Background: an optimization exercise with open tools, aiming at small area. Do not read the settings as production practice. RTL that was checked went through simulation tests only; none was proved equivalent to the original. Some runs may be left out. An edit can pass the tests and still lose a function that they never use. Only the layout flow was run in runs 6 to 8; the RTL was not checked for function there. The clock cells of runs 6 to 14 come from the design's own scripts or RTL, not from TritonCTS. The clock port is modelled as an ideal driver, which makes a skipped or thinned clock tree look cheaper than it is; a real chip needs a root buffer or a tree.

### constraint.sdc
create_clock -name core_clock -period 10.0 [get_ports {clk}]
set_input_delay 2.0000 -clock core_clock [delete_from_list [all_inputs] [get_ports {clk}]]
set_output_delay 2.0000 -clock core_clock [all_outputs]
set_load 0.01 [all_outputs]
### config.mk
export PLATFORM = sky130hd
export DESIGN_NAME = digital_clock
export DESIGN_NICKNAME = digital_clock
export VERILOG_FILES = /design/flow/design.v
export SDC_FILE = /design/flow/constraint.sdc
export NUM_CORES = 4
export LEC_CHECK = 0
export CAP_MARGIN = 20
export CORE_MARGIN = 2
export CORE_UTILIZATION = 40
export SLEW_MARGIN = 20
### design.v
`timescale 1ns / 1ps
module digital_clock(
    input clk,
    input reset,
    input direction,
    input shift_enable,
    input min_test_enable,
    input hr_test_enable,
    output [7:0] dig,
    output [7:0] ssd
    );
    localparam [3:0] DIV_S_MAX    = 4'd10;   
    localparam [2:0] DIV_R_MAX    = 3'd4;    
    localparam [4:0] DIV_SEC_MAX  = 5'd24;   
    localparam [4:0] DIV_MIN_MAX  = 5'd6;    
    localparam [4:0] DIV_HR_MAX   = 5'd1;    
    reg [3:0] div_s;
    reg [2:0] div_r;
    reg [4:0] div_sec;
    reg clk_s;  
    reg clk_r;  
    reg clk_sec;  
    reg clk_sec_next;
    always @(*) begin
        if (min_test_enable == 1'b1) begin
            clk_sec_next = div_sec[2];
        end
        else if (hr_test_enable == 1'b1) begin
            clk_sec_next = div_sec[0];
        end
        else begin
            clk_sec_next = div_sec[4];
        end
    end
    wire tick_s = div_s[3] & ~clk_s;
    wire tick_r = div_r[2] & ~clk_r;
    wire tick_sec = clk_sec_next & ~clk_sec;
    always @(posedge clk) begin
        if (reset == 1'b1) begin
            div_s <= 4'd0;
            div_r <= 3'd0;
            div_sec <= 5'd0;
            clk_s <= 1'b0;
            clk_r <= 1'b0;
            clk_sec <= 1'b0;
        end
        else begin
            if (div_s < DIV_S_MAX) begin
                div_s <= div_s + 1;
            end
            else begin
                div_s <= 4'd0;
            end
            clk_s <= div_s[3];
            if (div_r < DIV_R_MAX) begin
                div_r <= div_r + 1;
            end
            else begin
                div_r <= 3'd0;
            end
            clk_r <= div_r[2];
            if (min_test_enable == 1'b1) begin
                if (div_sec < DIV_MIN_MAX) begin
                    div_sec <= div_sec + 1;
                end
                else begin
                    div_sec <= 5'd0;
                end
            end
            else if (hr_test_enable == 1'b1) begin
                if (div_sec < DIV_HR_MAX) begin
                    div_sec <= div_sec + 1;
                end
                else begin
                    div_sec <= 5'd0;
                end
            end
            else begin
                if (div_sec < DIV_SEC_MAX) begin
                    div_sec <= div_sec + 1;
                end
                else begin
                    div_sec <= 5'd0;
                end
            end
            clk_sec <= clk_sec_next;
        end
    end
    reg [3:0] current_time[0:19];
    always @(posedge clk) begin
        if (reset == 1'b1) begin
            current_time[0] <= 4'd2;   
            current_time[1] <= 4'd0;
            current_time[2] <= 4'd2;
            current_time[3] <= 4'd4;
            current_time[4] <= 4'd10;  
            current_time[5] <= 4'd0;   
            current_time[6] <= 4'd4;
            current_time[7] <= 4'd10;  
            current_time[8] <= 4'd2;   
            current_time[9] <= 4'd5;
            current_time[10] <= 4'd10;  
            current_time[11] <= 4'd0;   
            current_time[12] <= 4'd0;
            current_time[13] <= 4'd10;  
            current_time[14] <= 4'd0;   
            current_time[15] <= 4'd0;
            current_time[16] <= 4'd10;  
            current_time[17] <= 4'd0;   
            current_time[18] <= 4'd0;
            current_time[19] <= 4'd11;  
        end
        else if (tick_sec) begin
        if (current_time[17] == 4'd5 && current_time[18] == 4'd9) begin
            current_time[17] <= 4'd0;
            current_time[18] <= 4'd0;
            if (current_time[14] == 4'd5 && current_time[15] == 4'd9) begin
                current_time[14] <= 4'd0;
                current_time[15] <= 4'd0;
                if (current_time[11] == 4'd2 && current_time[12] == 4'd3) begin
                    current_time[11] <= 4'd0;
                    current_time[12] <= 4'd0;
                    if (current_time[8] == 4'd3 && current_time[9] == 4'd0) begin
                        current_time[8] <= 4'd0;
                        current_time[9] <= 4'd0;
                        current_time[6] <= current_time[6] + 1;
                    end
                    else if (current_time[8] != 4'd3 && current_time[9] == 4'd9) begin
                        current_time[8] <= current_time[8] + 1;
                        current_time[9] <= 4'd0;
                    end
                    else begin
                        current_time[9] <= current_time[9] + 1;
                    end
                end
                else if (current_time[11] != 4'd2 && current_time[12] == 4'd9) begin
                    current_time[11] <= current_time[11] + 1;
                    current_time[12] <= 4'd0;
                end
                else begin
                    current_time[12] <= current_time[12] + 1;
                end
            end
            else if (current_time[14] != 4'd5 && current_time[15] == 4'd9) begin
                current_time[14] <= current_time[14] + 1;
                current_time[15] <= 4'd0;
            end
            else begin
                current_time[15] <= current_time[15] + 1;
            end
        end
        else if (current_time[17] != 4'd5 && current_time[18] == 4'd9) begin
                current_time[17] <= current_time[17] + 1;
                current_time[18] <= 4'd0;
        end
        else begin
            current_time[18] <= current_time[18] + 1;
        end
        end
    end
    reg [4:0] address[0:19];
    integer k;
    always @(posedge clk) begin
        if (reset == 1'b1) begin
            for (k = 0; k < 20; k = k + 1) begin
                address[k] <= k[4:0];
            end
        end
        else if (tick_s) begin
        if(direction == 1'b0 && shift_enable == 1'b1) begin
            address[0] <= address[19];
            address[1] <= address[0];
            address[2] <= address[1];
            address[3] <= address[2];
            address[4] <= address[3];
            address[5] <= address[4];
            address[6] <= address[5];
            address[7] <= address[6];
            address[8] <= address[7];
            address[9] <= address[8];
            address[10] <= address[9];
            address[11] <= address[10];
            address[12] <= address[11];
            address[13] <= address[12];
            address[14] <= address[13];
            address[15] <= address[14];
            address[16] <= address[15];
            address[17] <= address[16];
            address[18] <= address[17];
            address[19] <= address[18];
        end
        else if (direction == 1'b1 && shift_enable == 1'b1) begin
            address[0] <= address[1];
            address[1] <= address[2];
            address[2] <= address[3];
            address[3] <= address[4];
            address[4] <= address[5];
            address[5] <= address[6];
            address[6] <= address[7];
            address[7] <= address[8];
            address[8] <= address[9];
            address[9] <= address[10];
            address[10] <= address[11];
            address[11] <= address[12];
            address[12] <= address[13];
            address[13] <= address[14];
            address[14] <= address[15];
            address[15] <= address[16];
            address[16] <= address[17];
            address[17] <= address[18];
            address[18] <= address[19];
            address[19] <= address[0];
        end
        end
    end
    function [7:0] ssd_lut;
        input [3:0] bcd;
        begin
            case (bcd)
                4'd0: ssd_lut = 8'b0000001_1;
                4'd1: ssd_lut = 8'b1001111_1;
                4'd2: ssd_lut = 8'b0010010_1;
                4'd3: ssd_lut = 8'b0000110_1;
                4'd4: ssd_lut = 8'b1001100_1;
                4'd5: ssd_lut = 8'b0100100_1;
                4'd6: ssd_lut = 8'b0100000_1;
                4'd7: ssd_lut = 8'b0001111_1;
                4'd8: ssd_lut = 8'b0000000_1;
                4'd9: ssd_lut = 8'b0000100_1;
                4'd10: ssd_lut = 8'b1111110_1;
                default: ssd_lut = 8'b1111111_1;
            endcase
        end
    endfunction
    function [3:0] time_at;
        input [4:0] a;
        begin
            if (a < 5'd20) begin
                time_at = current_time[a];
            end
            else begin
                time_at = 4'd0;
            end
        end
    endfunction
    reg [7:0] memory[0:7];
    always @(*) begin
        memory[0] = ssd_lut(time_at(address[0]));
        memory[1] = ssd_lut(time_at(address[1]));
        memory[2] = ssd_lut(time_at(address[2]));
        memory[3] = ssd_lut(time_at(address[3]));
        memory[4] = ssd_lut(time_at(address[4]));
        memory[5] = ssd_lut(time_at(address[5]));
        memory[6] = ssd_lut(time_at(address[6]));
        memory[7] = ssd_lut(time_at(address[7]));
    end
    reg [2:0] position;
    always @(posedge clk) begin
        if (reset == 1'b1) begin
            position <= 3'b000;
        end
        else if (tick_r) begin
        if (position == 3'b111) begin  
            position <= 3'b000;
        end 
        else begin
            position <= position + 1;
        end
        end
    end
    reg [7:0] ssd_current;
    reg [7:0] dig_r;
    always @(*) begin
        case(position)
            3'b000: begin
                dig_r = 8'b0111_1111;
                ssd_current = memory[0];
            end
            3'b001: begin
                dig_r = 8'b1011_1111;
                ssd_current = memory[1];
            end
            3'b010: begin
                dig_r = 8'b1101_1111;
                ssd_current = memory[2];
            end
            3'b011: begin
                dig_r = 8'b1110_1111;
                ssd_current = memory[3];
            end
            3'b100: begin
                dig_r = 8'b1111_0111;
                ssd_current = memory[4];
            end
            3'b101: begin
                dig_r = 8'b1111_1011;
                ssd_current = memory[5];
            end
            3'b110: begin
                dig_r = 8'b1111_1101;
                ssd_current = memory[6];
            end
            3'b111: begin
                dig_r = 8'b1111_1110;
                ssd_current = memory[7];
            end
            default: begin
                dig_r = 8'b0111_1111;
                ssd_current = 8'b1111111_1;
            end
        endcase
    end
    assign dig = dig_r;
    assign ssd = ssd_current;
endmodule
### run.sh
#!/bin/bash
# synth_recipe.tcl (not shown) runs the flow's synth.tcl, then flattens the netlist and writes it again
# the make line also repeats each setting of config.mk as NAME=value (left out here)
make -C /OpenROAD-flow-scripts/flow DESIGN_CONFIG=/design/flow/config.mk WORK_HOME=/design/flow/orfs CLKGATE_MAP_FILE= SYNTH_SCRIPT=/design/flow/synth_recipe.tcl finish
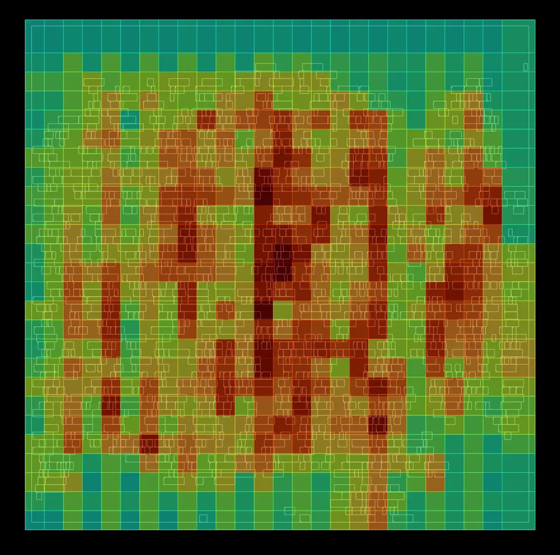
Fig. 1. Track usage over the die (run 1).
met2 Use GR: 39.7%
fin util: 42.1%
GRT Util Overall: 25.7%
Top Usage Layer GRT: met2

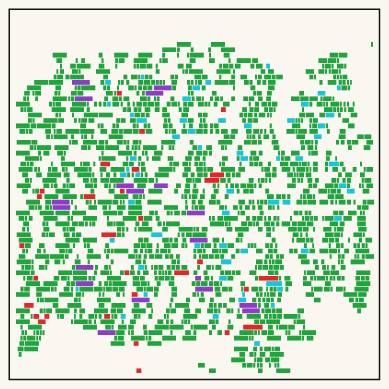
Fig. 2. Cell sizes after repair (run 1).
(2 px per um)
color	size	cells	share	most used
purple	x6 and larger	19	1.2%	clkbuf_16
red	x3 and x4	30	1.9%	buf_4
green	x1 and smaller	1,467	93%	dfxtp_1
cyan	x2	58	3.7%	mux2_2

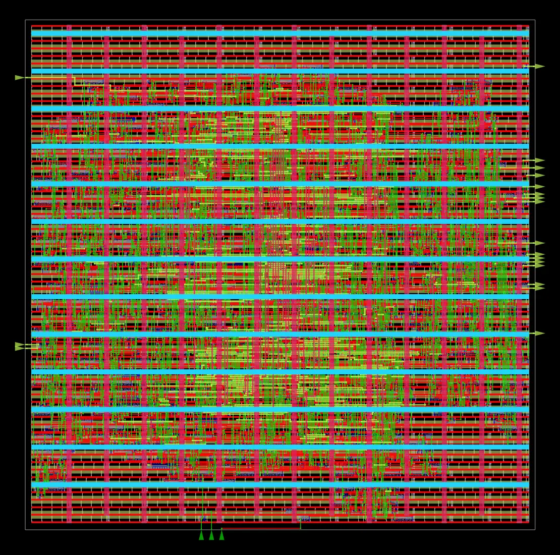
Fig. 3. Full-chip view from the flow's report step (run 1).
Post-Layout Inst Area: 13,600 sq um
die footprint: 34,000 sq um
IO Count: 22
Finished Layout Cells: 2,016
chip height: 184 um

==> run 1: Yosys cell counts (19+ instances only) <==
cell type	count	share of area, %
nor3b_1	21	1.2
nand2b_1	23	1.1
mux2i_1	50	3.8
nand3b_1	20	1.2
buf_2	51	2.0
inv_1	55	1.6
clkbuf_1	111	3.2
nor2_1	145	4.2
o22ai_1	47	2.3
nor2b_1	48	2.3
nor3_1	32	1.2
o221ai_1	69	4.6
o21ai_0	63	2.4
mux2_2	21	1.8
and3_1	19	0.91
a21oi_1	123	4.7
nand3_1	36	1.4
a211o_1	46	3.1
a22oi_1	19	1.1
a31oi_1	28	1.3
dfxtp_1	154	24
nand2_1	139	4.0
nand4_1	19	0.91
ha_1	74	7.1
==> run 1: critical path, cell delays in order, from the launching register on <==
cell and delay, ps:
dfxtp_1 790, inv_1 270, and3_1 240, nor3b_1 160
o41ai_2 940, inv_1 210, ha_1 260, a221oi_1 370
nor4_1 150, a41oi_1 240, clkdlybuf4s50_1 580
==> run 1: per-stage QoR <==
| stage | instance area (sq um) | setup slack, ps | utilization (%) | hold slack (ps) |
|---|---|---|---|---|
| floorplan | 13000 | 5230 | - | 404 |
| global placement | 13100 | 3980 | 40.5 | 412 |
| detailed placement | 13100 | 3850 | 40.5 | 424 |
| CTS | 13600 | 3370 | 42.1 | 434 |
| global route | 13600 | 2930 | 42.1 | 450 |
| finish | 13600 | 3360 | 42.1 | 429 |
==> run 1: cell type report <==
| class | instances | area, sq um | share of cell area (%) |
|---|---|---|---|
| multi-input combinational | 1306 | 8990 | 66.0 |
| sequential | 154 | 3080 | 22.7 |
| tap | 442 | 553 | 4.06 |
| clock buffer | 18 | 429 | 3.15 |
| timing repair buffer | 30 | 270 | 1.99 |
| inverter | 55 | 206 | 1.52 |
| clock inverter | 11 | 78.8 | 0.579 |
==> run 1: registers in the layout, indices dropped and copies added (netlist names) <==
| signal | cells |
|---|---|
| address | 100 |
| clk_r | 1 |
| clk_sec | 1 |
| position | 3 |
| div_sec | 5 |
| div_s | 4 |
| clk_s | 1 |
| div_r | 3 |
| current_time | 36 |
==> run 1: metal layers <==
metal  vias to the layer above  wire length, um
li1                       6034                -
met1                      6121            18900
met2                       540            19200
met3                       129             3910
met4                         0             2070
met5                         -                0
==> run 1: cells by family (layout without fill, tap and decap cells) <==
group	Yosys count	in the layout	synth area share, %
other	1	1	0.0288
adders and majority gates	74	74	7.11
muxes	72	72	5.83
AOI/OAI and AO/OA	538	538	29.7
xor gates and xnor gates	28	28	1.88
buffers and inverters	235	114	7.65
and+or+nand+nor	593	593	24.1
DFF	154	154	23.7
==> run 1: worst max-delay path by stage <==
stage / to / start / slack, ps / cells past startpoint
6_report: ssd[3] / address[7][2]$_SDFFE_PP1P_ / 3360 / 10
5_1_grt: ssd[3] / address[2][2]$_SDFFE_PP0P_ / 2930 / 11
4_1_cts: ssd[3] / address[2][2]$_SDFFE_PP0P_ / 3370 / 11
3_5_place_dp: ssd[3] / address[2][2]$_SDFFE_PP0P_ / 3850 / 11
3_3_place_gp: ssd[3] / address[2][2]$_SDFFE_PP0P_ / 3980 / 11
2_1_floorplan: ssd[4] / address[1][1]$_SDFFE_PP0P_ / 5230 / 11
==> summary.txt, run 1 <==
n_diodes=0; share of flip-flops with an asynchronous set or reset=0%; Layout area overhead=4.51%; Hold WC Path Type=flop to flop; H-tree levels=4; syn_area_per_cell=7.68 sq um; Max Slew Vio Count=0; CTS tree=done; status=finished clean; Setup crit end kind=primary output; largest net degree at the start of global routing=98; Setup TNS Final=0 ps; Slew HR=29.8%; cts hold-fix bufs=0; total CTS buffers=17; port bufs=20; core area=32,300 sq um; most common cell after layout, fill and taps aside=dfxtp_1; Hold Crit Endpoint=div_r[0]$_SDFF_PP0_; antenna viol nets, final=0; Cell Area, Synth=13,000 sq um; Worst Hold Depth=1; RR Endpoint=current_time[8][1]$_SDFFE_PP1P_; register area share after synthesis=23.7%; CTS Buffer Depth=2; GRT overflow=0; Synth cell types=97; Skew-Pair Late Insertion Delay=450 ps; per-cell routed wire length=21.8 um; Yosys Warn Count=4; R2R cell count=8; endpoints failing setup=0; max_cap viols=0; 1st-pass router iterations=6; Via density=6.36; Initial Utilization=40.3%; synthesized instance count=1,695; post-CTS resize count=0; minimum clock period after layout=6640 ps; Nets=1,644; Clock Sinks=154; hpwl dp=28,500 um; Post-CTS Setup Inserts=0; share of cells above drive strength 1=6.80%
--- run 2 (diff from run 1) ---
==> design.v (replaced) <==
`timescale 1ns / 1ps
module digital_clock(
    input clk,
    input reset,
    input direction,
    input shift_enable,
    input min_test_enable,
    input hr_test_enable,
    output [7:0] dig,
    output [7:0] ssd
    );
    reg [3:0] div_s;
    wire tick_s = div_s[3] & ~div_s[1] & ~div_s[0];
    reg [2:0] div_r;
    wire tick_r = div_r[2];
    reg [4:0] div_sec;
    reg clk_sec;
    wire sec_bit = min_test_enable ? div_sec[2] : hr_test_enable ? div_sec[0] : div_sec[4];
    wire sec_wrap = min_test_enable ? (div_sec[4] | div_sec[3] | (div_sec[2] & div_sec[1])) :
                    hr_test_enable ? (|div_sec) : (div_sec[4] & div_sec[3]);
    wire tick_sec = sec_bit & ~clk_sec;
    always @(posedge clk) begin
        if (reset) begin
            div_s <= 4'd0;
            div_r <= 3'd0;
            div_sec <= 5'd0;
            clk_sec <= 1'b0;
        end
        else begin
            div_s <= (div_s[3] & div_s[1]) ? 4'd0 : div_s + 4'd1;
            div_r <= div_r[2] ? 3'd0 : div_r + 3'd1;
            div_sec <= sec_wrap ? 5'd0 : div_sec + 5'd1;
            clk_sec <= sec_bit;
        end
    end
    reg [3:0] s0, m0, h0, d0, mo;
    reg [2:0] s1, m1;
    reg [1:0] h1, d1;
    wire s0_9 = s0[3] & s0[0];
    wire s1_5 = s1[2] & s1[0];
    wire m0_9 = m0[3] & m0[0];
    wire m1_5 = m1[2] & m1[0];
    wire h0_9 = h0[3] & h0[0];
    wire h_23 = h1[1] & h0[1] & h0[0];
    wire d0_9 = d0[3] & d0[0];
    wire d_30 = d1[1] & d1[0];
    wire c_s0 = tick_sec & s0_9;
    wire c_s1 = c_s0 & s1_5;
    wire c_m0 = c_s1 & m0_9;
    wire c_m1 = c_m0 & m1_5;
    wire c_h  = c_m1 & (h_23 | h0_9);
    always @(posedge clk) begin
        if (reset) begin
            s0 <= 4'd0; s1 <= 3'd0;
            m0 <= 4'd0; m1 <= 3'd0;
            h0 <= 4'd0; h1 <= 2'd0;
            d0 <= 4'd5; d1 <= 2'd2;
            mo <= 4'd4;
        end
        else begin
            if (tick_sec) s0 <= s0_9 ? 4'd0 : s0 + 4'd1;
            if (c_s0) s1 <= s1_5 ? 3'd0 : s1 + 3'd1;
            if (c_s1) m0 <= m0_9 ? 4'd0 : m0 + 4'd1;
            if (c_m0) m1 <= m1_5 ? 3'd0 : m1 + 3'd1;
            if (c_m1) h0 <= (h0_9 | h_23) ? 4'd0 : h0 + 4'd1;
            if (c_h)  h1 <= h_23 ? 2'd0 : h1 + 2'd1;
            if (c_m1 & h_23) begin
                if (d_30) begin
                    d1 <= 2'd0;
                    d0 <= 4'd0;
                    mo <= mo + 4'd1;
                end
                else if (d0_9) begin
                    d1 <= d1 + 2'd1;
                    d0 <= 4'd0;
                end
                else begin
                    d0 <= d0 + 4'd1;
                end
            end
        end
    end
    reg [4:0] off;
    reg [2:0] pos;
    always @(posedge clk) begin
        if (reset) begin
            off <= 5'd0;
            pos <= 3'd0;
        end
        else begin
            if (tick_s & shift_enable) begin
                if (direction)
                    off <= (off == 5'd19) ? 5'd0 : off + 5'd1;
                else
                    off <= (off == 5'd0) ? 5'd19 : off - 5'd1;
            end
            if (tick_r) pos <= pos + 3'd1;
        end
    end
    wire [4:0] idx = off + {2'b00, pos};
    reg [3:0] code;
    always @(*) begin
        case (idx)
            5'd0, 5'd20: code = 4'd2;
            5'd1, 5'd21: code = 4'd0;
            5'd2, 5'd22: code = 4'd2;
            5'd3, 5'd23: code = 4'd4;
            5'd4, 5'd24: code = 4'd10;
            5'd5, 5'd25: code = 4'd0;
            5'd6, 5'd26: code = mo;
            5'd7:  code = 4'd10;
            5'd8:  code = {2'b00, d1};
            5'd9:  code = d0;
            5'd10: code = 4'd10;
            5'd11: code = {2'b00, h1};
            5'd12: code = h0;
            5'd13: code = 4'd10;
            5'd14: code = {1'b0, m1};
            5'd15: code = m0;
            5'd16: code = 4'd10;
            5'd17: code = {1'b0, s1};
            5'd18: code = s0;
            default: code = 4'd11;
        endcase
    end
    reg [7:0] seg;
    always @(*) begin
        case (code)
            4'd0: seg = 8'b0000001_1;
            4'd1: seg = 8'b1001111_1;
            4'd2: seg = 8'b0010010_1;
            4'd3: seg = 8'b0000110_1;
            4'd4: seg = 8'b1001100_1;
            4'd5: seg = 8'b0100100_1;
            4'd6: seg = 8'b0100000_1;
            4'd7: seg = 8'b0001111_1;
            4'd8: seg = 8'b0000000_1;
            4'd9: seg = 8'b0000100_1;
            4'd10: seg = 8'b1111110_1;
            default: seg = 8'b1111111_1;
        endcase
    end
    assign ssd = seg;
    assign dig = ~(8'b1000_0000 >> pos);
endmodule
==> summary.txt, run 2 <==
status=finished clean; R2R cell count=7; post-synthesis compound-gate area fraction=22.9%; Synth area leaders=dfxtp_1 30%, ha_1 9.6%, nand2_1 4.4%, a21oi_1 4.0%, nor2_1 3.5%; total CTS buffers=5; hpwl dp=5280 um; Synth cell types=74; antenna viol nets, final=0; Initial Utilization=41.4%; Post-Synth XOR/XNOR Area=5.36%; Synth Area in Adders=10.1%; Min Hold Slack=436 ps; IO Count=22; minimum clock period after layout=6170 ps; Setup TNS Final=0 ps; Hold WC Path Type=flop to flop; Top Usage Layer GRT=met2; post-synthesis mux area share=3.01%; Cell Area, Synth=3410 sq um; Simple-Gate Fraction of Synth Area=23.7%; n_diodes=0; share of cells above drive strength 1=7.71%; endpoints failing setup=0; Max Slew Vio Count=0; main combinational cell family by area after synthesis=simple AND/OR/NAND/NOR gates; Worst Hold Depth=1; syn_area_per_cell=8.41 sq um; Clock Sinks=51; port bufs=20; met2 Use GR=27.3%; Nets=447; share of flip-flops with an asynchronous set or reset=0%; top post-synthesis cells by count=51 x dfxtp_1, 40 x nand2_1, 32 x nor2_1; CTS tree=done; GRT overflow=0; post-CTS resize count=0; Via density=5.49; GRT Util Overall=16.6%; Skew-Pair Late Insertion Delay=320 ps; CTS Buffer Depth=2; most common cell after layout, fill and taps aside=dfxtp_1; 1st-pass router iterations=4; Setup crit end kind=primary output; H-tree levels=2; post-synth top area share=30.0%
-- run 2: cell type report --
type | count | area [sq um] | area share (%)
Clock buffer | 5 | 68.8 | 1.84
Clock inverter | 3 | 25.0 | 0.671
Inverter | 15 | 56.3 | 1.51
Multi-Input combinational cell | 320 | 2220 | 59.5
Sequential cell | 51 | 1020 | 27.4
Tap cell | 105 | 131 | 3.52
Timing Repair Buffer | 21 | 208 | 5.57
-- run 2: final timing paths --
kind / endpoint / slack [ps] / startpoint
setup reg to reg: mo[3]$_SDFFE_PP0P_ / 7690 / div_sec[4]$_SDFF_PP0_
hold / removal: div_r[0]$_SDFF_PP0_ / 440 / div_r[0]$_SDFF_PP0_
setup / recovery: ssd[7] / 3830 / off[0]$_SDFFE_PP0P_
hold reg to reg: div_r[0]$_SDFF_PP0_ / 440 / div_r[0]$_SDFF_PP0_
-- run 2: cells by family after synthesis --
kind of cell | after synthesis
and+or+nand+nor | 158
AOI/OAI and AO/OA | 104
DFF | 51
buffers and inverters | 34
adders and majority gates | 27
xor gates and xnor gates | 20
muxes | 10
other | 1
-- run 2: critical path: stages, from the launching register on --
cell	delay, ps
dfxtp_1	370
ha_1	250
fa_1	470
xor2_1	780
nor4_2	150
or2_2	340
a2111oi_4	600
nand4b_1	210
nand3_1	130
clkdlybuf4s50_1	540
-- run 2: metal layers --
layer | wire, um | up-vias
li1 | - | 1478
met1 | 3540 | 1318
met2 | 3290 | 49
met3 | 232 | 12
met4 | 145 | 0
met5 | 0 | -
-- run 2: per-stage QoR --
| stage | area [sq um] | instances | utilization (%) | worst slack (ps) |
|---|---|---|---|---|
| floorplan | 3410 | 405 | - | 5240 |
| global placement | 3640 | 512 | 44.3 | 4270 |
| detailed placement | 3640 | 512 | 44.3 | 4220 |
| CTS | 3730 | 520 | 45.4 | 3850 |
| global route | 3730 | 520 | 45.4 | 3490 |
| finish | 3730 | 520 | 45.4 | 3830 |
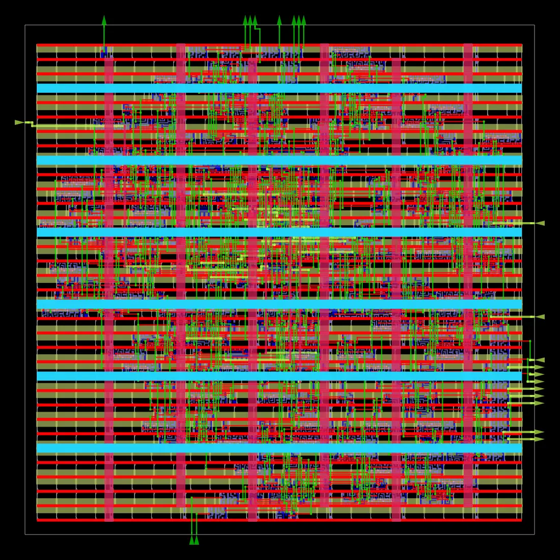
Fig. 4. Full-chip view from the flow's report step (run 2).
die footprint: 9270 sq um
Post-Layout Inst Area: 3730 sq um
Die X: 96.3 um
row cnt: 33

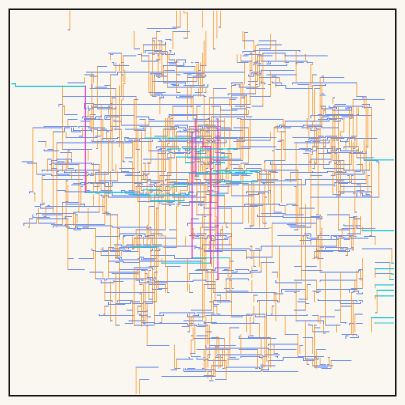
Fig. 5. Metal layers overlaid (run 2).
(4 px per um)
color	layer	wire length
cyan	M3	232 um
orange	M2	3,290 um
blue	M1	3,540 um
magenta	M4	145 um

--- run 3 (diff from run 2) ---
==> flow/run.sh (new file) <==
#!/bin/bash
# Own layout flow: the standard ORFS flow, with
#  - synthesis mapped by an area-oriented ABC script (flow/synth.tcl, flow/area.abc); the
#    registers come from the same dfflibmap step as the standard synthesis,
#  - the smallest buffer for the port buffers,
#  - clock tree synthesis without dummy loads.
set -euo pipefail
W=$(pwd)
export MY_ABC_SCRIPT=$W/flow/area.abc
bash standard.sh \
  SYNTH_SCRIPT=$W/flow/synth.tcl \
  BUFFER_PORTS_ARGS="-buffer_cell sky130_fd_sc_hd__buf_1" \
  CTS_ARGS="-sink_clustering_enable -repair_clock_nets -dont_use_dummy_load -buf_list \"sky130_fd_sc_hd__clkbuf_4 sky130_fd_sc_hd__clkbuf_8\"" \
  finish > $W/flow_make.log 2>&1
==> flow/area.abc (new file) <==
strash
&get -n
&deepsyn -I 5 -T 20
&put
dch -f
amap
topo
==> flow/synth.tcl (new file) <==
proc synth {args} { yosys synth -nofsm -noshare {*}$args }
proc extract_fa {args} { }
proc abc {args} {
  set out {}
  set skip 0
  foreach a $args {
    if {$skip} { set skip 0; continue }
    if {$a eq "-script" || $a eq "-D" || $a eq "-constr"} { set skip 1; continue }
    lappend out $a
  }
  yosys abc -script $::env(MY_ABC_SCRIPT) {*}$out
}
source $::env(SCRIPTS_DIR)/synth.tcl
# left out here: clear keep_hierarchy, flatten, clean up, hide names made inside functions, write 1_2_yosys.v
==> standard.sh (new file) <==
#!/bin/bash
# synth_recipe.tcl (not shown) runs the flow's synth.tcl, then flattens the netlist and writes it again
# the make line also repeats each setting of config.mk as NAME=value (left out here)
make -C /OpenROAD-flow-scripts/flow DESIGN_CONFIG=/design/flow/config.mk WORK_HOME=/design/flow/orfs CLKGATE_MAP_FILE= SYNTH_SCRIPT=/design/flow/synth_recipe.tcl "${@:-finish}"
removed: run.sh
==> summary.txt, run 3 <==
#FFs+latches synth=51; Stop stage=clock tree synthesis; Die X=81.7 um; most instantiated library cell after synthesis=nor2_1; Post-Syn Nets=341; status=did not finish; Error=[ERROR STA-0564] clock_tree_synthesis positional arguments not supported.; synthesized instance count=335; gp weighted congestion=0.871; syn_area_per_cell=7.21 sq um; post-synth top area share=42.3%; Yosys Warn Count=1; port bufs=20; post-synthesis compound-gate area fraction=23.8%; dominant synthesized flop cell=dfxtp_1; Cell Area, Synth=2410 sq um; Synth area leaders=dfxtp_1 42%, nor2_1 12%, clkinv_1 7.3%, o21ai_0 4.8%, nor3_1 4.1%; hpwl dp=4230 um; EDFF count, synth=0; chip height=81.7 um; Synth cell types=34; top post-synthesis cells by count=76 x nor2_1, 51 x dfxtp_1, 47 x clkinv_1; Post-Synth XOR/XNOR Area=0%; Simple-Gate Fraction of Synth Area=26.1%; row cnt=28; Synth Area in Adders=0%; IO Count=22; Initial Utilization=41.0%; post-synthesis mux area share=0%; Synth area leader=dfxtp_1; register area share after synthesis=42.3%; share of flip-flops with an asynchronous set or reset=0%; main combinational cell family by area after synthesis=simple AND/OR/NAND/NOR gates
-- run 3: cell count changes after synthesis, sizes merged, moves of 8 or more --
cell    change
clkinv     +47
nor2       +43
ha         -26
nand2      -16
inv        -15
a21oi      -13
xnor2      -13
clkbuf     -10
o22ai      +10
nand3       -9
buf         -8
mux2i       -8
-- run 3: worst max path at each step --
stage                              from  endpoint  slack, ps  cells after the start
detailed placement  pos[1]$_SDFFE_PP0P_    ssd[4]       3380                     22
floorplan           pos[1]$_SDFFE_PP0P_    ssd[4]       3950                     21
global placement    pos[1]$_SDFFE_PP0P_    ssd[4]       3590                     22
-- run 3: kinds of logic after synthesis --
kind of cell           after synthesis
and+or+nand+nor                    147
AOI/OAI and AO/OA                   88
buffers and inverters               48
other                                1
DFF                                 51
-- run 3: stage by stage --
stage	setup slack, ps	utilization [%]	cells	cell area (sq um)	hold slack [ps]
2_1_floorplan	3950	-	335	2410	404
3_5_place_dp	3380	43.9	430	2580	425
3_3_place_gp	3590	43.9	430	2580	422
--- run 4 (diff from run 3) ---
--- a/flow/run.sh
+++ b/flow/run.sh
@@ -12,3 +12,3 @@
   BUFFER_PORTS_ARGS="-buffer_cell sky130_fd_sc_hd__buf_1" \
-  CTS_ARGS="-sink_clustering_enable -repair_clock_nets -dont_use_dummy_load -buf_list \"sky130_fd_sc_hd__clkbuf_4 sky130_fd_sc_hd__clkbuf_8\"" \
+  CTS_ARGS="-sink_clustering_enable -repair_clock_nets -dont_use_dummy_load -buf_list {sky130_fd_sc_hd__clkbuf_4 sky130_fd_sc_hd__clkbuf_8}" \
   finish > $W/flow_make.log 2>&1
==> summary.txt, run 4 <==
status=finished clean; Hold WC Path Type=flop to flop; R2R cell count=21; register area=1020 sq um; Synth cell types=34; Clock Sinks=51; dominant synthesized flop cell=dfxtp_1; Max Slew Vio Count=0; Die X=81.7 um; Yosys Warn Count=1; CTS Buffer Depth=2; worst setup margin=2950 ps; largest net degree at the start of global routing=23; Via density=5.29; Slew HR=36.3%; DP Worst Slack=3380 ps; Setup crit end kind=primary output; GRT overflow=0; Initial Utilization=41.0%; die footprint=6670 sq um; max_cap viols=0; #FFs+latches synth=51; Critical Path Most Common Cell=nor2_1; synthesized instance count=335; chip height=81.7 um; gp weighted congestion=0.871; Worst Hold Depth=1; Crit path largest cell delay=740 ps; Nets=368; Synth area leaders=dfxtp_1 42%, nor2_1 12%, clkinv_1 7.3%, o21ai_0 4.8%, nor3_1 4.1%; syn_area_per_cell=7.21 sq um; most common cell after layout, fill and taps aside=nor2_1; post-synth top area share=42.3%; post-synthesis mux area share=0%; total CTS buffers=5; Simple-Gate Fraction of Synth Area=26.1%; Synth Area in Adders=0%; top post-synthesis cells by count=76 x nor2_1, 51 x dfxtp_1, 47 x clkinv_1; 1st-pass router iterations=6; most instantiated library cell after synthesis=nor2_1; CTS tree=done; share of cells above drive strength 1=1.67%; WP buf/inv=4; register area share after synthesis=42.3%; cell breakdown of the critical path=clkinv_1 > o22ai_1 > nor3_1 > a21oi_1 > o21ai_0 > nor2b_1 > nor2_1 > nor2_1 > o21ai_0 > o21ai_0 > nor2_1 > clkinv_1 > a32o_1 > o21a_1 > nor3_1 > clkinv_1 > a2111oi_0 > nor2_1 > a21oi_1 > nor2_1 > or2_0 > buf_1; Levels on crit path=22; H-tree levels=2; GRT Util Overall=17.8%; delay-heaviest family, CP=compound AO/OA/AOI/OAI gates; antenna viol nets, final=0; n_diodes=0
run 4: cell counts after synthesis:
Identical to the previous run, type by type.
run 4: per-stage QoR:
step | std cells | cell area [sq um] | hold slack, ps
floorplan | 335 | 2410 | 404
finish | 435 | 2650 | 437
CTS | 435 | 2650 | 439
global placement | 430 | 2580 | 422
global route | 435 | 2650 | 454
detailed placement | 430 | 2580 | 425
run 4: worst paths after layout:
| kind | to | slack [ps] |
|---|---|---|
| setup / recovery | ssd[4] | 2950 |
| hold / removal | div_s[0]$_SDFF_PP0_ | 440 |
| setup reg to reg | mo[3]$_SDFFE_PP0P_ | 6650 |
| hold reg to reg | div_s[0]$_SDFF_PP0_ | 440 |
run 4: metal layers:
metal	vias up	share of wire (%)	GRT usage, %
met5	-	0	0
met4	0	0.97	5.00
met3	4	3.7	3.63
met2	31	47	29.4
met1	1040	49	23.7
li1	1228	-	-
run 4: logic make-up (layout without fill, tap and decap cells):
kind of cell	after synthesis	after routing
and+or+nand+nor	147	147
DFF	51	51
other	1	1
buffers and inverters	48	73
AOI/OAI and AO/OA	88	88
run 4: area by class of cell:
cell class	count	share of cell area (%)
multi-input combinational	236	45.6
sequential	51	38.5
inverter	47	6.65
tap	75	3.54
timing repair buffer	21	3.11
clock buffer	5	2.59
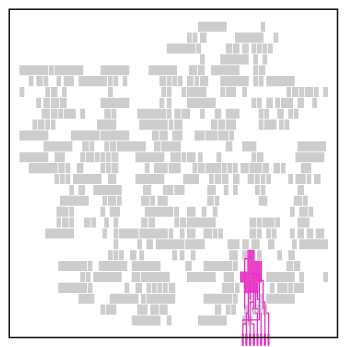
Fig. 6. I/O nets highlighted (run 4).
(4 px per um)
color	port	direction	edge	end cells	buffers	wire
magenta	`dig`	output	south	8	8	126 um
port bufs: 20

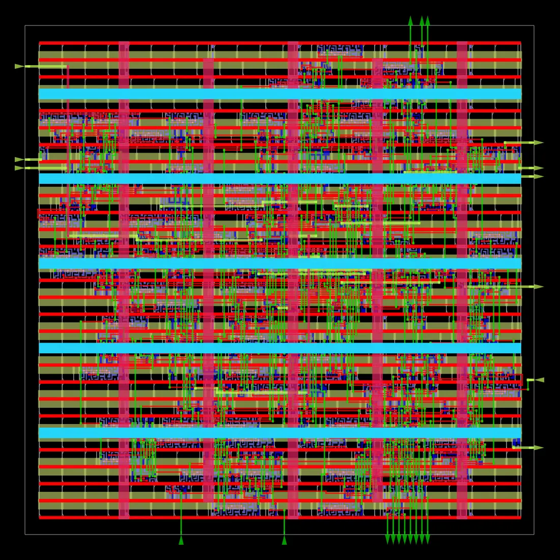
Fig. 7. Full-chip view from the flow's report step (run 4).
row cnt: 28
Finished Layout Cells: 435
fin util: 45.1%

--- run 5 (diff from run 4) ---
--- a/flow/run.sh
+++ b/flow/run.sh
@@ -12,3 +12,3 @@
   BUFFER_PORTS_ARGS="-buffer_cell sky130_fd_sc_hd__buf_1" \
-  CTS_ARGS="-sink_clustering_enable -repair_clock_nets -dont_use_dummy_load -buf_list {sky130_fd_sc_hd__clkbuf_4 sky130_fd_sc_hd__clkbuf_8}" \
+  CTS_ARGS="-sink_clustering_enable -repair_clock_nets -dont_use_dummy_load -sink_clustering_size 30 -sink_clustering_max_diameter 300 -buf_list {sky130_fd_sc_hd__clkbuf_4 sky130_fd_sc_hd__clkbuf_8 sky130_fd_sc_hd__clkbuf_16}" \
   finish > $W/flow_make.log 2>&1
==> summary.txt, run 5 <==
Post-Syn Nets=341; share of flip-flops with an asynchronous set or reset=0%; Finished Layout Cells=435; largest net degree at the start of global routing=23; Die X=81.7 um; port bufs=20; hpwl dp=4230 um; GRT overflow=0; gp weighted congestion=0.871; Post-Layout Inst Area=2650 sq um; Initial Utilization=41.0%; H-tree levels=2; dominant synthesized flop cell=dfxtp_1; die footprint=6670 sq um; IO Count=22; Post-CTS Setup Inserts=0; Hold WC Path Type=flop to flop; max_cap viols=0; CTS Buffer Depth=2; synthesized instance count=335; per-cell routed wire length=12.3 um; Yosys Warn Count=1; CTS tree=done; Max Slew Vio Count=0; Skew-Pair Late Insertion Delay=300 ps; 1st-pass router iterations=6; post-CTS resize count=0; status=finished clean; biggest regs=div_sec (5), off (5); cell breakdown of the critical path=clkinv_1 > o22ai_1 > nor3_1 > a21oi_1 > o21ai_0 > nor2b_1 > nor2_1 > nor2_1 > o21ai_0 > o21ai_0 > nor2_1 > clkinv_1 > a32o_1 > o21a_1 > nor3_1 > clkinv_1 > a2111oi_0 > nor2_1 > a21oi_1 > nor2_1 > or2_0 > buf_1; top post-synthesis cells by count=76 x nor2_1, 51 x dfxtp_1, 47 x clkinv_1; Synth area leader=dfxtp_1
## run 5: cell counts after synthesis
No cell type changed its count.
## run 5: layer usage
metal  share of wire [%]  GRT usage, %  vias up
li1                    -             -     1228
met1                  49          23.7     1040
met2                  47          29.4       31
met3                 3.7          3.63        4
met4                0.97          5.00        0
met5                   0             0        -
## run 5: final cells by class
cell class / count / area share [%]
timing repair buffer: 21 / 3.11
multi-input combinational: 236 / 45.6
inverter: 47 / 6.65
clock buffer: 5 / 2.59
sequential: 51 / 38.5
tap: 75 / 3.54
## run 5: through the flow
step | hold WS, ps | setup slack [ps] | utilization, %
finish | 437 | 2950 | 45.1
global route | 454 | 2300 | 45.1
CTS | 439 | 3030 | 45.1
detailed placement | 425 | 3380 | 43.9
global placement | 422 | 3590 | 43.9
floorplan | 404 | 3950 | -
## run 5: worst paths after layout
kind                                             to  slack (ps)  cells past startpoint
worst min register to register  div_s[0]$_SDFF_PP0_         440                      1
worst max register to register   mo[3]$_SDFFE_PP0P_        6650                     21
worst min-delay path            div_s[0]$_SDFF_PP0_         440                      1
worst max-delay path                         ssd[4]        2950                     22
## run 5: kinds of logic after synthesis
family,synth area share (%)
other cells,0.155
buf+inv,7.62
flops,42.3
simple gates,26.1
compound gates,23.8
## run 5: critical path: cells and delay by family (launching register included)
family | cells | cell delay [ps]
AOI/OAI and AO/OA | 9 | 2230
and+or+nand+nor | 9 | 1490
buffers and inverters | 4 | 590
DFF | 1 | 470
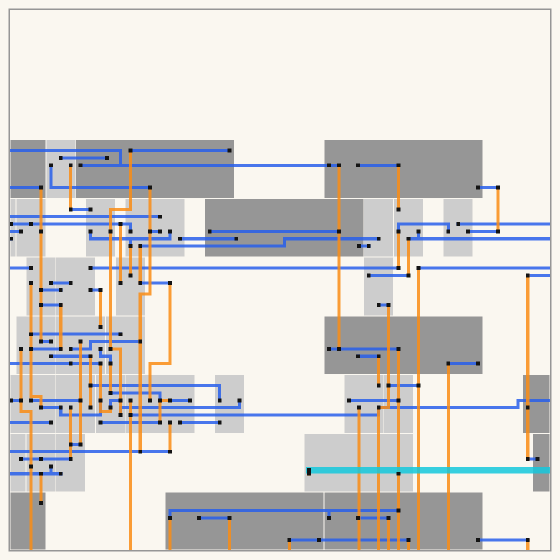
Fig. 8. Close-up of the layout (run 5).
Window x 8 to 33, y 49 to 74 um. Cells in gray, sequential cells in the stronger gray; small squares are vias.
color	layer
cyan	M3
orange	M2
blue	M1
sequential cells in the window	6
most frequent	nor2_1 (8), dfxtp_1 (6), clkinv_1 (5)
netlist names of flops here include	`d1` (2), `div_sec` (2)
cells with their middle in the window	30

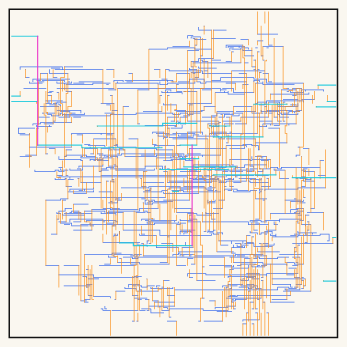
Fig. 9. Metal layers overlaid (run 5).
(4 px per um)
color	layer	wire length
cyan	M3	198 um
magenta	M4	52.4 um
blue	M1	2,610 um
orange	M2	2,510 um
Post-Route WL: 5370 um
GRT Util Overall: 17.8%

==> run 6: a larger rewrite; changed files in full <==
==> design.v <==
`timescale 1ns / 1ps
module digital_clock(
    input clk,
    input reset,
    input direction,
    input shift_enable,
    input min_test_enable,
    input hr_test_enable,
    output [7:0] dig,
    output [7:0] ssd
    );
    reg [3:0] div_s;
    wire tick_s = div_s[3] & div_s[1];
    wire div_s_in = div_s[3] ? div_s[2] : ~div_s[2] & ~(div_s[1] & div_s[0]);
    reg [2:0] div_r;
    wire tick_r = div_r[2];
    always @(posedge clk) begin
        if (reset) begin
            div_s <= 4'd0;
            div_r <= 3'd0;
        end else begin
            div_s <= {div_s[2:0], div_s_in};
            div_r <= {div_r[1] & ~div_r[0], div_r[0], ~div_r[2] & ~div_r[1]};
        end
    end
    reg [4:0] div_sec;
    reg clk_sec;
    wire sec_bit = min_test_enable ? div_sec[2] : hr_test_enable ? div_sec[0] : div_sec[4];
    wire sec_wrap = min_test_enable ? (div_sec[4] | div_sec[3] | (div_sec[2] & div_sec[1])) :
                    hr_test_enable ? (|div_sec) : (div_sec[4] & div_sec[3]);
    wire tick_sec = sec_bit & ~clk_sec;
    always @(posedge clk) begin
        if (reset) begin
            div_sec <= 5'd0;
            clk_sec <= 1'b0;
        end else begin
            div_sec <= sec_wrap ? 5'd0 : div_sec + 5'd1;
            clk_sec <= sec_bit;
        end
    end
    reg [3:0] s0, m0, h0, d0, mo;
    reg [2:0] s1, m1;
    reg [1:0] h1, d1;
    wire s0_9 = s0[3] & s0[0];
    wire s1_5 = s1[2] & s1[0];
    wire m0_9 = m0[3] & m0[0];
    wire m1_5 = m1[2] & m1[0];
    wire h0_9 = h0[3] & h0[0];
    wire h_23 = h1[1] & h0[1] & h0[0];
    wire d0_9 = d0[3] & d0[0];
    wire d_30 = d1[1] & d1[0];
    wire c_s0 = tick_sec & s0_9;
    wire c_s1 = c_s0 & s1_5;
    wire c_m0 = c_s1 & m0_9;
    wire c_m1 = c_m0 & m1_5;
    wire c_h  = c_m1 & (h_23 | h0_9);
    always @(posedge clk) begin
        if (reset) begin
            s0 <= 4'd0; s1 <= 3'd0;
            m0 <= 4'd0; m1 <= 3'd0;
            h0 <= 4'd0; h1 <= 2'd0;
            d0 <= 4'd5; d1 <= 2'd2;
            mo <= 4'd4;
        end
        else begin
            if (tick_sec) s0 <= s0_9 ? 4'd0 : s0 + 4'd1;
            if (c_s0) s1 <= s1_5 ? 3'd0 : s1 + 3'd1;
            if (c_s1) m0 <= m0_9 ? 4'd0 : m0 + 4'd1;
            if (c_m0) m1 <= m1_5 ? 3'd0 : m1 + 3'd1;
            if (c_m1) h0 <= (h0_9 | h_23) ? 4'd0 : h0 + 4'd1;
            if (c_h)  h1 <= h_23 ? 2'd0 : h1 + 2'd1;
            if (c_m1 & h_23) begin
                if (d_30) begin
                    d1 <= 2'd0;
                    d0 <= 4'd0;
                    mo <= mo + 4'd1;
                end
                else if (d0_9) begin
                    d1 <= d1 + 2'd1;
                    d0 <= 4'd0;
                end
                else begin
                    d0 <= d0 + 4'd1;
                end
            end
        end
    end
    reg [4:0] off;
    reg [2:0] pos;
    always @(posedge clk) begin
        if (reset) begin
            off <= 5'd1;
            pos <= 3'd0;
        end
        else begin
            if (tick_s & shift_enable) begin
                if (direction)
                    off <= (off[4] & off[1] & off[0]) ? 5'd0 : off + 5'd1;
                else
                    off <= (off == 5'd0) ? 5'd19 : off - 5'd1;
            end
            if (tick_r) pos <= pos + 3'd1;
        end
    end
    wire [4:0] t = off + {2'b00, pos};
    reg [3:0] c;
    always @(*) begin
        case (t)
            5'd0: c = 4'd11;
            5'd1: c = 4'd2;
            5'd2: c = 4'd0;
            5'd3: c = 4'd2;
            5'd4: c = 4'd4;
            5'd5: c = 4'd10;
            5'd6: c = 4'd0;
            5'd7: c = mo;
            5'd8: c = 4'd10;
            5'd9: c = {2'b00, d1};
            5'd10: c = d0;
            5'd11: c = 4'd10;
            5'd12: c = {2'b00, h1};
            5'd13: c = h0;
            5'd14: c = 4'd10;
            5'd15: c = {1'b0, m1};
            5'd16: c = m0;
            5'd17: c = 4'd10;
            5'd18: c = {1'b0, s1};
            5'd19: c = s0;
            5'd20: c = 4'd11;
            5'd21: c = 4'd2;
            5'd22: c = 4'd0;
            5'd23: c = 4'd2;
            5'd24: c = 4'd4;
            5'd25: c = 4'd10;
            5'd26: c = 4'd0;
            default: c = 4'bxxxx;
        endcase
    end
    reg [6:0] seg;
    always @(*) begin
        case (c)
            4'd0: seg = 7'b0000001;
            4'd1: seg = 7'b1001111;
            4'd2: seg = 7'b0010010;
            4'd3: seg = 7'b0000110;
            4'd4: seg = 7'b1001100;
            4'd5: seg = 7'b0100100;
            4'd6: seg = 7'b0100000;
            4'd7: seg = 7'b0001111;
            4'd8: seg = 7'b0000000;
            4'd9: seg = 7'b0000100;
            4'd10: seg = 7'b1111110;
            default: seg = 7'b1111111;
        endcase
    end
    assign ssd = {seg, 1'b1};
    assign dig = ~(8'b1000_0000 >> pos);
endmodule
==> flow/run.sh <==
#!/bin/bash
# Own layout flow: the standard ORFS flow (standard.sh), with
#  - synthesis mapped by an area-oriented ABC script (flow/synth.tcl, flow/area.abc); the
#    registers come from the same dfflibmap step as the standard synthesis,
#  - the smallest buffer for the port buffers,
#  - one clock buffer driving all register clock pins in place of a clock tree (flow/cts_hook.tcl).
# The make output goes to flow_make.log; ORFS keeps each step's log under orfs/logs/.
set -euo pipefail
W=$(pwd)
export MY_ABC_SCRIPT=$W/flow/area.abc
export MY_CLK_BUF=sky130_fd_sc_hd__buf_8
export MY_CLK_GROUPS=3
export MY_CLK_PORT=clk
bash standard.sh \
  SYNTH_SCRIPT=$W/flow/synth.tcl \
  BUFFER_PORTS_ARGS="-buffer_cell sky130_fd_sc_hd__buf_1" \
  PRE_CTS_TCL=$W/flow/cts_hook.tcl \
  finish > $W/flow_make.log 2>&1
==> flow/area.abc <==
strash
 &get -n
 &deepsyn -J 100
 &put
 dch -f
 amap
 topo
==> flow/cts_hook.tcl <==
# Sourced by ORFS's cts.tcl before clock_tree_synthesis (PRE_CTS_TCL). The design has few
# registers, so in place of a buffer tree the register clock pins are split by position into
# MY_CLK_GROUPS groups (k-means on their locations), and each group gets one clock buffer of type
# MY_CLK_BUF at its centre. The clock port drives only those buffers, so every register gets its
# clock through exactly one buffer.
proc clock_tree_synthesis {args} {
  set db [ord::get_db]
  set block [ord::get_db_block]
  set master [$db findMaster $::env(MY_CLK_BUF)]
  set clknet [$block findNet $::env(MY_CLK_PORT)]
  set k $::env(MY_CLK_GROUPS)
  set pins {}
  foreach it [$clknet getITerms] {
    set loc [[$it getInst] getLocation]
    lappend pins [list $it [lindex $loc 0] [lindex $loc 1]]
  }
  set n [llength $pins]
  # k-means, started from pins spread through the list sorted by x
  set sorted [lsort -integer -index 1 $pins]
  set cent {}
  for {set g 0} {$g < $k} {incr g} {
    set p [lindex $sorted [expr {int(($g + 0.5) * $n / $k)}]]
    lappend cent [list [lindex $p 1] [lindex $p 2]]
  }
  for {set iter 0} {$iter < 50} {incr iter} {
    set assign {}
    foreach p $pins {
      set best 0
      set bd -1
      for {set g 0} {$g < $k} {incr g} {
        set dx [expr {[lindex $p 1] - [lindex $cent $g 0]}]
        set dy [expr {[lindex $p 2] - [lindex $cent $g 1]}]
        set d [expr {abs($dx) + abs($dy)}]
        if {$bd < 0 || $d < $bd} { set bd $d; set best $g }
      }
      lappend assign $best
    }
    set newc {}
    for {set g 0} {$g < $k} {incr g} {
      set sx 0; set sy 0; set c 0
      foreach p $pins a $assign {
        if {$a == $g} { incr sx [lindex $p 1]; incr sy [lindex $p 2]; incr c }
      }
      if {$c > 0} {
        lappend newc [list [expr {$sx / $c}] [expr {$sy / $c}]]
      } else {
        lappend newc [lindex $cent $g]
      }
    }
    if {$newc eq $cent} break
    set cent $newc
  }
  for {set g 0} {$g < $k} {incr g} {
    set inst [odb::dbInst_create $block $master clkbuf_$g]
    set net [odb::dbNet_create $block clknet_$g]
    $net setSigType CLOCK
    set c 0
    foreach p $pins a $assign {
      if {$a == $g} {
        set it [lindex $p 0]
        $it disconnect
        $it connect $net
        incr c
      }
    }
    [$inst findITerm A] connect $clknet
    [$inst findITerm X] connect $net
    $inst setLocation [lindex $cent $g 0] [lindex $cent $g 1]
    $inst setPlacementStatus PLACED
    puts "clock_tree_synthesis (own flow): group $g, $c clock pins on $::env(MY_CLK_BUF)"
  }
  set_propagated_clock [all_clocks]
}
==> summary.txt, run 6 <==
Crit path largest cell delay=430 ps; Setup TNS Final=0 ps; Post-Layout Inst Area=2710 sq um; top post-synthesis cells by count=80 x nor2_1, 57 x clkinv_1, 51 x dfxtp_1; most common cell after layout, fill and taps aside=nor2_1; placed cells=452; GRT Util Overall=15.7%; Post-CTS Setup Inserts=0; delay-heaviest family, CP=compound AO/OA/AOI/OAI gates; Skew-Pair Late Insertion Delay=140 ps; #FFs+latches synth=51; Via density=5.25; n_diodes=0; most instantiated library cell after synthesis=nor2_1; CP max stage cell=dfxtp_1; DP Worst Slack=3420 ps; port bufs=20; Initial Utilization=41.8%; register area share after synthesis=41.0%; Hold WC Path Type=flop to flop; share of flip-flops with an asynchronous set or reset=0%; post-synth top area share=41.0%; share of cells above drive strength 1=1.05%; Layout area overhead=8.59%; Nets=388; gp weighted congestion=0.904; minimum clock period after layout=6840 ps; status=finished clean; endpoints failing setup=0; max_cap viols=0; per-cell routed wire length=12.2 um; biggest regs=div_sec (5), off (5); Synth area leaders=dfxtp_1 41%, nor2_1 12%, clkinv_1 8.6%, nor3_1 5.0%, nand2_1 4.8%; cts hold-fix bufs=0; largest net degree at the start of global routing=23; CP startpoint=pos[0]$_SDFFE_PP0P_; Cell Area, Synth=2490 sq um; dominant synthesized flop cell=dfxtp_1; Yosys Warn Count=1
-- run 6: cell count changes in the layout (fill, tap and decap cells not counted), sizes merged, moves of 4 or more --
cell and delta:
clkinv +10, nand2 +8, o22ai -8, a211oi +5, clkbuf -5, nor3 +5
a22oi -4, nor2 +4, o221ai +4, or3 +4
-- run 6: routing by layer --
layer	global-route usage [%]	vias to the layer above	routed length, um
li1	-	1286	-
met1	23.5	1057	2860
met2	25.1	42	2390
met3	1.59	5	243
met4	1.49	0	61
met5	0	-	0
-- run 6: cell type report --
type	instances	area, sq um
Sequential cell	51	1020
Fill cell	624	3250
Tap cell	75	93.8
Timing Repair Buffer	21	82.6
Inverter	57	214
Buffer	3	45.0
Multi-Input combinational cell	248	1250
-- run 6: worst paths after layout --
path	endpoint	slack (ps)	cells after the start
max	ssd[2]	3160	25
min	div_r[0]$_SDFF_PP0_	420	1
max reg2reg	mo[3]$_SDFFE_PP0P_	5860	21
min reg2reg	div_r[0]$_SDFF_PP0_	420	1
-- run 6: cells by family (layout without fill, tap and decap cells) --
family	after synthesis	in the layout	share of synthesized area, %
other	1	1	0.151
AND/OR/NAND/NOR	168	168	29.0
AO/OA/AOI/OAI	79	79	21.0
flip-flops	51	51	41.0
buffers and inverters	58	81	8.89
-- run 6: metrics by stage --
| step | utilization, % | hold WS (ps) |
|---|---|---|
| after CTS | 45.4 | 426 |
| final | 45.4 | 424 |
| after detailed placement | 44.7 | 412 |
| after global placement | 44.7 | 393 |
| after global routing | 45.4 | 462 |
| after floorplan | - | 383 |
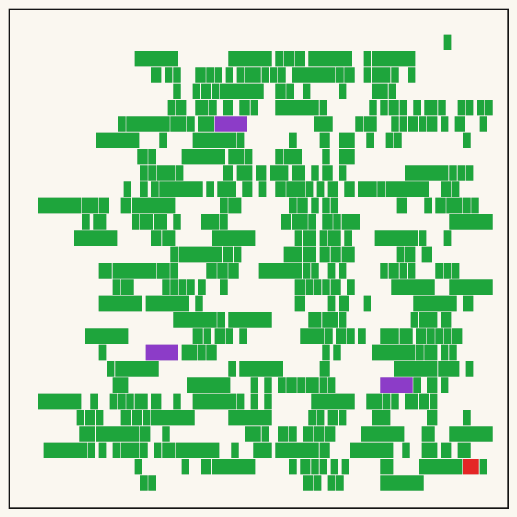
Fig. 10. Cell sizes after repair (run 6).
(6 px per um)
color	size	cells	share	most used
red	x3 and x4	1	0.26%	buf_4
purple	x6 and larger	3	0.79%	buf_8
green	x1 and smaller	376	99%	nor2_1

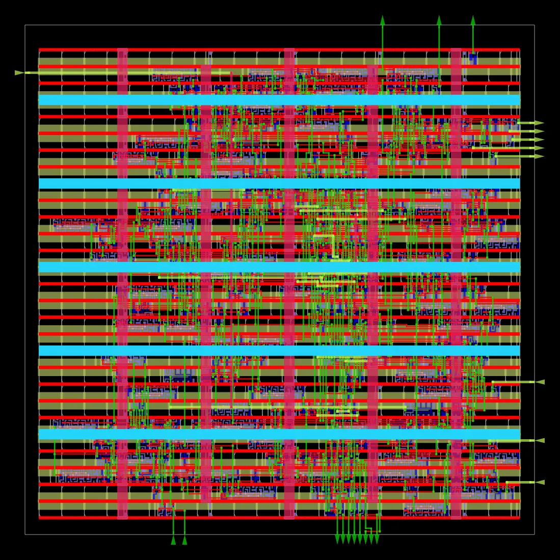
Fig. 11. Full-chip view from the flow's report step (run 6).
Post-Route WL: 5550 um
die footprint: 6870 sq um
Die X: 82.9 um
chip height: 82.9 um
fin util: 45.4%

--- run 7 (diff from run 6) ---
--- a/flow/run.sh
+++ b/flow/run.sh
@@ -10,4 +10,4 @@
 export MY_ABC_SCRIPT=$W/flow/area.abc
-export MY_CLK_BUF=sky130_fd_sc_hd__buf_8
-export MY_CLK_GROUPS=3
+export MY_CLK_BUF=sky130_fd_sc_hd__clkbuf_16
+export MY_CLK_GROUPS=2
 export MY_CLK_PORT=clk
==> summary.txt, run 7 <==
status=finished clean; most common cell after layout, fill and taps aside=nor2_1; Hold WC Path Type=flop to flop; endpoints failing setup=0; die footprint=6870 sq um; #FFs+latches synth=51; gp weighted congestion=0.904; post-synth top area share=41.0%; core area=5960 sq um; antenna viol nets, final=0; Cell Area, Synth=2490 sq um; Initial Utilization=41.8%; largest net degree at the start of global routing=30; most instantiated library cell after synthesis=nor2_1; register area share after synthesis=41.0%; biggest regs=div_sec (5), off (5); Post-CTS Setup Inserts=0; Synth cell types=33; synthesized instance count=357; Yosys Warn Count=1; row cnt=28; top post-synthesis cells by count=80 x nor2_1, 57 x clkinv_1, 51 x dfxtp_1; Post-DP Area=2660 sq um; IO Count=22; Skew-Pair Late Insertion Delay=170 ps; cts hold-fix bufs=0; chip height=82.9 um; Post-Syn Nets=363; GRT Util Overall=15.6%; Nets=387; Synth area leader=dfxtp_1; minimum clock period after layout=6890 ps; per-cell routed wire length=12.1 um; share of cells above drive strength 1=0.792%; Layout area overhead=8.79%; # fillers=623; EDFF count, synth=0; max_cap viols=0; 1st-pass router iterations=4; dominant synthesized flop cell=dfxtp_1; Via density=5.31; port bufs=20
run 7: routing by layer:
metal | vias to the layer above | GRT usage, % | routed length [um]
li1 | 1291 | - | -
met3 | 8 | 1.19 | 227
met2 | 49 | 25.0 | 2370
met1 | 1062 | 23.7 | 2860
met5 | - | 0 | 0
met4 | 0 | 1.19 | 59
run 7: path summary, 6_finish.rpt:
path,startpoint,to,slack [ps],depth (start not counted)
max reg2reg,div_sec[0]$_SDFF_PP0_,mo[3]$_SDFFE_PP0P_,5880,21
max,pos[0]$_SDFFE_PP0P_,ssd[2],3110,25
min reg2reg,div_r[1]$_SDFF_PP0_,div_r[0]$_SDFF_PP0_,420,1
min,div_r[1]$_SDFF_PP0_,div_r[0]$_SDFF_PP0_,420,1
run 7: worst max-delay path, stage by stage (launching register included):
cell and delay, ps:
dfxtp_1 430, clkinv_1 210, nor2_1 250, o22ai_1 150, nand2_1 120, clkinv_1 70, nor2_1 190, clkinv_1 140
o21ai_0 270, nor2_1 70, a21oi_1 210, clkinv_1 190, nor2_1 230, o21ai_0 110, o21ai_0 120, or3_1 220
or3_1 180, nor2_1 70, a2111oi_0 420, o211ai_1 240, nor2_1 170, nor2_1 50, a21oi_1 200, nor2_1 100
o21ai_0 160, buf_1 160
run 7: cells by family after synthesis:
| logic type | Yosys count | synth area share (%) |
|---|---|---|
| flops | 51 | 41.0 |
| buf+inv | 58 | 8.89 |
| compound gates | 79 | 21.0 |
| simple gates | 168 | 29.0 |
| other cells | 1 | 0.151 |
run 7: through the flow:
stage	hold slack [ps]	cells	setup slack [ps]	util, %
after global routing	460	454	2520	45.5
after detailed placement	412	452	3420	44.7
after global placement	393	452	3490	44.7
after CTS	424	454	3180	45.5
after floorplan	383	357	3940	-
final	423	454	3110	45.5
run 7: layout make-up:
type | instances | area (sq um) | share of cell area [%]
Sequential cell | 51 | 1020 | 37.7
Multi-Input combinational cell | 248 | 1250 | 46.1
Buffer | 2 | 50.0 | 1.85
Inverter | 57 | 214 | 7.89
Tap cell | 75 | 93.8 | 3.46
Timing Repair Buffer | 21 | 82.6 | 3.05
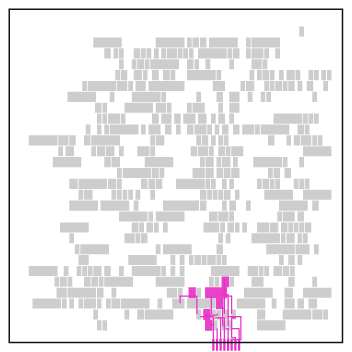
Fig. 12. I/O nets highlighted (run 7).
(4 px per um)

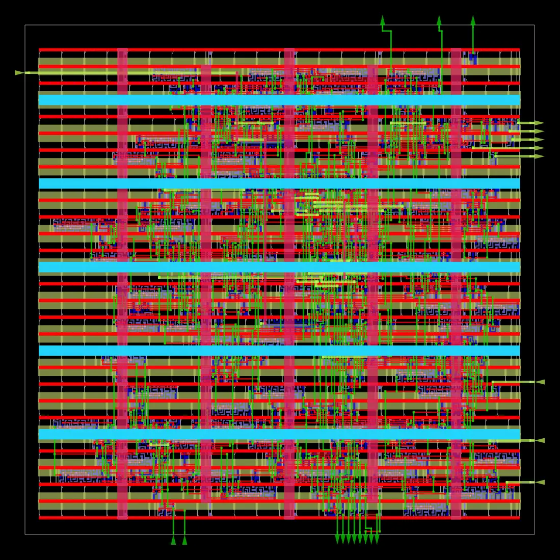
Fig. 13. Full-chip view from the flow's report step (run 7).
Post-Route WL: 5520 um
Post-Layout Inst Area: 2710 sq um
fin util: 45.5%
Finished Layout Cells: 454

--- run 8 (diff from run 7) ---
--- a/flow/run.sh
+++ b/flow/run.sh
@@ -10,3 +10,3 @@
 export MY_ABC_SCRIPT=$W/flow/area.abc
-export MY_CLK_BUF=sky130_fd_sc_hd__clkbuf_16
+export MY_CLK_BUF=sky130_fd_sc_hd__buf_12
 export MY_CLK_GROUPS=2
==> summary.txt, run 8 <==
status=finished clean; main combinational cell family by area after synthesis=simple AND/OR/NAND/NOR gates; biggest regs=div_sec (5), off (5); Max Slew Vio Count=0; Post-Syn Nets=363; Skew-Pair Late Insertion Delay=140 ps; Via density=5.30; die footprint=6870 sq um; IO Count=22; EDFF count, synth=0; post-synthesis compound-gate area fraction=21.0%; share of cells above drive strength 1=0.792%; most common cell after layout, fill and taps aside=nor2_1; Post-CTS Setup Inserts=0; GRT overflow=0; chip height=82.9 um; Nets=387; register area share after synthesis=41.0%; Yosys Warn Count=1; Post-Synth XOR/XNOR Area=0%; share of flip-flops with an asynchronous set or reset=0%; Critical Path Most Common Cell=nor2_1; Setup TNS Final=0 ps; Slew HR=63.5%; most instantiated library cell after synthesis=nor2_1; #FFs+latches synth=51; cts hold-fix bufs=0; syn_area_per_cell=6.98 sq um; Initial Utilization=41.8%; antenna viol nets, final=0; dominant synthesized flop cell=dfxtp_1; Synth area leaders=dfxtp_1 41%, nor2_1 12%, clkinv_1 8.6%, nor3_1 5.0%, nand2_1 4.8%; Die X=82.9 um; post-synth top area share=41.0%; endpoints failing setup=0; Cell Area, Synth=2490 sq um; CP max stage cell=dfxtp_1; Crit path largest cell delay=430 ps; Synth area leader=dfxtp_1; Simple-Gate Fraction of Synth Area=29.0%; n_diodes=0; port bufs=20; per-cell routed wire length=12.2 um; core area=5960 sq um; 1st-pass router iterations=5; max_cap viols=0; hpwl dp=4300 um; gp weighted congestion=0.904; Setup crit end kind=primary output; WP buf/inv=5
## run 8: cell types whose count changed in the layout (fill, tap and decap cells not counted), sizes merged
cell    previous run  this run
clkbuf             2         0
buf               21        23
## run 8: kinds of logic after synthesis
kind of cell,count (synthesis)
AOI/OAI and AO/OA,79
buffers and inverters,58
DFF,51
other,1
and+or+nand+nor,168
## run 8: worst paths after layout
kind / from / end / slack [ps] / depth (start not counted)
setup / recovery: pos[0]$_SDFFE_PP0P_ / ssd[2] / 3170 / 25
hold / removal: div_r[1]$_SDFF_PP0_ / div_r[0]$_SDFF_PP0_ / 420 / 1
setup reg to reg: div_sec[0]$_SDFF_PP0_ / mo[3]$_SDFFE_PP0P_ / 5890 / 21
hold reg to reg: div_r[1]$_SDFF_PP0_ / div_r[0]$_SDFF_PP0_ / 420 / 1
## run 8: stage by stage
| stage | worst slack [ps] | instances | utilization (%) | hold WS [ps] |
|---|---|---|---|---|
| CTS | 3200 | 454 | 45.3 | 425 |
| global route | 2540 | 454 | 45.3 | 461 |
| global placement | 3490 | 452 | 44.7 | 393 |
| detailed placement | 3420 | 452 | 44.7 | 412 |
| finish | 3170 | 454 | 45.3 | 423 |
| floorplan | 3940 | 357 | - | 383 |
## run 8: layout make-up
class / count / area (sq um)
fill: 625 / 3260
multi-input combinational: 248 / 1250
sequential: 51 / 1020
inverter: 57 / 214
tap: 75 / 93.8
timing repair buffer: 21 / 82.6
buffer: 2 / 40.0
## run 8: worst register-to-register path: cells and delay by family, from the launching register on
family	cells	cell delay (ps)
buffers and inverters	3	420
flip-flops	1	370
AND/OR/NAND/NOR	15	2680
AO/OA/AOI/OAI	3	540
## run 8: per-layer routing
metal	wire, um	vias to the layer above	GRT usage [%]
li1	-	1286	-
met1	2840	1060	23.7
met2	2400	52	25.0
met3	231	6	1.19
met4	50	0	1.19
met5	0	-	0
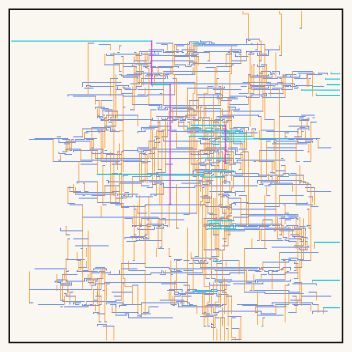
Fig. 14. Metal layers overlaid (run 8).
(4 px per um)
color	layer	wire length
blue	M1	2,840 um
cyan	M3	231 um
magenta	M4	50.3 um
orange	M2	2,400 um
GRT Util Overall: 15.6%
Post-Route WL: 5520 um
via count: 2,404

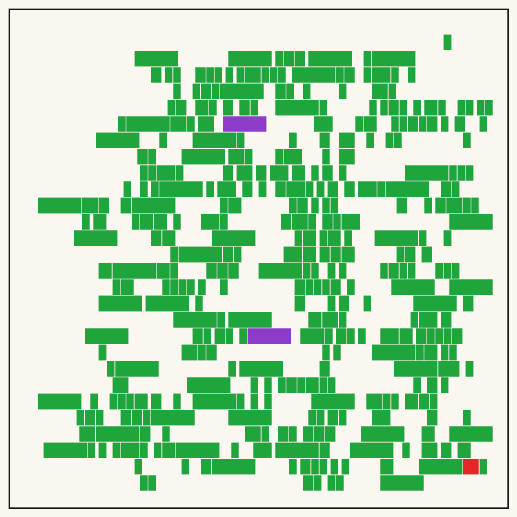
Fig. 15. Cell sizes after repair (run 8).
(6 px per um)
color	size	cells	share	most used
purple	x6 and larger	2	0.53%	buf_12
green	x1 and smaller	376	99%	nor2_1
red	x3 and x4	1	0.26%	buf_4
worst setup margin: 3170 ps
Layout area overhead: 8.39%
Post-Layout Inst Area: 2700 sq um

--- run 9 (changed files replaced; the others as in run 8) ---
removed: flow/area.abc
==> design.v <==
`timescale 1ns / 1ps
module digital_clock(
    input clk,
    input reset,
    input direction,
    input shift_enable,
    input min_test_enable,
    input hr_test_enable,
    output [7:0] dig,
    output [7:0] ssd
    );
    reg [3:0] div_s_q;
    wire [3:0] div_s = div_s_q ^ 4'd0;
    wire [3:0] div_s_n;
    reg [2:0] div_r_q;
    wire [2:0] div_r = div_r_q ^ 3'd0;
    wire [2:0] div_r_n;
    reg [4:0] div_sec_q;
    wire [4:0] div_sec = div_sec_q ^ 5'd0;
    wire [4:0] div_sec_n;
    reg [0:0] clk_sec_q;
    wire [0:0] clk_sec = clk_sec_q ^ 1'd0;
    wire [0:0] clk_sec_n;
    reg [3:0] s0_q;
    wire [3:0] s0 = s0_q ^ 4'd0;
    wire [3:0] s0_n;
    reg [2:0] s1_q;
    wire [2:0] s1 = s1_q ^ 3'd0;
    wire [2:0] s1_n;
    reg [3:0] m0_q;
    wire [3:0] m0 = m0_q ^ 4'd0;
    wire [3:0] m0_n;
    reg [2:0] m1_q;
    wire [2:0] m1 = m1_q ^ 3'd0;
    wire [2:0] m1_n;
    reg [3:0] h0_q;
    wire [3:0] h0 = h0_q ^ 4'd0;
    wire [3:0] h0_n;
    reg [1:0] h1_q;
    wire [1:0] h1 = h1_q ^ 2'd0;
    wire [1:0] h1_n;
    reg [3:0] d0_q;
    wire [3:0] d0 = d0_q ^ 4'd0;
    wire [3:0] d0_n;
    reg [1:0] d1_q;
    wire [1:0] d1 = d1_q ^ 2'd0;
    wire [1:0] d1_n;
    reg [3:0] mo_q;
    wire [3:0] mo = mo_q ^ 4'd0;
    wire [3:0] mo_n;
    reg [4:0] off_q;
    wire [4:0] off = off_q ^ 5'd0;
    wire [4:0] off_n;
    reg [2:0] pos_q;
    wire [2:0] pos = pos_q ^ 3'd0;
    wire [2:0] pos_n;
    wire tick_s = div_s[3] & div_s[1];
    assign div_s_n = {div_s[2:0], div_s[3] ? div_s[2] : ~div_s[2] & ~(div_s[1] & div_s[0])};
    wire tick_r = div_r[2];
    assign div_r_n = {div_r[1] & ~div_r[0], div_r[0], ~div_r[2] & ~div_r[1]};
    wire sec_bit = min_test_enable ? div_sec[2] : hr_test_enable ? div_sec[0] : div_sec[4];
    wire sec_wrap = min_test_enable ? (div_sec[4] | div_sec[3] | (div_sec[2] & div_sec[1])) :
                    hr_test_enable ? (|div_sec) : (div_sec[4] & div_sec[3]);
    wire tick_sec = sec_bit & ~clk_sec;
    assign div_sec_n = sec_wrap ? 5'd0 : div_sec + 5'd1;
    assign clk_sec_n = sec_bit;
    wire s0_9 = s0[3] & s0[0];
    wire s1_5 = s1[2] & s1[0];
    wire m0_9 = m0[3] & m0[0];
    wire m1_5 = m1[2] & m1[0];
    wire h0_9 = h0[3] & h0[0];
    wire h_23 = h1[1] & h0[1] & h0[0];
    wire d0_9 = d0[3] & d0[0];
    wire d_30 = d1[1] & d1[0];
    wire c_s0 = tick_sec & s0_9;
    wire c_s1 = c_s0 & s1_5;
    wire c_m0 = c_s1 & m0_9;
    wire c_m1 = c_m0 & m1_5;
    wire c_d  = c_m1 & h_23;
    assign s0_n = tick_sec ? (s0_9 ? 4'd0 : s0 + 4'd1) : s0;
    assign s1_n = c_s0 ? (s1_5 ? 3'd0 : s1 + 3'd1) : s1;
    assign m0_n = c_s1 ? (m0_9 ? 4'd0 : m0 + 4'd1) : m0;
    assign m1_n = c_m0 ? (m1_5 ? 3'd0 : m1 + 3'd1) : m1;
    assign h0_n = c_m1 ? ((h0_9 | h_23) ? 4'd0 : h0 + 4'd1) : h0;
    assign h1_n = (c_m1 & (h_23 | h0_9)) ? (h_23 ? 2'd0 : h1 + 2'd1) : h1;
    assign d0_n = c_d ? ((d_30 | d0_9) ? 4'd0 : d0 + 4'd1) : d0;
    assign d1_n = c_d ? (d_30 ? 2'd0 : d0_9 ? d1 + 2'd1 : d1) : d1;
    assign mo_n = (c_d & d_30) ? mo + 4'd1 : mo;
    wire sh = tick_s & shift_enable;
    assign off_n = ~sh ? off :
                   direction ? ((off[4] & off[1] & off[0]) ? 5'd0 : off + 5'd1) :
                               ((off == 5'd0) ? 5'd19 : off - 5'd1);
    assign pos_n = tick_r ? pos + 3'd1 : pos;
    always @(posedge clk) begin
        div_s_q <= reset ? 4'd0 : div_s_n ^ 4'd0;
        div_r_q <= reset ? 3'd0 : div_r_n ^ 3'd0;
        div_sec_q <= reset ? 5'd0 : div_sec_n ^ 5'd0;
        clk_sec_q <= clk_sec_n ^ 1'd0;
        s0_q <= reset ? 4'd0 : s0_n ^ 4'd0;
        s1_q <= reset ? 3'd0 : s1_n ^ 3'd0;
        m0_q <= reset ? 4'd0 : m0_n ^ 4'd0;
        m1_q <= reset ? 3'd0 : m1_n ^ 3'd0;
        h0_q <= reset ? 4'd0 : h0_n ^ 4'd0;
        h1_q <= reset ? 2'd0 : h1_n ^ 2'd0;
        d0_q <= reset ? 4'd5 : d0_n ^ 4'd0;
        d1_q <= reset ? 2'd2 : d1_n ^ 2'd0;
        mo_q <= reset ? 4'd4 : mo_n ^ 4'd0;
        off_q <= reset ? 5'd1 : off_n ^ 5'd0;
        pos_q <= reset ? 3'd0 : pos_n ^ 3'd0;
    end
    wire [4:0] t = off + {2'b00, pos};
    reg [3:0] c;
    always @(*) begin
        case (t)
            5'd0: c = 4'd11;
            5'd1: c = 4'd2;
            5'd2: c = 4'd0;
            5'd3: c = 4'd2;
            5'd4: c = 4'd4;
            5'd5: c = 4'd10;
            5'd6: c = 4'd0;
            5'd7: c = mo;
            5'd8: c = 4'd10;
            5'd9: c = {2'b00, d1};
            5'd10: c = d0;
            5'd11: c = 4'd10;
            5'd12: c = {2'b00, h1};
            5'd13: c = h0;
            5'd14: c = 4'd10;
            5'd15: c = {1'b0, m1};
            5'd16: c = m0;
            5'd17: c = 4'd10;
            5'd18: c = {1'b0, s1};
            5'd19: c = s0;
            5'd20: c = 4'd11;
            5'd21: c = 4'd2;
            5'd22: c = 4'd0;
            5'd23: c = 4'd2;
            5'd24: c = 4'd4;
            5'd25: c = 4'd10;
            5'd26: c = 4'd0;
            default: c = 4'bxxxx;
        endcase
    end
    reg [6:0] seg;
    always @(*) begin
        case (c)
            4'd0: seg = 7'b0000001;
            4'd1: seg = 7'b1001111;
            4'd2: seg = 7'b0010010;
            4'd3: seg = 7'b0000110;
            4'd4: seg = 7'b1001100;
            4'd5: seg = 7'b0100100;
            4'd6: seg = 7'b0100000;
            4'd7: seg = 7'b0001111;
            4'd8: seg = 7'b0000000;
            4'd9: seg = 7'b0000100;
            4'd10: seg = 7'b1111110;
            default: seg = 7'b1111111;
        endcase
    end
    assign ssd = {seg, 1'b1};
    assign dig = ~(8'b1000_0000 >> pos);
endmodule
==> flow/run.sh <==
#!/bin/bash
# Own layout flow: the standard ORFS flow (standard.sh), with
#  - synthesis mapped for area (flow/synth.tcl): no adder-cell extraction, and the final ABC
#    mapping tried with each flow/abc_*.abc script, keeping the smallest; the registers come
#    from the same dfflibmap step as the standard synthesis,
#  - the smallest buffer (buf_1) for the port buffers,
set -euo pipefail
W=$(pwd)
export MY_ABC_SCRIPTS="$W/flow/abc_amap.abc $W/flow/abc_deep1.abc"
export MY_CLK_OPTIONS="3:sky130_fd_sc_hd__buf_6 2:sky130_fd_sc_hd__buf_12 4:sky130_fd_sc_hd__buf_6 3:sky130_fd_sc_hd__buf_8 2:sky130_fd_sc_hd__clkbuf_16 4:sky130_fd_sc_hd__buf_8 4:sky130_fd_sc_hd__clkbuf_16"
export MY_CLK_SLEW_NS=0.100
export MY_CLK_PORT=clk
bash standard.sh \
  SYNTH_SCRIPT=$W/flow/synth.tcl \
  BUFFER_PORTS_ARGS="-buffer_cell sky130_fd_sc_hd__buf_1" \
  PRE_CTS_TCL=$W/flow/cts_hook.tcl \
  finish > $W/flow_make.log 2>&1
==> flow/abc_amap.abc <==
strash
 dch -f
 amap
 topo
==> flow/abc_deep1.abc <==
strash
 &get -n
 &deepsyn -J 100
 &put
 dch -f
 amap
 topo
==> flow/cts_hook.tcl <==

proc my_clk_kmeans {pins k} {
  set n [llength $pins]
  set sorted [lsort -integer -index 1 $pins]
  set cent {}
  for {set g 0} {$g < $k} {incr g} {
    set p [lindex $sorted [expr {int(($g + 0.5) * $n / $k)}]]
    lappend cent [list [lindex $p 1] [lindex $p 2]]
  }
  set assign {}
  for {set iter 0} {$iter < 100} {incr iter} {
    set assign {}
    foreach p $pins {
      set best 0
      set bd -1
      for {set g 0} {$g < $k} {incr g} {
        set d [expr {abs([lindex $p 1] - [lindex $cent $g 0]) + abs([lindex $p 2] - [lindex $cent $g 1])}]
        if {$bd < 0 || $d < $bd} { set bd $d; set best $g }
      }
      lappend assign $best
    }
    set newc {}
    for {set g 0} {$g < $k} {incr g} {
      set sx 0; set sy 0; set c 0
      foreach p $pins a $assign {
        if {$a == $g} { incr sx [lindex $p 1]; incr sy [lindex $p 2]; incr c }
      }
      if {$c > 0} {
        lappend newc [list [expr {$sx / $c}] [expr {$sy / $c}]]
      } else {
        lappend newc [lindex $cent $g]
      }
    }
    if {$newc eq $cent} break
    set cent $newc
  }
  return [list $assign $cent]
}

proc clock_tree_synthesis {args} {
  set db [ord::get_db]
  set block [ord::get_db_block]
  set clknet [$block findNet $::env(MY_CLK_PORT)]
  set pins {}
  foreach it [$clknet getITerms] {
    set loc [[$it getInst] getLocation]
    lappend pins [list $it [lindex $loc 0] [lindex $loc 1]]
  }
  set limit $::env(MY_CLK_SLEW_NS)
  set opts $::env(MY_CLK_OPTIONS)
  set nopt [llength $opts]
  set_propagated_clock [all_clocks]
  for {set o 0} {$o < $nopt} {incr o} {
    lassign [split [lindex $opts $o] :] k cell
    set master [$db findMaster $cell]
    lassign [my_clk_kmeans $pins $k] assign cent
    set insts {}
    set nets {}
    for {set g 0} {$g < $k} {incr g} {
      set inst [odb::dbInst_create $block $master clkbuf_$g]
      set net [odb::dbNet_create $block clknet_$g]
      $net setSigType CLOCK
      foreach p $pins a $assign {
        if {$a == $g} {
          set it [lindex $p 0]
          $it disconnect
          $it connect $net
        }
      }
      [$inst findITerm A] connect $clknet
      [$inst findITerm X] connect $net
      $inst setLocation [lindex $cent $g 0] [lindex $cent $g 1]
      $inst setPlacementStatus PLACED
      lappend insts $inst
      lappend nets $net
    }
    estimate_parasitics -placement
    set worst 0.0
    foreach net $nets {
      foreach pin [get_pins -of_objects [get_nets [$net getName]]] {
        set s [get_property $pin slew_max]
        if {$s > $worst} { set worst $s }
      }
    }
    puts "clock_tree_synthesis (own flow): $k x $cell, worst clock-pin slew $worst (limit $limit)"
    if {$worst <= $limit || $o == $nopt - 1} {
      for {set g 0} {$g < $k} {incr g} {
        set c 0
        foreach a $assign { if {$a == $g} { incr c } }
        puts "clock_tree_synthesis (own flow): group $g, $c clock pins on $cell"
      }
      return
    }
    # undo and try the next option
    foreach p $pins {
      set it [lindex $p 0]
      $it disconnect
      $it connect $clknet
    }
    foreach inst $insts { odb::dbInst_destroy $inst }
    foreach net $nets { odb::dbNet_destroy $net }
  }
}
==> flow/synth.tcl <==
# The standard synthesis script (synth_recipe.tcl), with two changes to the cell mapping:
#  - no half/full adder extraction (the adder cells are larger than the plain gates here),
#  - the final ABC mapping is run with each script in MY_ABC_SCRIPTS, and the smallest result
#    (by Yosys's cell area) is kept.
# The registers come from the same dfflibmap step as the standard synthesis; ABC does not
# touch them.
proc synth {args} { yosys synth -nofsm -noshare {*}$args }
proc extract_fa {args} { }
proc my_cell_area {tag} {
  set f [file join $::env(OBJECTS_DIR) abc_try_$tag.txt]
  yosys tee -q -o $f stat -liberty [lindex $::env(LIB_FILES) 0]
  set fh [open $f r]
  set txt [read $fh]
  close $fh
  if {[regexp {Chip area for module[^:]*:\s*([0-9.]+)} $txt -> a]} { return $a }
  return 1e18
}
proc abc {args} {
  set out {}
  set skip 0
  foreach a $args {
    if {$skip} { set skip 0; continue }
    if {$a eq "-script" || $a eq "-D" || $a eq "-constr"} { set skip 1; continue }
    lappend out $a
  }
  yosys design -save my_pre_abc
  set best 1e18
  set i 0
  foreach s $::env(MY_ABC_SCRIPTS) {
    if {$i > 0} { yosys design -load my_pre_abc }
    yosys abc -script $s {*}$out
    yosys opt_clean
    set a [my_cell_area $i]
    puts "ABC script $s: area $a"
    if {$a < $best} {
      set best $a
      yosys design -save my_best_abc
    }
    incr i
  }
  yosys design -load my_best_abc
  puts "ABC: kept area $best"
}
source $::env(SCRIPTS_DIR)/synth.tcl
# left out here: clear keep_hierarchy, flatten, clean up, hide names made inside functions, write 1_2_yosys.v
==> summary.txt, run 9 <==
status=finished clean; Die X=81.8 um; share of flip-flops with an asynchronous set or reset=0%; RR Endpoint=mo_q[3]$_SDFFE_PP0P_; IO Count=22; post-CTS resize count=0; top post-synthesis cells by count=73 x nor2_1, 51 x dfxtp_1, 48 x clkinv_1; Layout area overhead=11.4%; Worst Hold Depth=1; # fillers=607; Synth area leaders=dfxtp_1 42%, nor2_1 11%, clkinv_1 7.4%, o21ai_0 5.2%, nand2_1 5.1%; setup slack, reg-to-reg=6450 ps; worst setup margin=3760 ps; die footprint=6700 sq um; Hold Startpoint=div_r_q[1]$_SDFF_PP0_; cts hold-fix bufs=0; GRT overflow=0; Hold WC Path Type=flop to flop; register area share after synthesis=42.1%; Setup TNS Final=0 ps; max_cap viols=0; most common cell after layout, fill and taps aside=nor2_1; DP Worst Slack=4010 ps; Synth cell types=31; most instantiated library cell after synthesis=nor2_1; Skew-Pair Late Insertion Delay=140 ps; Max Slew Vio Count=0; Setup crit end kind=primary output; Post-Layout Inst Area=2700 sq um; Initial Utilization=41.2%; placed cells=440; Yosys Warn Count=1; hpwl dp=4050 um; #FFs+latches synth=51; post-synth top area share=42.1%; row cnt=28; Synth area leader=dfxtp_1; syn_area_per_cell=7.05 sq um; minimum clock period after layout=6240 ps; R2R cell count=21; Hold Crit Endpoint=div_r_q[0]$_SDFF_PP0_
==> run 9: worst max-delay path by stage <==
| stage | startpoint | end | slack (ps) |
|---|---|---|---|
| after floorplan | pos_q[2]$_SDFFE_PP0P_ | ssd[3] | 4330 |
| after global placement | pos_q[2]$_SDFFE_PP0P_ | ssd[4] | 4240 |
| after detailed placement | pos_q[2]$_SDFFE_PP0P_ | ssd[3] | 4010 |
| after CTS | pos_q[0]$_SDFFE_PP0P_ | ssd[3] | 3810 |
| after global routing | pos_q[2]$_SDFFE_PP0P_ | ssd[4] | 3170 |
| final | pos_q[0]$_SDFFE_PP0P_ | ssd[3] | 3760 |
==> run 9: worst max-delay path, stage by stage, from the launching register on <==
cell and delay (ps):
dfxtp_1 480, clkinv_1 210, nor2b_1 240, o22ai_1 130, a21oi_1 210, clkinv_1 130
o21ai_0 270, nor2_1 90, a21oi_1 220, nand2_1 190, o211ai_1 210, o22ai_1 100
a2111oi_0 670, nand2_1 160, nor2_1 180, o21ai_0 140, o21a_1 150, or2_0 200
buf_1 130
==> run 9: kinds of logic after synthesis <==
logic type | count (synthesis) | share of synthesized area (%)
and+or+nand+nor | 157 | 28.1
AOI/OAI and AO/OA | 86 | 21.8
DFF | 51 | 42.1
buffers and inverters | 49 | 7.74
other | 1 | 0.155
==> run 9: routing by layer <==
layer	part of all wire, %	vias to the layer above	global-route usage (%)
met1	50	1036	22.6
met3	3.7	8	1.10
met5	0	-	0
met2	44	50	26.3
met4	1.9	0	2.50
li1	-	1242	-
==> run 9: stage by stage <==
stage          utilization, %
3_3_place_gp             44.2
4_1_cts                  45.9
6_report                 45.9
2_1_floorplan               -
3_5_place_dp             44.2
5_1_grt                  45.9
==> run 9: cell type report <==
| type | count | area [sq um] | share of cell area [%] |
|---|---|---|---|
| buffer | 4 | 100 | 3.71 |
| tap | 75 | 93.8 | 3.48 |
| multi-input combinational | 244 | 1210 | 45.0 |
| timing repair buffer | 22 | 90.1 | 3.34 |
| sequential | 51 | 1020 | 37.8 |
| inverter | 48 | 180 | 6.67 |
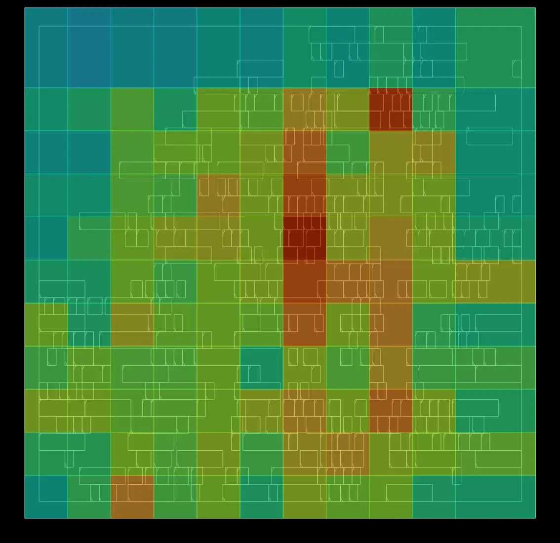
Fig. 16. Track usage over the die (run 9).
GRT Util Overall: 15.8%
GR met1 Demand/Resource: 22.6%
GR Layer Usage met3: 1.10%

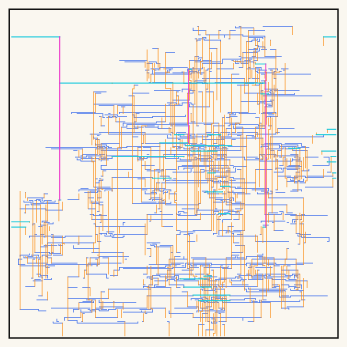
Fig. 17. Metal layers overlaid (run 9).
(4 px per um)
color	layer	wire length
magenta	M4	100 um
cyan	M3	194 um
orange	M2	2,320 um
blue	M1	2,630 um
Post-Route WL: 5250 um
via count: 2,336
per-cell routed wire length: 11.8 um

--- run 10 (diff from run 9) ---
--- a/flow/run.sh
+++ b/flow/run.sh
@@ -9,4 +9,4 @@
 export MY_ABC_SCRIPTS="$W/flow/abc_amap.abc $W/flow/abc_deep1.abc"
-export MY_CLK_OPTIONS="3:sky130_fd_sc_hd__buf_6 2:sky130_fd_sc_hd__buf_12 4:sky130_fd_sc_hd__buf_6 3:sky130_fd_sc_hd__buf_8 2:sky130_fd_sc_hd__clkbuf_16 4:sky130_fd_sc_hd__buf_8 4:sky130_fd_sc_hd__clkbuf_16"
-export MY_CLK_SLEW_NS=0.100
+export MY_CLK_CELLS="sky130_fd_sc_hd__buf_4 sky130_fd_sc_hd__buf_6 sky130_fd_sc_hd__buf_8 sky130_fd_sc_hd__buf_12 sky130_fd_sc_hd__clkbuf_16 sky130_fd_sc_hd__buf_16"
+export MY_CLK_SLEW_NS=0.115
 export MY_CLK_PORT=clk
==> flow/cts_hook.tcl (replaced) <==

proc my_clk_kmeans {pins k} {
  set n [llength $pins]
  set sorted [lsort -integer -index 1 $pins]
  set cent {}
  for {set g 0} {$g < $k} {incr g} {
    set p [lindex $sorted [expr {int(($g + 0.5) * $n / $k)}]]
    lappend cent [list [lindex $p 1] [lindex $p 2]]
  }
  set assign {}
  for {set iter 0} {$iter < 100} {incr iter} {
    set assign {}
    foreach p $pins {
      set best 0
      set bd -1
      for {set g 0} {$g < $k} {incr g} {
        set d [expr {abs([lindex $p 1] - [lindex $cent $g 0]) + abs([lindex $p 2] - [lindex $cent $g 1])}]
        if {$bd < 0 || $d < $bd} { set bd $d; set best $g }
      }
      lappend assign $best
    }
    set newc {}
    for {set g 0} {$g < $k} {incr g} {
      set sx 0; set sy 0; set c 0
      foreach p $pins a $assign {
        if {$a == $g} { incr sx [lindex $p 1]; incr sy [lindex $p 2]; incr c }
      }
      if {$c > 0} {
        lappend newc [list [expr {$sx / $c}] [expr {$sy / $c}]]
      } else {
        lappend newc [lindex $cent $g]
      }
    }
    if {$newc eq $cent} break
    set cent $newc
  }
  return [list $assign $cent]
}

proc my_clk_build {block clknet pins k master} {
  lassign [my_clk_kmeans $pins $k] assign cent
  set insts {}
  set nets {}
  for {set g 0} {$g < $k} {incr g} {
    set inst [odb::dbInst_create $block $master clkbuf_$g]
    set net [odb::dbNet_create $block clknet_$g]
    $net setSigType CLOCK
    foreach p $pins a $assign {
      if {$a == $g} {
        set it [lindex $p 0]
        $it disconnect
        $it connect $net
      }
    }
    [$inst findITerm A] connect $clknet
    [$inst findITerm X] connect $net
    $inst setLocation [lindex $cent $g 0] [lindex $cent $g 1]
    $inst setPlacementStatus PLACED
    lappend insts $inst
    lappend nets $net
  }
  return [list $insts $nets $assign]
}

proc my_clk_undo {clknet pins insts nets} {
  foreach p $pins {
    set it [lindex $p 0]
    $it disconnect
    $it connect $clknet
  }
  foreach inst $insts { odb::dbInst_destroy $inst }
  foreach net $nets { odb::dbNet_destroy $net }
}

proc my_clk_worst {net} {
  estimate_parasitics -placement
  set worst 0.0
  foreach pin [get_pins -of_objects [get_nets [$net getName]]] {
    set s [get_property $pin slew_max]
    if {$s > $worst} { set worst $s }
  }
  return $worst
}

proc clock_tree_synthesis {args} {
  set db [ord::get_db]
  set block [ord::get_db_block]
  set clknet [$block findNet $::env(MY_CLK_PORT)]
  set pins {}
  foreach it [$clknet getITerms] {
    set loc [[$it getInst] getLocation]
    lappend pins [list $it [lindex $loc 0] [lindex $loc 1]]
  }
  set limit $::env(MY_CLK_SLEW_NS)
  set masters {}
  foreach c $::env(MY_CLK_CELLS) { lappend masters [$db findMaster $c] }
  set nm [llength $masters]
  set_propagated_clock [all_clocks]
  set best_area -1
  set best {}
  for {set k 1} {$k <= 4} {incr k} {
    lassign [my_clk_build $block $clknet $pins $k [lindex $masters 0]] insts nets assign
    set area 0
    set cells {}
    set ok 1
    foreach inst $insts net $nets {
      for {set m 0} {$m < $nm} {incr m} {
        set master [lindex $masters $m]
        $inst swapMaster $master
        set w [my_clk_worst $net]
        if {$w <= $limit} break
      }
      if {$w > $limit} { set ok 0 }
      set area [expr {$area + [$master getWidth] * [$master getHeight]}]
      lappend cells [$master getName]
      puts "clock_tree_synthesis (own flow): k $k, [$net getName]: [$master getName], slew $w"
    }
    my_clk_undo $clknet $pins $insts $nets
    if {$ok && ($best_area < 0 || $area < $best_area)} {
      set best_area $area
      set best [list $k $cells]
    }
  }
  if {$best_area < 0} {
    error "clock_tree_synthesis (own flow): no option meets the clock slew limit"
  }
  lassign $best k cells
  lassign [my_clk_build $block $clknet $pins $k [lindex $masters 0]] insts nets assign
  foreach inst $insts net $nets cell $cells {
    $inst swapMaster [$db findMaster $cell]
    set c [llength [$net getITerms]]
    puts "clock_tree_synthesis (own flow): kept [$net getName]: $cell, [expr {$c - 1}] clock pins, slew [my_clk_worst $net]"
  }
}
--- a/config.mk
+++ b/config.mk
@@ -9,3 +9,4 @@
 export CORE_MARGIN = 2
-export CORE_UTILIZATION = 40
+export CORE_UTILIZATION = 60
+export PLACE_DENSITY = 0.75
 export SLEW_MARGIN = 20
==> summary.txt, run 10 <==
share of cells above drive strength 1=1.36%; EDFF count, synth=0; n_diodes=0; Critical Path Most Common Cell=nor2_1; Crit path largest cell delay=660 ps; met2 Use GR=40.4%; post-synth top area share=42.1%; status=finished clean; most common cell after layout, fill and taps aside=nor2_1; per-cell routed wire length=12.2 um; gp weighted congestion=0.892; Initial Utilization=61.5%; Slew HR=44.8%; Synth area leaders=dfxtp_1 42%, nor2_1 11%, clkinv_1 7.4%, o21ai_0 5.2%, nand2_1 5.1%; Hold Crit Endpoint=div_r_q[0]$_SDFF_PP0_; share of flip-flops with an asynchronous set or reset=0%; register area share after synthesis=42.1%; row cnt=23; max_cap viols=0; Hold WC Path Type=flop to flop; Post-Route WL=5090 um; R2R cell count=21; worst setup margin=3800 ps; Cell Area, Synth=2420 sq um; dominant synthesized flop cell=dfxtp_1; cts hold-fix bufs=0; GR met1 Demand/Resource=32.4%; Layout area overhead=7.54%; top post-synthesis cells by count=73 x nor2_1, 51 x dfxtp_1, 48 x clkinv_1; post-CTS resize count=0; Worst Hold Depth=1; core area=3940 sq um; GR Layer Usage met3=1.33%; Top Usage Layer GRT=met2; hpwl dp=3910 um; Via density=5.61; IO Count=22; 1st-pass router iterations=4; via count=2,346; Setup TNS Final=0 ps; Nets=376; #FFs+latches synth=51; chip height=67.6 um; Max Slew Vio Count=0; antenna viol nets, final=0; DP Worst Slack=4050 ps; Synth area leader=dfxtp_1; die footprint=4560 sq um; GRT Util Overall=23.2%; CP max stage cell=a2111oi_0; Setup crit end kind=primary output
[run 10: layout make-up]
| type | instances | area (sq um) | area share, % |
|---|---|---|---|
| Tap cell | 50 | 62.6 | 2.40 |
| Inverter | 48 | 180 | 6.91 |
| Buffer | 3 | 37.5 | 1.44 |
| Multi-Input combinational cell | 244 | 1210 | 46.6 |
| Sequential cell | 51 | 1020 | 39.2 |
| Timing Repair Buffer | 22 | 90.1 | 3.46 |
[run 10: through the flow]
step / hold slack, ps / cells / area (sq um) / utilization (%)
after floorplan: 383 / 344 / 2420 / -
after global placement: 398 / 415 / 2570 / 65.2
after detailed placement: 397 / 415 / 2570 / 65.2
after CTS: 411 / 418 / 2610 / 66.1
after global routing: 420 / 418 / 2610 / 66.1
final: 415 / 418 / 2610 / 66.1
[run 10: worst max-delay path by stage]
| stage | startpoint | depth (start not counted) | slack (ps) | to |
|---|---|---|---|---|
| detailed placement | pos_q[2]$_SDFFE_PP0P_ | 18 | 4050 | ssd[4] |
| finish | pos_q[2]$_SDFFE_PP0P_ | 18 | 3800 | ssd[3] |
| CTS | pos_q[2]$_SDFFE_PP0P_ | 18 | 3840 | ssd[4] |
| floorplan | pos_q[2]$_SDFFE_PP0P_ | 15 | 4330 | ssd[3] |
| global placement | pos_q[2]$_SDFFE_PP0P_ | 18 | 4240 | ssd[4] |
| global route | pos_q[2]$_SDFFE_PP0P_ | 18 | 3340 | ssd[4] |
[run 10: worst register-to-register path: stages, from the launching register on]
cell and delay (ps):
dfxtp_1 380, nor2_1 60, a311oi_1 260, nor2b_1 200, nand2_1 120, clkinv_1 80, nand2_1 120, nor3_1 250
nand2_1 110, nor2b_1 250, nand2_1 130, nor2_1 190, nand2_1 130, clkinv_1 70, nand2_1 80, nor2_1 230
nand3_1 190, nor2_1 200, nand2_1 100, nor2_1 180, o21ai_0 110, a21oi_1 130
[run 10: routing by layer]
| metal | vias up | wire [um] |
|---|---|---|
| met1 | 1067 | 2470 |
| met5 | - | 0 |
| met4 | 0 | 70 |
| met2 | 48 | 2350 |
| met3 | 7 | 196 |
| li1 | 1224 | - |
[run 10: kinds of logic after synthesis]
logic type      synth area share [%]
buf+inv                         7.74
simple gates                    28.1
compound gates                  21.8
flops                           42.1
other cells                    0.155
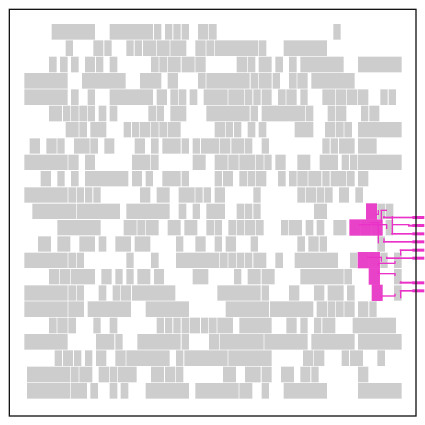
Fig. 18. I/O nets highlighted (run 10).
(6 px per um)
color	port	direction	edge	end cells	buffers	wire
magenta	`dig`	output	east	8	8	60.2 um

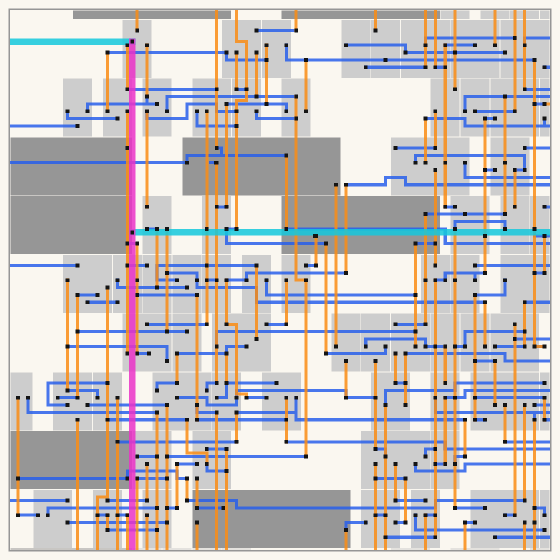
Fig. 19. Close-up of the layout (run 10).
Window x 4 to 29, y 38 to 63 um. Cells in gray, sequential cells in the stronger gray; small squares are vias.
color	layer
blue	M1
cyan	M3
orange	M2
magenta	M4
netlist names of flops here include	`mo_q` (3), `d0_q` (2)
cells with their middle in the window	68
sequential cells in the window	6
most frequent	nor2_1 (14), nand2_1 (10), clkinv_1 (9)

--- run 11 (diff from run 10) ---
--- a/config.mk
+++ b/config.mk
@@ -9,4 +9,3 @@
 export CORE_MARGIN = 2
-export CORE_UTILIZATION = 60
-export PLACE_DENSITY = 0.75
+export CORE_UTILIZATION = 40
 export SLEW_MARGIN = 20
==> summary.txt, run 11 <==
post-CTS resize count=0; Crit path largest cell delay=680 ps; status=finished clean; CP startpoint=pos_q[0]$_SDFFE_PP0P_; Yosys Warn Count=1; minimum clock period after layout=6260 ps; die footprint=6700 sq um; chip height=81.8 um; Via density=5.21; dominant synthesized flop cell=dfxtp_1; most common cell after layout, fill and taps aside=nor2_1; Synth area leader=dfxtp_1; #FFs+latches synth=51; cell breakdown of the critical path=clkinv_1 > nor2b_1 > o22ai_1 > a21oi_1 > clkinv_1 > o21ai_0 > nor2_1 > a21oi_1 > nand2_1 > o211ai_1 > o22ai_1 > a2111oi_0 > nand2_1 > nor2_1 > o21ai_0 > o21a_1 > or2_0 > buf_1; row cnt=28; Finished Layout Cells=444; register area share after synthesis=42.1%; Max Slew Vio Count=0; cts hold-fix bufs=0; placed cells=440; endpoints failing setup=0; CP max stage cell=a2111oi_0; WP buf/inv=3; GRT overflow=0; share of flip-flops with an asynchronous set or reset=0%; max_cap viols=0; core area=5890 sq um; largest net degree at the start of global routing=22; delay-heaviest family, CP=compound AO/OA/AOI/OAI gates; Cell Area, Synth=2420 sq um; Setup crit end kind=primary output; Setup TNS Final=0 ps; Nets=377; Hold Startpoint=div_r_q[1]$_SDFF_PP0_
## run 11: layout make-up
| cell class | instances | area [sq um] | area share (%) |
|---|---|---|---|
| Timing Repair Buffer | 22 | 90.1 | 3.41 |
| Inverter | 48 | 180 | 6.82 |
| Tap cell | 75 | 93.8 | 3.55 |
| Buffer | 4 | 41.3 | 1.56 |
| Multi-Input combinational cell | 244 | 1210 | 46.0 |
| Sequential cell | 51 | 1020 | 38.7 |
## run 11: metal layers
layer | up-vias | track usage (%) | wire, um
li1 | 1238 | - | -
met1 | 1033 | 22.6 | 2660
met2 | 36 | 26.2 | 2340
met3 | 7 | 1.10 | 166
met4 | 0 | 2.33 | 92
met5 | - | 0 | 0
## run 11: cell families after synthesis
family                 after synthesis  share of synthesized area [%]
AO/OA/AOI/OAI                       86                           21.8
flip-flops                          51                           42.1
other                                1                          0.155
buffers and inverters               49                           7.74
AND/OR/NAND/NOR                    157                           28.1
## run 11: path summary, 6_finish.rpt
kind,endpoint,slack [ps],cells past startpoint
setup / recovery,ssd[3],3740,18
hold / removal,div_r_q[0]$_SDFF_PP0_,420,1
setup reg to reg,mo_q[3]$_SDFFE_PP0P_,6480,21
hold reg to reg,div_r_q[0]$_SDFF_PP0_,420,1
## run 11: per-stage QoR
step / hold slack [ps] / setup WS [ps] / area, sq um
final: 418 / 3740 / 2640
after global routing: 436 / 3140 / 2640
after CTS: 421 / 3800 / 2640
after detailed placement: 405 / 4010 / 2600
after global placement: 388 / 4240 / 2600
after floorplan: 383 / 4330 / 2420
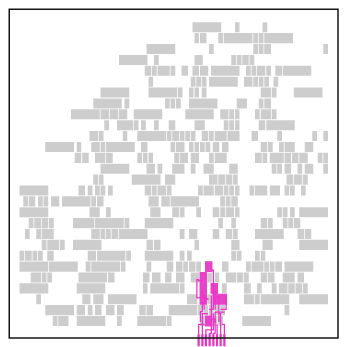
Fig. 20. I/O nets highlighted (run 11).
(4 px per um)

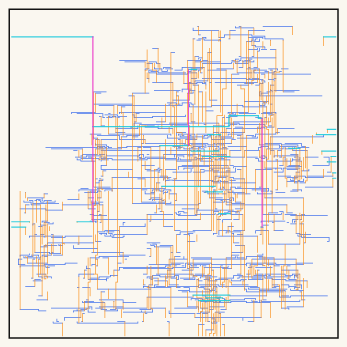
Fig. 21. Metal layers overlaid (run 11).
(4 px per um)
per-cell routed wire length: 11.8 um
Post-Route WL: 5250 um
GRT Util Overall: 15.7%
via count: 2,314

--- run 12 (diff from run 11) ---
--- a/flow/run.sh
+++ b/flow/run.sh
@@ -3,3 +3,4 @@
 #  - synthesis mapped for area (flow/synth.tcl): no adder-cell extraction, and the final ABC
-#    mapping tried with each flow/abc_*.abc script, keeping the smallest; the registers come
+#    mapping tried with each flow/abc_*.abc script (amap alone, and deepsyn runs with several
+#    settings before amap), keeping the smallest; the registers come
 #    from the same dfflibmap step as the standard synthesis,
@@ -8,3 +9,3 @@
 W=$(pwd)
-export MY_ABC_SCRIPTS="$W/flow/abc_amap.abc $W/flow/abc_deep1.abc"
+export MY_ABC_SCRIPTS="$(ls $W/flow/abc_*.abc | tr "\n" " ")"
 export MY_CLK_CELLS="sky130_fd_sc_hd__buf_4 sky130_fd_sc_hd__buf_6 sky130_fd_sc_hd__buf_8 sky130_fd_sc_hd__buf_12 sky130_fd_sc_hd__clkbuf_16 sky130_fd_sc_hd__buf_16"
==> flow/abc_01_amap.abc (new file) <==
strash
 dch -f
 amap
 topo
==> flow/abc_02_deep.abc (new file) <==
strash
 &get -n
 &deepsyn -J 100
 &put
 dch -f
 amap
 topo
==> flow/abc_03_deep_amapf.abc (new file) <==
strash
 &get -n
 &deepsyn -J 100
 &put
 dch -f
 amap -F 50 -A 50
 topo
==> flow/abc_04_deep_dchp.abc (new file) <==
strash
 &get -n
 &deepsyn -J 100
 &put
 dch -f -p
 amap
 topo
==> flow/abc_05_deep_s1.abc (new file) <==
strash
 &get -n
 &deepsyn -J 200 -S 1
 &put
 dch -f
 amap
 topo
==> flow/abc_06_deep_s2.abc (new file) <==
strash
 &get -n
 &deepsyn -J 200 -S 2
 &put
 dch -f
 amap
 topo
==> flow/abc_07_deep_s3.abc (new file) <==
strash
 &get -n
 &deepsyn -J 200 -S 3
 &put
 dch -f
 amap
 topo
==> flow/abc_08_deep_s4.abc (new file) <==
strash
 &get -n
 &deepsyn -J 200 -S 4
 &put
 dch -f
 amap
 topo
==> flow/abc_09_deep_s5.abc (new file) <==
strash
 &get -n
 &deepsyn -J 200 -S 5
 &put
 dch -f
 amap
 topo
==> flow/abc_10_deep_long.abc (new file) <==
strash
 &get -n
 &deepsyn -J 1000
 &put
 dch -f
 amap
 topo
--- a/config.mk
+++ b/config.mk
@@ -9,3 +9,4 @@
 export CORE_MARGIN = 2
-export CORE_UTILIZATION = 40
+export CORE_UTILIZATION = 60
+export PLACE_DENSITY = 0.75
 export SLEW_MARGIN = 20
removed: flow/abc_amap.abc
removed: flow/abc_deep1.abc
==> summary.txt, run 12 <==
Via density=5.66; endpoints failing setup=0; CP max stage cell=a2111oi_1; core area=3740 sq um; antenna viol nets, final=0; n_diodes=0; chip height=67.2 um; post-CTS resize count=0; Crit path largest cell delay=730 ps; Nets=362; row cnt=22; placed cells=399; WP buf/inv=6; die footprint=4520 sq um; share of cells above drive strength 1=1.13%; largest net degree at the start of global routing=24; cell breakdown of the critical path=clkinv_1 > nor2_1 > nor2_1 > a21oi_1 > o21ai_0 > clkinv_1 > nor2_1 > o32ai_1 > clkinv_1 > nand3_1 > o22ai_1 > a2111oi_1 > clkinv_1 > nor2b_1 > nor2_1 > clkinv_1 > o211ai_1 > or2_0 > o21ai_0 > buf_1; Die X=67.2 um; post-synth top area share=42.6%; Initial Utilization=64.0%; Critical Path Most Common Cell=clkinv_1; Max Slew Vio Count=0; post-synthesis mux area share=0%; share of flip-flops with an asynchronous set or reset=0%; Yosys Warn Count=1; Starting DRT DRC Count=121; max_cap viols=0; Synth area leader=dfxtp_1; register area=1020 sq um; Simple-Gate Fraction of Synth Area=27.6%; Synth Area in Adders=0%; footprint of the multi-input gates=1200 sq um; Setup TNS Final=0 ps; status=finished clean; synthesized instance count=331; # fillers=338; first-pass GRT wire length=8750 um; gp weighted congestion=0.892; Synth cell types=31; cts hold-fix bufs=0; most instantiated library cell after synthesis=nor2_1; delay-heaviest family, CP=compound AO/OA/AOI/OAI gates; Post-Syn Nets=337; register area share after synthesis=42.6%; most common cell after layout, fill and taps aside=nor2_1; Hold WC Path Type=flop to flop; post-synthesis compound-gate area fraction=22.3%; Post-Synth XOR/XNOR Area=0%; 1st-pass router iterations=4; Finished Layout Cells=402; hpwl dp=3780 um; top post-synthesis cells by count=72 x nor2_1, 51 x dfxtp_1, 45 x clkinv_1; IO Count=22; biggest regs=div_sec_q (5), off_q (5); syn_area_per_cell=7.24 sq um
==> run 12: cell types whose count changed after synthesis, moves of 4 or more <==
cell and delta:
a21oi_1 -4, o22ai_1 -9, o21ai_0 +5, nand2_1 -10, nor3_1 +4, and3_1 +4
==> run 12: cell families (layout without fill, tap and decap cells) <==
family                 count (synthesis)  in the layout
AND/OR/NAND/NOR                      150            150
AO/OA/AOI/OAI                         83             83
flip-flops                            51             51
buffers and inverters                 46             69
other                                  1              1
==> run 12: worst paths after layout <==
path	startpoint	end	slack, ps	cells past startpoint
setup / recovery	pos_q[0]$_SDFFE_PP0P_	ssd[6]	3150	20
hold / removal	div_r_q[1]$_SDFF_PP0_	div_r_q[0]$_SDFF_PP0_	410	1
hold reg to reg	div_r_q[1]$_SDFF_PP0_	div_r_q[0]$_SDFF_PP0_	410	1
setup reg to reg	div_sec_q[2]$_SDFF_PP0_	mo_q[3]$_SDFFE_PP0P_	6440	20
==> run 12: final cells by class <==
class	instances	share of cell area, %
timing repair buffer	21	3.21
tap	48	2.34
buffer	3	1.46
inverter	45	6.57
multi-input combinational	234	46.7
sequential	51	39.7
==> run 12: per-layer routing <==
metal | vias up | GRT usage [%] | wire (um)
met5 | - | 0 | 0
met4 | 0 | 1.53 | 48
met3 | 5 | 1.33 | 173
met2 | 43 | 40.2 | 2090
met1 | 1025 | 35.3 | 2610
li1 | 1204 | - | -
==> run 12: metrics by stage <==
| step | setup WS (ps) | instance area, sq um | hold WS (ps) | utilization (%) |
|---|---|---|---|---|
| finish | 3150 | 2570 | 411 | 68.6 |
| global route | 2590 | 2570 | 420 | 68.6 |
| CTS | 3030 | 2570 | 411 | 68.6 |
| detailed placement | 3240 | 2530 | 396 | 67.6 |
| global placement | 3470 | 2530 | 394 | 67.6 |
| floorplan | 3930 | 2400 | 383 | - |
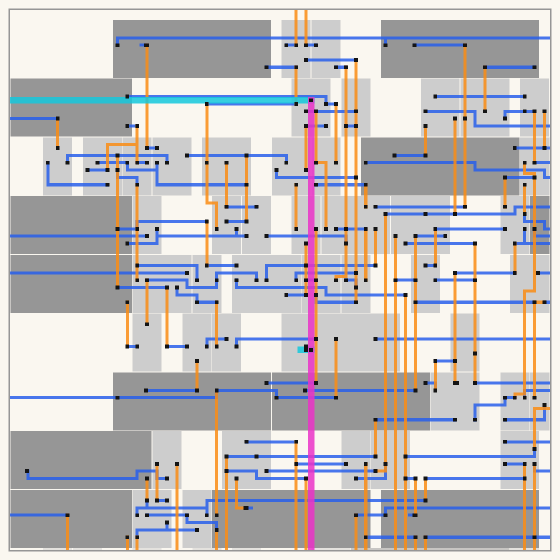
Fig. 22. Close-up of the layout (run 12).
Window x 4 to 29, y 38 to 63 um. Cells in gray, sequential cells in the stronger gray; small squares are vias.

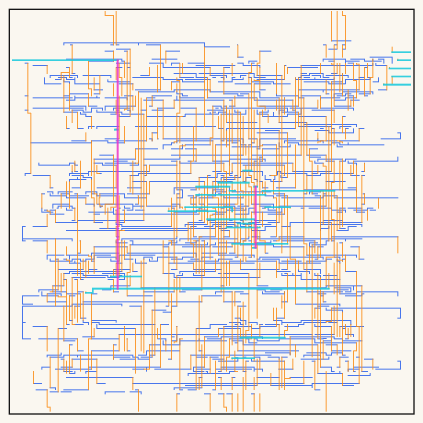
Fig. 23. Metal layers overlaid (run 12).
(6 px per um)
Post-Route WL: 4920 um
via count: 2,277
per-cell routed wire length: 12.2 um
GRT Util Overall: 23.8%

--- run 13 (diff from run 12) ---
==> flow/run.sh (replaced) <==
#!/bin/bash
# Own layout flow: the standard ORFS flow (standard.sh), with
#  - synthesis mapped for area (flow/synth.tcl): no adder-cell extraction, and the final ABC
#    mapping tried several ways (amap alone, and ABC's deepsyn and a mapping for each seed:map
#    pair in MY_ABC_TRIES), keeping the smallest; the registers come from
#    the same dfflibmap step as the standard synthesis,
#  - the smallest buffer (buf_1) for the port buffers,
set -euo pipefail
W=$(pwd)
export MY_ABC_TRIES="$(for s in $(seq 0 35); do printf '%s:0 ' $s; done; for s in $(seq 0 9); do printf '%s:1 ' $s; done)"
export MY_ABC_MAPS="amap,amap -F 50 -A 50"
export MY_ABC_DEEPSYN_J=200
export MY_CLK_CELLS="sky130_fd_sc_hd__buf_4 sky130_fd_sc_hd__buf_6 sky130_fd_sc_hd__buf_8 sky130_fd_sc_hd__buf_12 sky130_fd_sc_hd__clkbuf_16 sky130_fd_sc_hd__buf_16"
export MY_CLK_SLEW_NS=0.115
export MY_CLK_PORT=clk
bash standard.sh \
  SYNTH_SCRIPT=$W/flow/synth.tcl \
  BUFFER_PORTS_ARGS="-buffer_cell sky130_fd_sc_hd__buf_1" \
  PRE_CTS_TCL=$W/flow/cts_hook.tcl \
  finish > $W/flow_make.log 2>&1
--- a/flow/synth.tcl
+++ b/flow/synth.tcl
@@ -1,5 +1,7 @@
 # The standard synthesis script (synth_recipe.tcl), with two changes to the cell mapping:
-#  - no half/full adder extraction (the adder cells are larger than the plain gates here),
-#  - the final ABC mapping is run with each script in MY_ABC_SCRIPTS, and the smallest result
-#    (by Yosys's cell area) is kept.
+#  - no half/full adder extraction (the adder cells are larger than plain gates here),
+#  - the final ABC mapping is tried several ways and the smallest result (by Yosys's cell area)
+#    is kept: a plain "dch; amap" mapping, and ABC's &deepsyn AIG optimisation followed by a
+#    mapping command, for each "seed:map" pair in MY_ABC_TRIES (map indexes the comma-separated
+#    MY_ABC_MAPS). Every try is deterministic, so the flow always gives the same netlist.
 # The registers come from the same dfflibmap step as the standard synthesis; ABC does not
@@ -17,2 +19,9 @@
 }
+proc my_abc_script {tag lines} {
+  set f [file join $::env(OBJECTS_DIR) abc_$tag.abc]
+  set fh [open $f w]
+  puts $fh [join $lines "\n"]
+  close $fh
+  return $f
+}
 proc abc {args} {
@@ -25,2 +34,8 @@
   }
+  set scripts [list [my_abc_script plain {strash "dch -f" amap topo}]]
+  set maps [split $::env(MY_ABC_MAPS) ","]
+  foreach try $::env(MY_ABC_TRIES) {
+    lassign [split $try :] s m
+    lappend scripts [my_abc_script deep_s${s}_m$m [list strash "&get -n" "&deepsyn -J $::env(MY_ABC_DEEPSYN_J) -S $s" "&put" "dch -f" [lindex $maps $m] topo]]
+  }
   yosys design -save my_pre_abc
@@ -28,3 +43,3 @@
   set i 0
-  foreach s $::env(MY_ABC_SCRIPTS) {
+  foreach s $scripts {
     if {$i > 0} { yosys design -load my_pre_abc }
@@ -33,3 +48,3 @@
     set a [my_cell_area $i]
-    puts "ABC script $s: area $a"
+    puts "ABC script [file tail $s]: area $a"
     if {$a < $best} {
removed: flow/abc_01_amap.abc
removed: flow/abc_02_deep.abc
removed: flow/abc_03_deep_amapf.abc
removed: flow/abc_04_deep_dchp.abc
removed: flow/abc_05_deep_s1.abc
removed: flow/abc_06_deep_s2.abc
removed: flow/abc_07_deep_s3.abc
removed: flow/abc_08_deep_s4.abc
removed: flow/abc_09_deep_s5.abc
removed: flow/abc_10_deep_long.abc
==> summary.txt, run 13 <==
core area=3740 sq um; via count=2,236; Finished Layout Cells=390; RR Endpoint=mo_q[3]$_SDFFE_PP0P_; share of cells above drive strength 1=1.17%; Starting DRT DRC Count=106; largest net degree at the start of global routing=31; crit path capture=ssd[6]; minimum clock period after layout=6410 ps; setup slack, reg-to-reg=6050 ps; register area share after synthesis=42.9%; Yosys Warn Count=1; most common cell after layout, fill and taps aside=dfxtp_1; Via density=5.73; IO Count=22; die footprint=4490 sq um; EDFF count, synth=0; Critical R2R Launch=div_sec_q[0]$_SDFF_PP0_; #FFs+latches synth=51; GRT overflow=0; synthesized instance count=319; Post-Syn Nets=325; biggest regs=div_sec_q (5), off_q (5); Crit path largest cell delay=750 ps; n_diodes=0; Nets=350; 1st-pass router iterations=5; Initial Utilization=63.6%; status=finished clean; Cell Area, Synth=2380 sq um; dominant synthesized flop cell=dfxtp_1; post-synth top area share=42.9%; port bufs=20; per-cell routed wire length=12.6 um; CP startpoint=pos_q[1]$_SDFFE_PP0P_; most instantiated library cell after synthesis=dfxtp_1; first-pass GRT wire length=8390 um; # fillers=324; Synth cell types=32; R2R cell count=20; Synth area leader=dfxtp_1; endpoints failing setup=0; placed cells=387; Setup crit end kind=primary output; share of flip-flops with an asynchronous set or reset=0%; row cnt=22; top post-synthesis cells by count=51 x dfxtp_1, 46 x clkinv_1, 44 x nor2_1; antenna viol nets, final=0; GRT Util Overall=23.1%; CP max stage cell=o32ai_1; Post-CTS Setup Inserts=0; Setup TNS Final=0 ps; hpwl dp=3690 um
## run 13: tightest hold or removal path, cell delays in order, from the launching register on
cell	delay [ps]
dfxtp_1	310
clkinv_1	40
nor2_1	30
## run 13: cell type report
| cell class | instances | area [sq um] | area share, % |
|---|---|---|---|
| plain buffers | 3 | 37.5 | 1.47 |
| flip-flops and latches | 51 | 1020 | 40.0 |
| repair buffers | 21 | 82.6 | 3.23 |
| multi-input cells | 221 | 1180 | 46.2 |
| well taps | 48 | 60.1 | 2.35 |
| inverters | 46 | 173 | 6.76 |
## run 13: metrics by stage
step / hold slack (ps) / setup WS, ps / area (sq um) / utilization (%)
after global routing: 438 / 3120 / 2550 / 68.2
final: 420 / 3590 / 2550 / 68.2
after floorplan: 383 / 4310 / 2380 / -
after CTS: 423 / 3630 / 2550 / 68.2
after detailed placement: 408 / 3810 / 2520 / 67.2
after global placement: 400 / 4020 / 2520 / 67.2
## run 13: worst min-delay path by stage
stage                          start                     to  slack (ps)  cells after the start
6_report       div_r_q[0]$_SDFF_PP0_  div_r_q[1]$_SDFF_PP0_         420                      2
3_3_place_gp   div_r_q[1]$_SDFF_PP0_  div_r_q[0]$_SDFF_PP0_         400                      1
5_1_grt        div_r_q[0]$_SDFF_PP0_  div_r_q[1]$_SDFF_PP0_         440                      2
4_1_cts        div_r_q[0]$_SDFF_PP0_  div_r_q[1]$_SDFF_PP0_         420                      2
3_5_place_dp   div_r_q[0]$_SDFF_PP0_  div_r_q[1]$_SDFF_PP0_         410                      2
2_1_floorplan  div_r_q[1]$_SDFF_PP0_  div_r_q[0]$_SDFF_PP0_         380                      1
## run 13: logic make-up (layout without fill, tap and decap cells)
kind of cell    Yosys count  count (layout)  synth area share [%]
buf+inv                  47              70                  7.56
compound gates           93              93                  24.9
flops                    51              51                  42.9
simple gates            127             127                  24.5
other cells               1               1                 0.157
## run 13: routing by layer
metal	part of all wire [%]	vias to the layer above	GRT usage [%]
met5	0	-	0
met3	5.2	3	1.52
met1	52	998	34.7
met2	42	47	37.7
li1	-	1188	-
met4	0.81	0	1.79
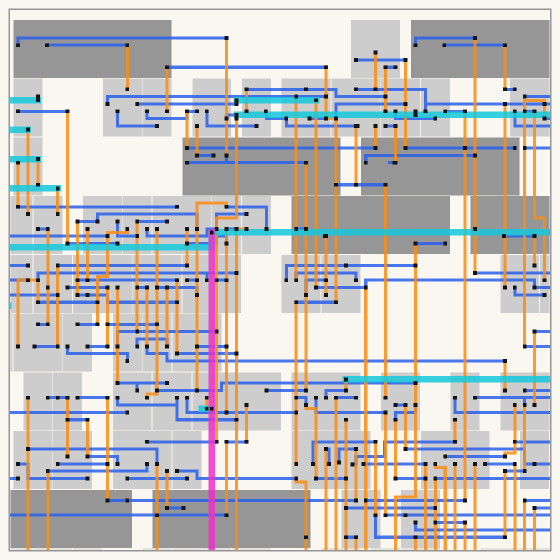
Fig. 24. Close-up of the layout (run 13).
Window x 4 to 29, y 38 to 63 um. Cells in gray, sequential cells in the stronger gray; small squares are vias.
color	layer
cyan	M3
magenta	M4
orange	M2
blue	M1
cells with their middle in the window	59
sequential cells in the window	8
most frequent	o21ai_0 (8), dfxtp_1 (8)
netlist names of flops here include	`mo_q` (4), `d1_q` (2), `s0_q` (2)

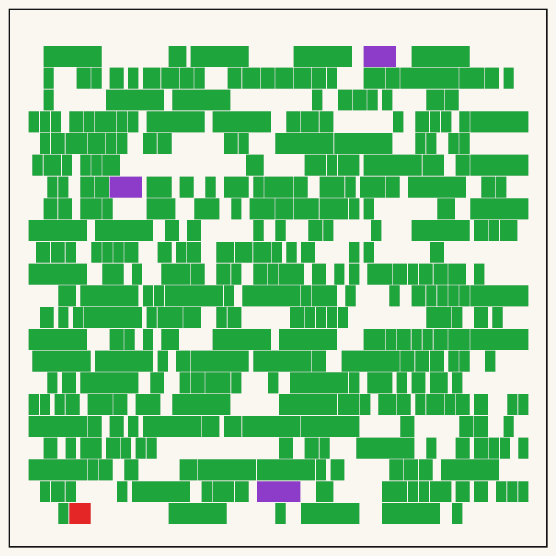
Fig. 25. Cell sizes after repair (run 13).
(8 px per um)
color	size	cells	share	most used
green	x1 and smaller	338	99%	dfxtp_1
purple	x6 and larger	3	0.88%	buf_6
red	x3 and x4	1	0.29%	buf_4
worst setup margin: 3590 ps
Layout area overhead: 7.25%
Post-Layout Inst Area: 2550 sq um

--- run 14 (diff from run 13) ---
--- a/flow/run.sh
+++ b/flow/run.sh
@@ -9,3 +9,3 @@
 W=$(pwd)
-export MY_ABC_TRIES="$(for s in $(seq 0 35); do printf '%s:0 ' $s; done; for s in $(seq 0 9); do printf '%s:1 ' $s; done)"
+export MY_ABC_TRIES="$(for s in $(seq 0 69); do printf '%s:0 ' $s; done; for s in $(seq 0 29); do printf '%s:1 ' $s; done)"
 export MY_ABC_MAPS="amap,amap -F 50 -A 50"
--- a/flow/synth.tcl
+++ b/flow/synth.tcl
@@ -5,3 +5,5 @@
 #    mapping command, for each "seed:map" pair in MY_ABC_TRIES (map indexes the comma-separated
-#    MY_ABC_MAPS). Every try is deterministic, so the flow always gives the same netlist.
+#    MY_ABC_MAPS). The tries run in parallel, NUM_CORES at a time, each in its own Yosys
+#    process on a copy of the design; every try is deterministic, so the flow always gives
+#    the same netlist.
 # The registers come from the same dfflibmap step as the standard synthesis; ABC does not
@@ -40,18 +42,46 @@
   }
+  # Each try runs in its own Yosys process on a copy of the design (NUM_CORES at a time) and
+  # reports its area; the best try is then run again here (every try is deterministic).
+  set dir [file join $::env(OBJECTS_DIR) abc_tries]
+  file mkdir $dir
   yosys design -save my_pre_abc
-  set best 1e18
+  yosys write_rtlil [file join $dir pre_abc.il]
+  set lib [lindex $::env(LIB_FILES) 0]
+  set jobs [open [file join $dir jobs.txt] w]
   set i 0
   foreach s $scripts {
-    if {$i > 0} { yosys design -load my_pre_abc }
-    yosys abc -script $s {*}$out
-    yosys opt_clean
-    set a [my_cell_area $i]
-    puts "ABC script [file tail $s]: area $a"
-    if {$a < $best} {
-      set best $a
-      yosys design -save my_best_abc
-    }
+    set ys [file join $dir try_$i.ys]
+    set fh [open $ys w]
+    puts $fh "read_rtlil [file join $dir pre_abc.il]"
+    puts $fh "abc -script $s $out"
+    puts $fh "opt_clean"
+    puts $fh "tee -q -o [file join $dir area_$i.txt] stat -liberty $lib"
+    close $fh
+    puts $jobs $ys
     incr i
   }
-  yosys design -load my_best_abc
+  close $jobs
+  if {[info exists ::env(YOSYS_EXE)] && [file executable $::env(YOSYS_EXE)]} {
+    set yosys_bin $::env(YOSYS_EXE)
+  } else {
+    set yosys_bin [info nameofexecutable]
+  }
+  exec bash -c "xargs -P $::env(NUM_CORES) -I @ $yosys_bin -q -l @.log -s @ < [file join $dir jobs.txt] > [file join $dir xargs.log] 2>&1 || true"
+  set best 1e18
+  set best_i 0
+  for {set i 0} {$i < [llength $scripts]} {incr i} {
+    set a 1e18
+    set f [file join $dir area_$i.txt]
+    if {[file exists $f]} {
+      set fh [open $f r]
+      set txt [read $fh]
+      close $fh
+      regexp {Chip area for module[^:]*:\s*([0-9.]+)} $txt -> a
+    }
+    puts "ABC script [file tail [lindex $scripts $i]]: area $a"
+    if {$a < $best} { set best $a; set best_i $i }
+  }
+  yosys abc -script [lindex $scripts $best_i] {*}$out
+  yosys opt_clean
+  set best [my_cell_area kept]
   puts "ABC: kept area $best"
==> summary.txt, run 14 <==
top post-synthesis cells by count=51 x dfxtp_1, 46 x clkinv_1, 44 x nor2_1; chip height=67.0 um; Die X=67.0 um; cell breakdown of the critical path=clkinv_1 > o21ai_0 > o21ai_0 > a21oi_1 > nor2_1 > o32ai_1 > nor2_1 > a222oi_1 > o221ai_1 > clkinv_1 > nand2_1 > or2_0 > o211ai_1 > nand2b_1 > o21ai_0 > buf_1; Hold WC Path Type=flop to flop; Layout area overhead=7.25%; Synth area leader=dfxtp_1; Cell Area, Synth=2380 sq um; status=finished clean; IO Count=22; setup slack, reg-to-reg=6050 ps; most instantiated library cell after synthesis=dfxtp_1; CP max stage cell=o32ai_1; Critical Path Most Common Cell=o21ai_0; R2R cell count=20; Skew-Pair Late Insertion Delay=130 ps; largest net degree at the start of global routing=31; gp weighted congestion=0.863; CP startpoint=pos_q[1]$_SDFFE_PP0P_; GRT Util Overall=23.1%; Initial Utilization=63.6%; share of cells above drive strength 1=1.17%; register area share after synthesis=42.9%; Setup TNS Final=0 ps; RR Endpoint=mo_q[3]$_SDFFE_PP0P_
-- run 14: per-stage QoR --
step                instance area (sq um)  hold WS, ps  setup slack [ps]  cells
finish                               2550          420              3590    390
global route                         2550          438              3120    390
CTS                                  2550          423              3630    390
detailed placement                   2520          408              3810    387
global placement                     2520          400              4020    387
floorplan                            2380          383              4310    319
-- run 14: worst min path at each step --
stage / depth (start not counted) / endpoint / slack [ps]
global route: 2 / div_r_q[1]$_SDFF_PP0_ / 440
finish: 2 / div_r_q[1]$_SDFF_PP0_ / 420
floorplan: 1 / div_r_q[0]$_SDFF_PP0_ / 380
CTS: 2 / div_r_q[1]$_SDFF_PP0_ / 420
detailed placement: 2 / div_r_q[1]$_SDFF_PP0_ / 410
global placement: 1 / div_r_q[0]$_SDFF_PP0_ / 400
-- run 14: logic make-up (layout without fill, tap and decap cells) --
group | Yosys count | count (layout) | synth area share [%]
buffers and inverters | 47 | 70 | 7.56
DFF | 51 | 51 | 42.9
other | 1 | 1 | 0.157
AOI/OAI and AO/OA | 93 | 93 | 24.9
and+or+nand+nor | 127 | 127 | 24.5
-- run 14: layout make-up --
| cell class | instances | area [sq um] |
|---|---|---|
| Fill cell | 324 | 1190 |
| Multi-Input combinational cell | 221 | 1180 |
| Sequential cell | 51 | 1020 |
| Inverter | 46 | 173 |
| Timing Repair Buffer | 21 | 82.6 |
| Tap cell | 48 | 60.1 |
| Buffer | 3 | 37.5 |
-- run 14: worst min-delay path, stage by stage, from the launching register on --
cell and delay (ps):
dfxtp_1 310, clkinv_1 40, nor2_1 30
-- run 14: per-layer routing --
| metal | vias up | track usage, % | wire length [um] |
|---|---|---|---|
| li1 | 1188 | - | - |
| met1 | 998 | 34.7 | 2560 |
| met2 | 47 | 37.7 | 2060 |
| met3 | 3 | 1.52 | 257 |
| met4 | 0 | 1.79 | 40 |
| met5 | - | 0 | 0 |
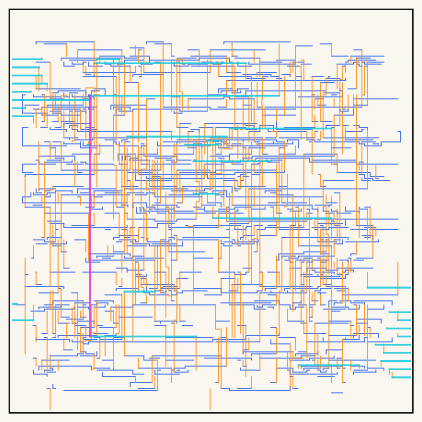
Fig. 26. Metal layers overlaid (run 14).
(6 px per um)
color	layer	wire length
orange	M2	2,060 um
cyan	M3	257 um
magenta	M4	40.1 um
blue	M1	2,560 um
Post-Route WL: 4920 um
via count: 2,236

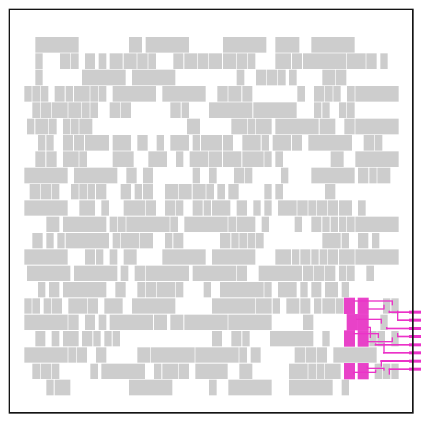
Fig. 27. I/O nets highlighted (run 14).
(6 px per um)
color	port	direction	edge	end cells	buffers	wire
magenta	`dig`	output	east	8	8	70.7 um

==> separate check: timing with driven ports <==
In the flow no input, the clock included, has a driving cell. The finished layouts below were timed again as built, in two steps.
Step 1 (the two cells are an assumption about what drives the block):
set clk [get_ports {clk}]
set_driving_cell -lib_cell sky130_fd_sc_hd__clkbuf_16 $clk
set_driving_cell -lib_cell sky130_fd_sc_hd__buf_2 [delete_from_list [all_inputs] $clk]
Step 2 moves the port delays by t, midway between the first and last clock arrival at a register: inputs arrive t later, outputs are due t later. That takes back most of the time a late clock gives input paths.
Three values: ideal ports, drivers, drivers and shift; two values: the first two.
run	shift t [ns]	setup WS [ns]	worst hold slack (ns)	worst setup path at the end	slew at the worst register clock pin (ns)
run 1	0.485	3.356 / 3.303 / 3.788	0.429 / 0.429 / 0.429	register to output	0.07 / 0.07
run 2	0.341	3.829 / 3.799 / 4.140	0.436 / 0.436 / 0.436	register to output	0.11 / 0.11
run 4	0.321	2.947 / 2.919 / 3.240	0.437 / 0.437 / 0.437	register to output	0.08 / 0.08
run 5	0.321	2.947 / 2.919 / 3.240	0.437 / 0.437 / 0.437	register to output	0.08 / 0.08
run 6	0.185	3.164 / 3.104 / 3.289	0.424 / 0.424 / 0.424	register to output	0.12 / 0.12
run 7	0.204	3.105 / 3.060 / 3.264	0.423 / 0.423 / 0.423	register to output	0.11 / 0.11
run 8	0.182	3.173 / 3.124 / 3.306	0.423 / 0.423 / 0.423	register to output	0.11 / 0.11
run 9	0.204	3.757 / 3.683 / 3.887	0.415 / 0.415 / 0.415	register to output	0.08 / 0.08
run 10	0.179	3.799 / 3.747 / 3.926	0.415 / 0.415 / 0.415	register to output	0.11 / 0.11
run 11	0.188	3.738 / 3.679 / 3.867	0.418 / 0.418 / 0.418	register to output	0.11 / 0.11
run 12	0.178	3.153 / 3.102 / 3.280	0.411 / 0.411 / 0.411	register to output	0.11 / 0.11
run 13	0.180	3.594 / 3.540 / 3.721	0.420 / 0.420 / 0.420	register to output	0.10 / 0.10
run 14	0.180	3.594 / 3.540 / 3.721	0.420 / 0.420 / 0.420	register to output	0.10 / 0.10
After both steps every run listed still meets setup and hold.
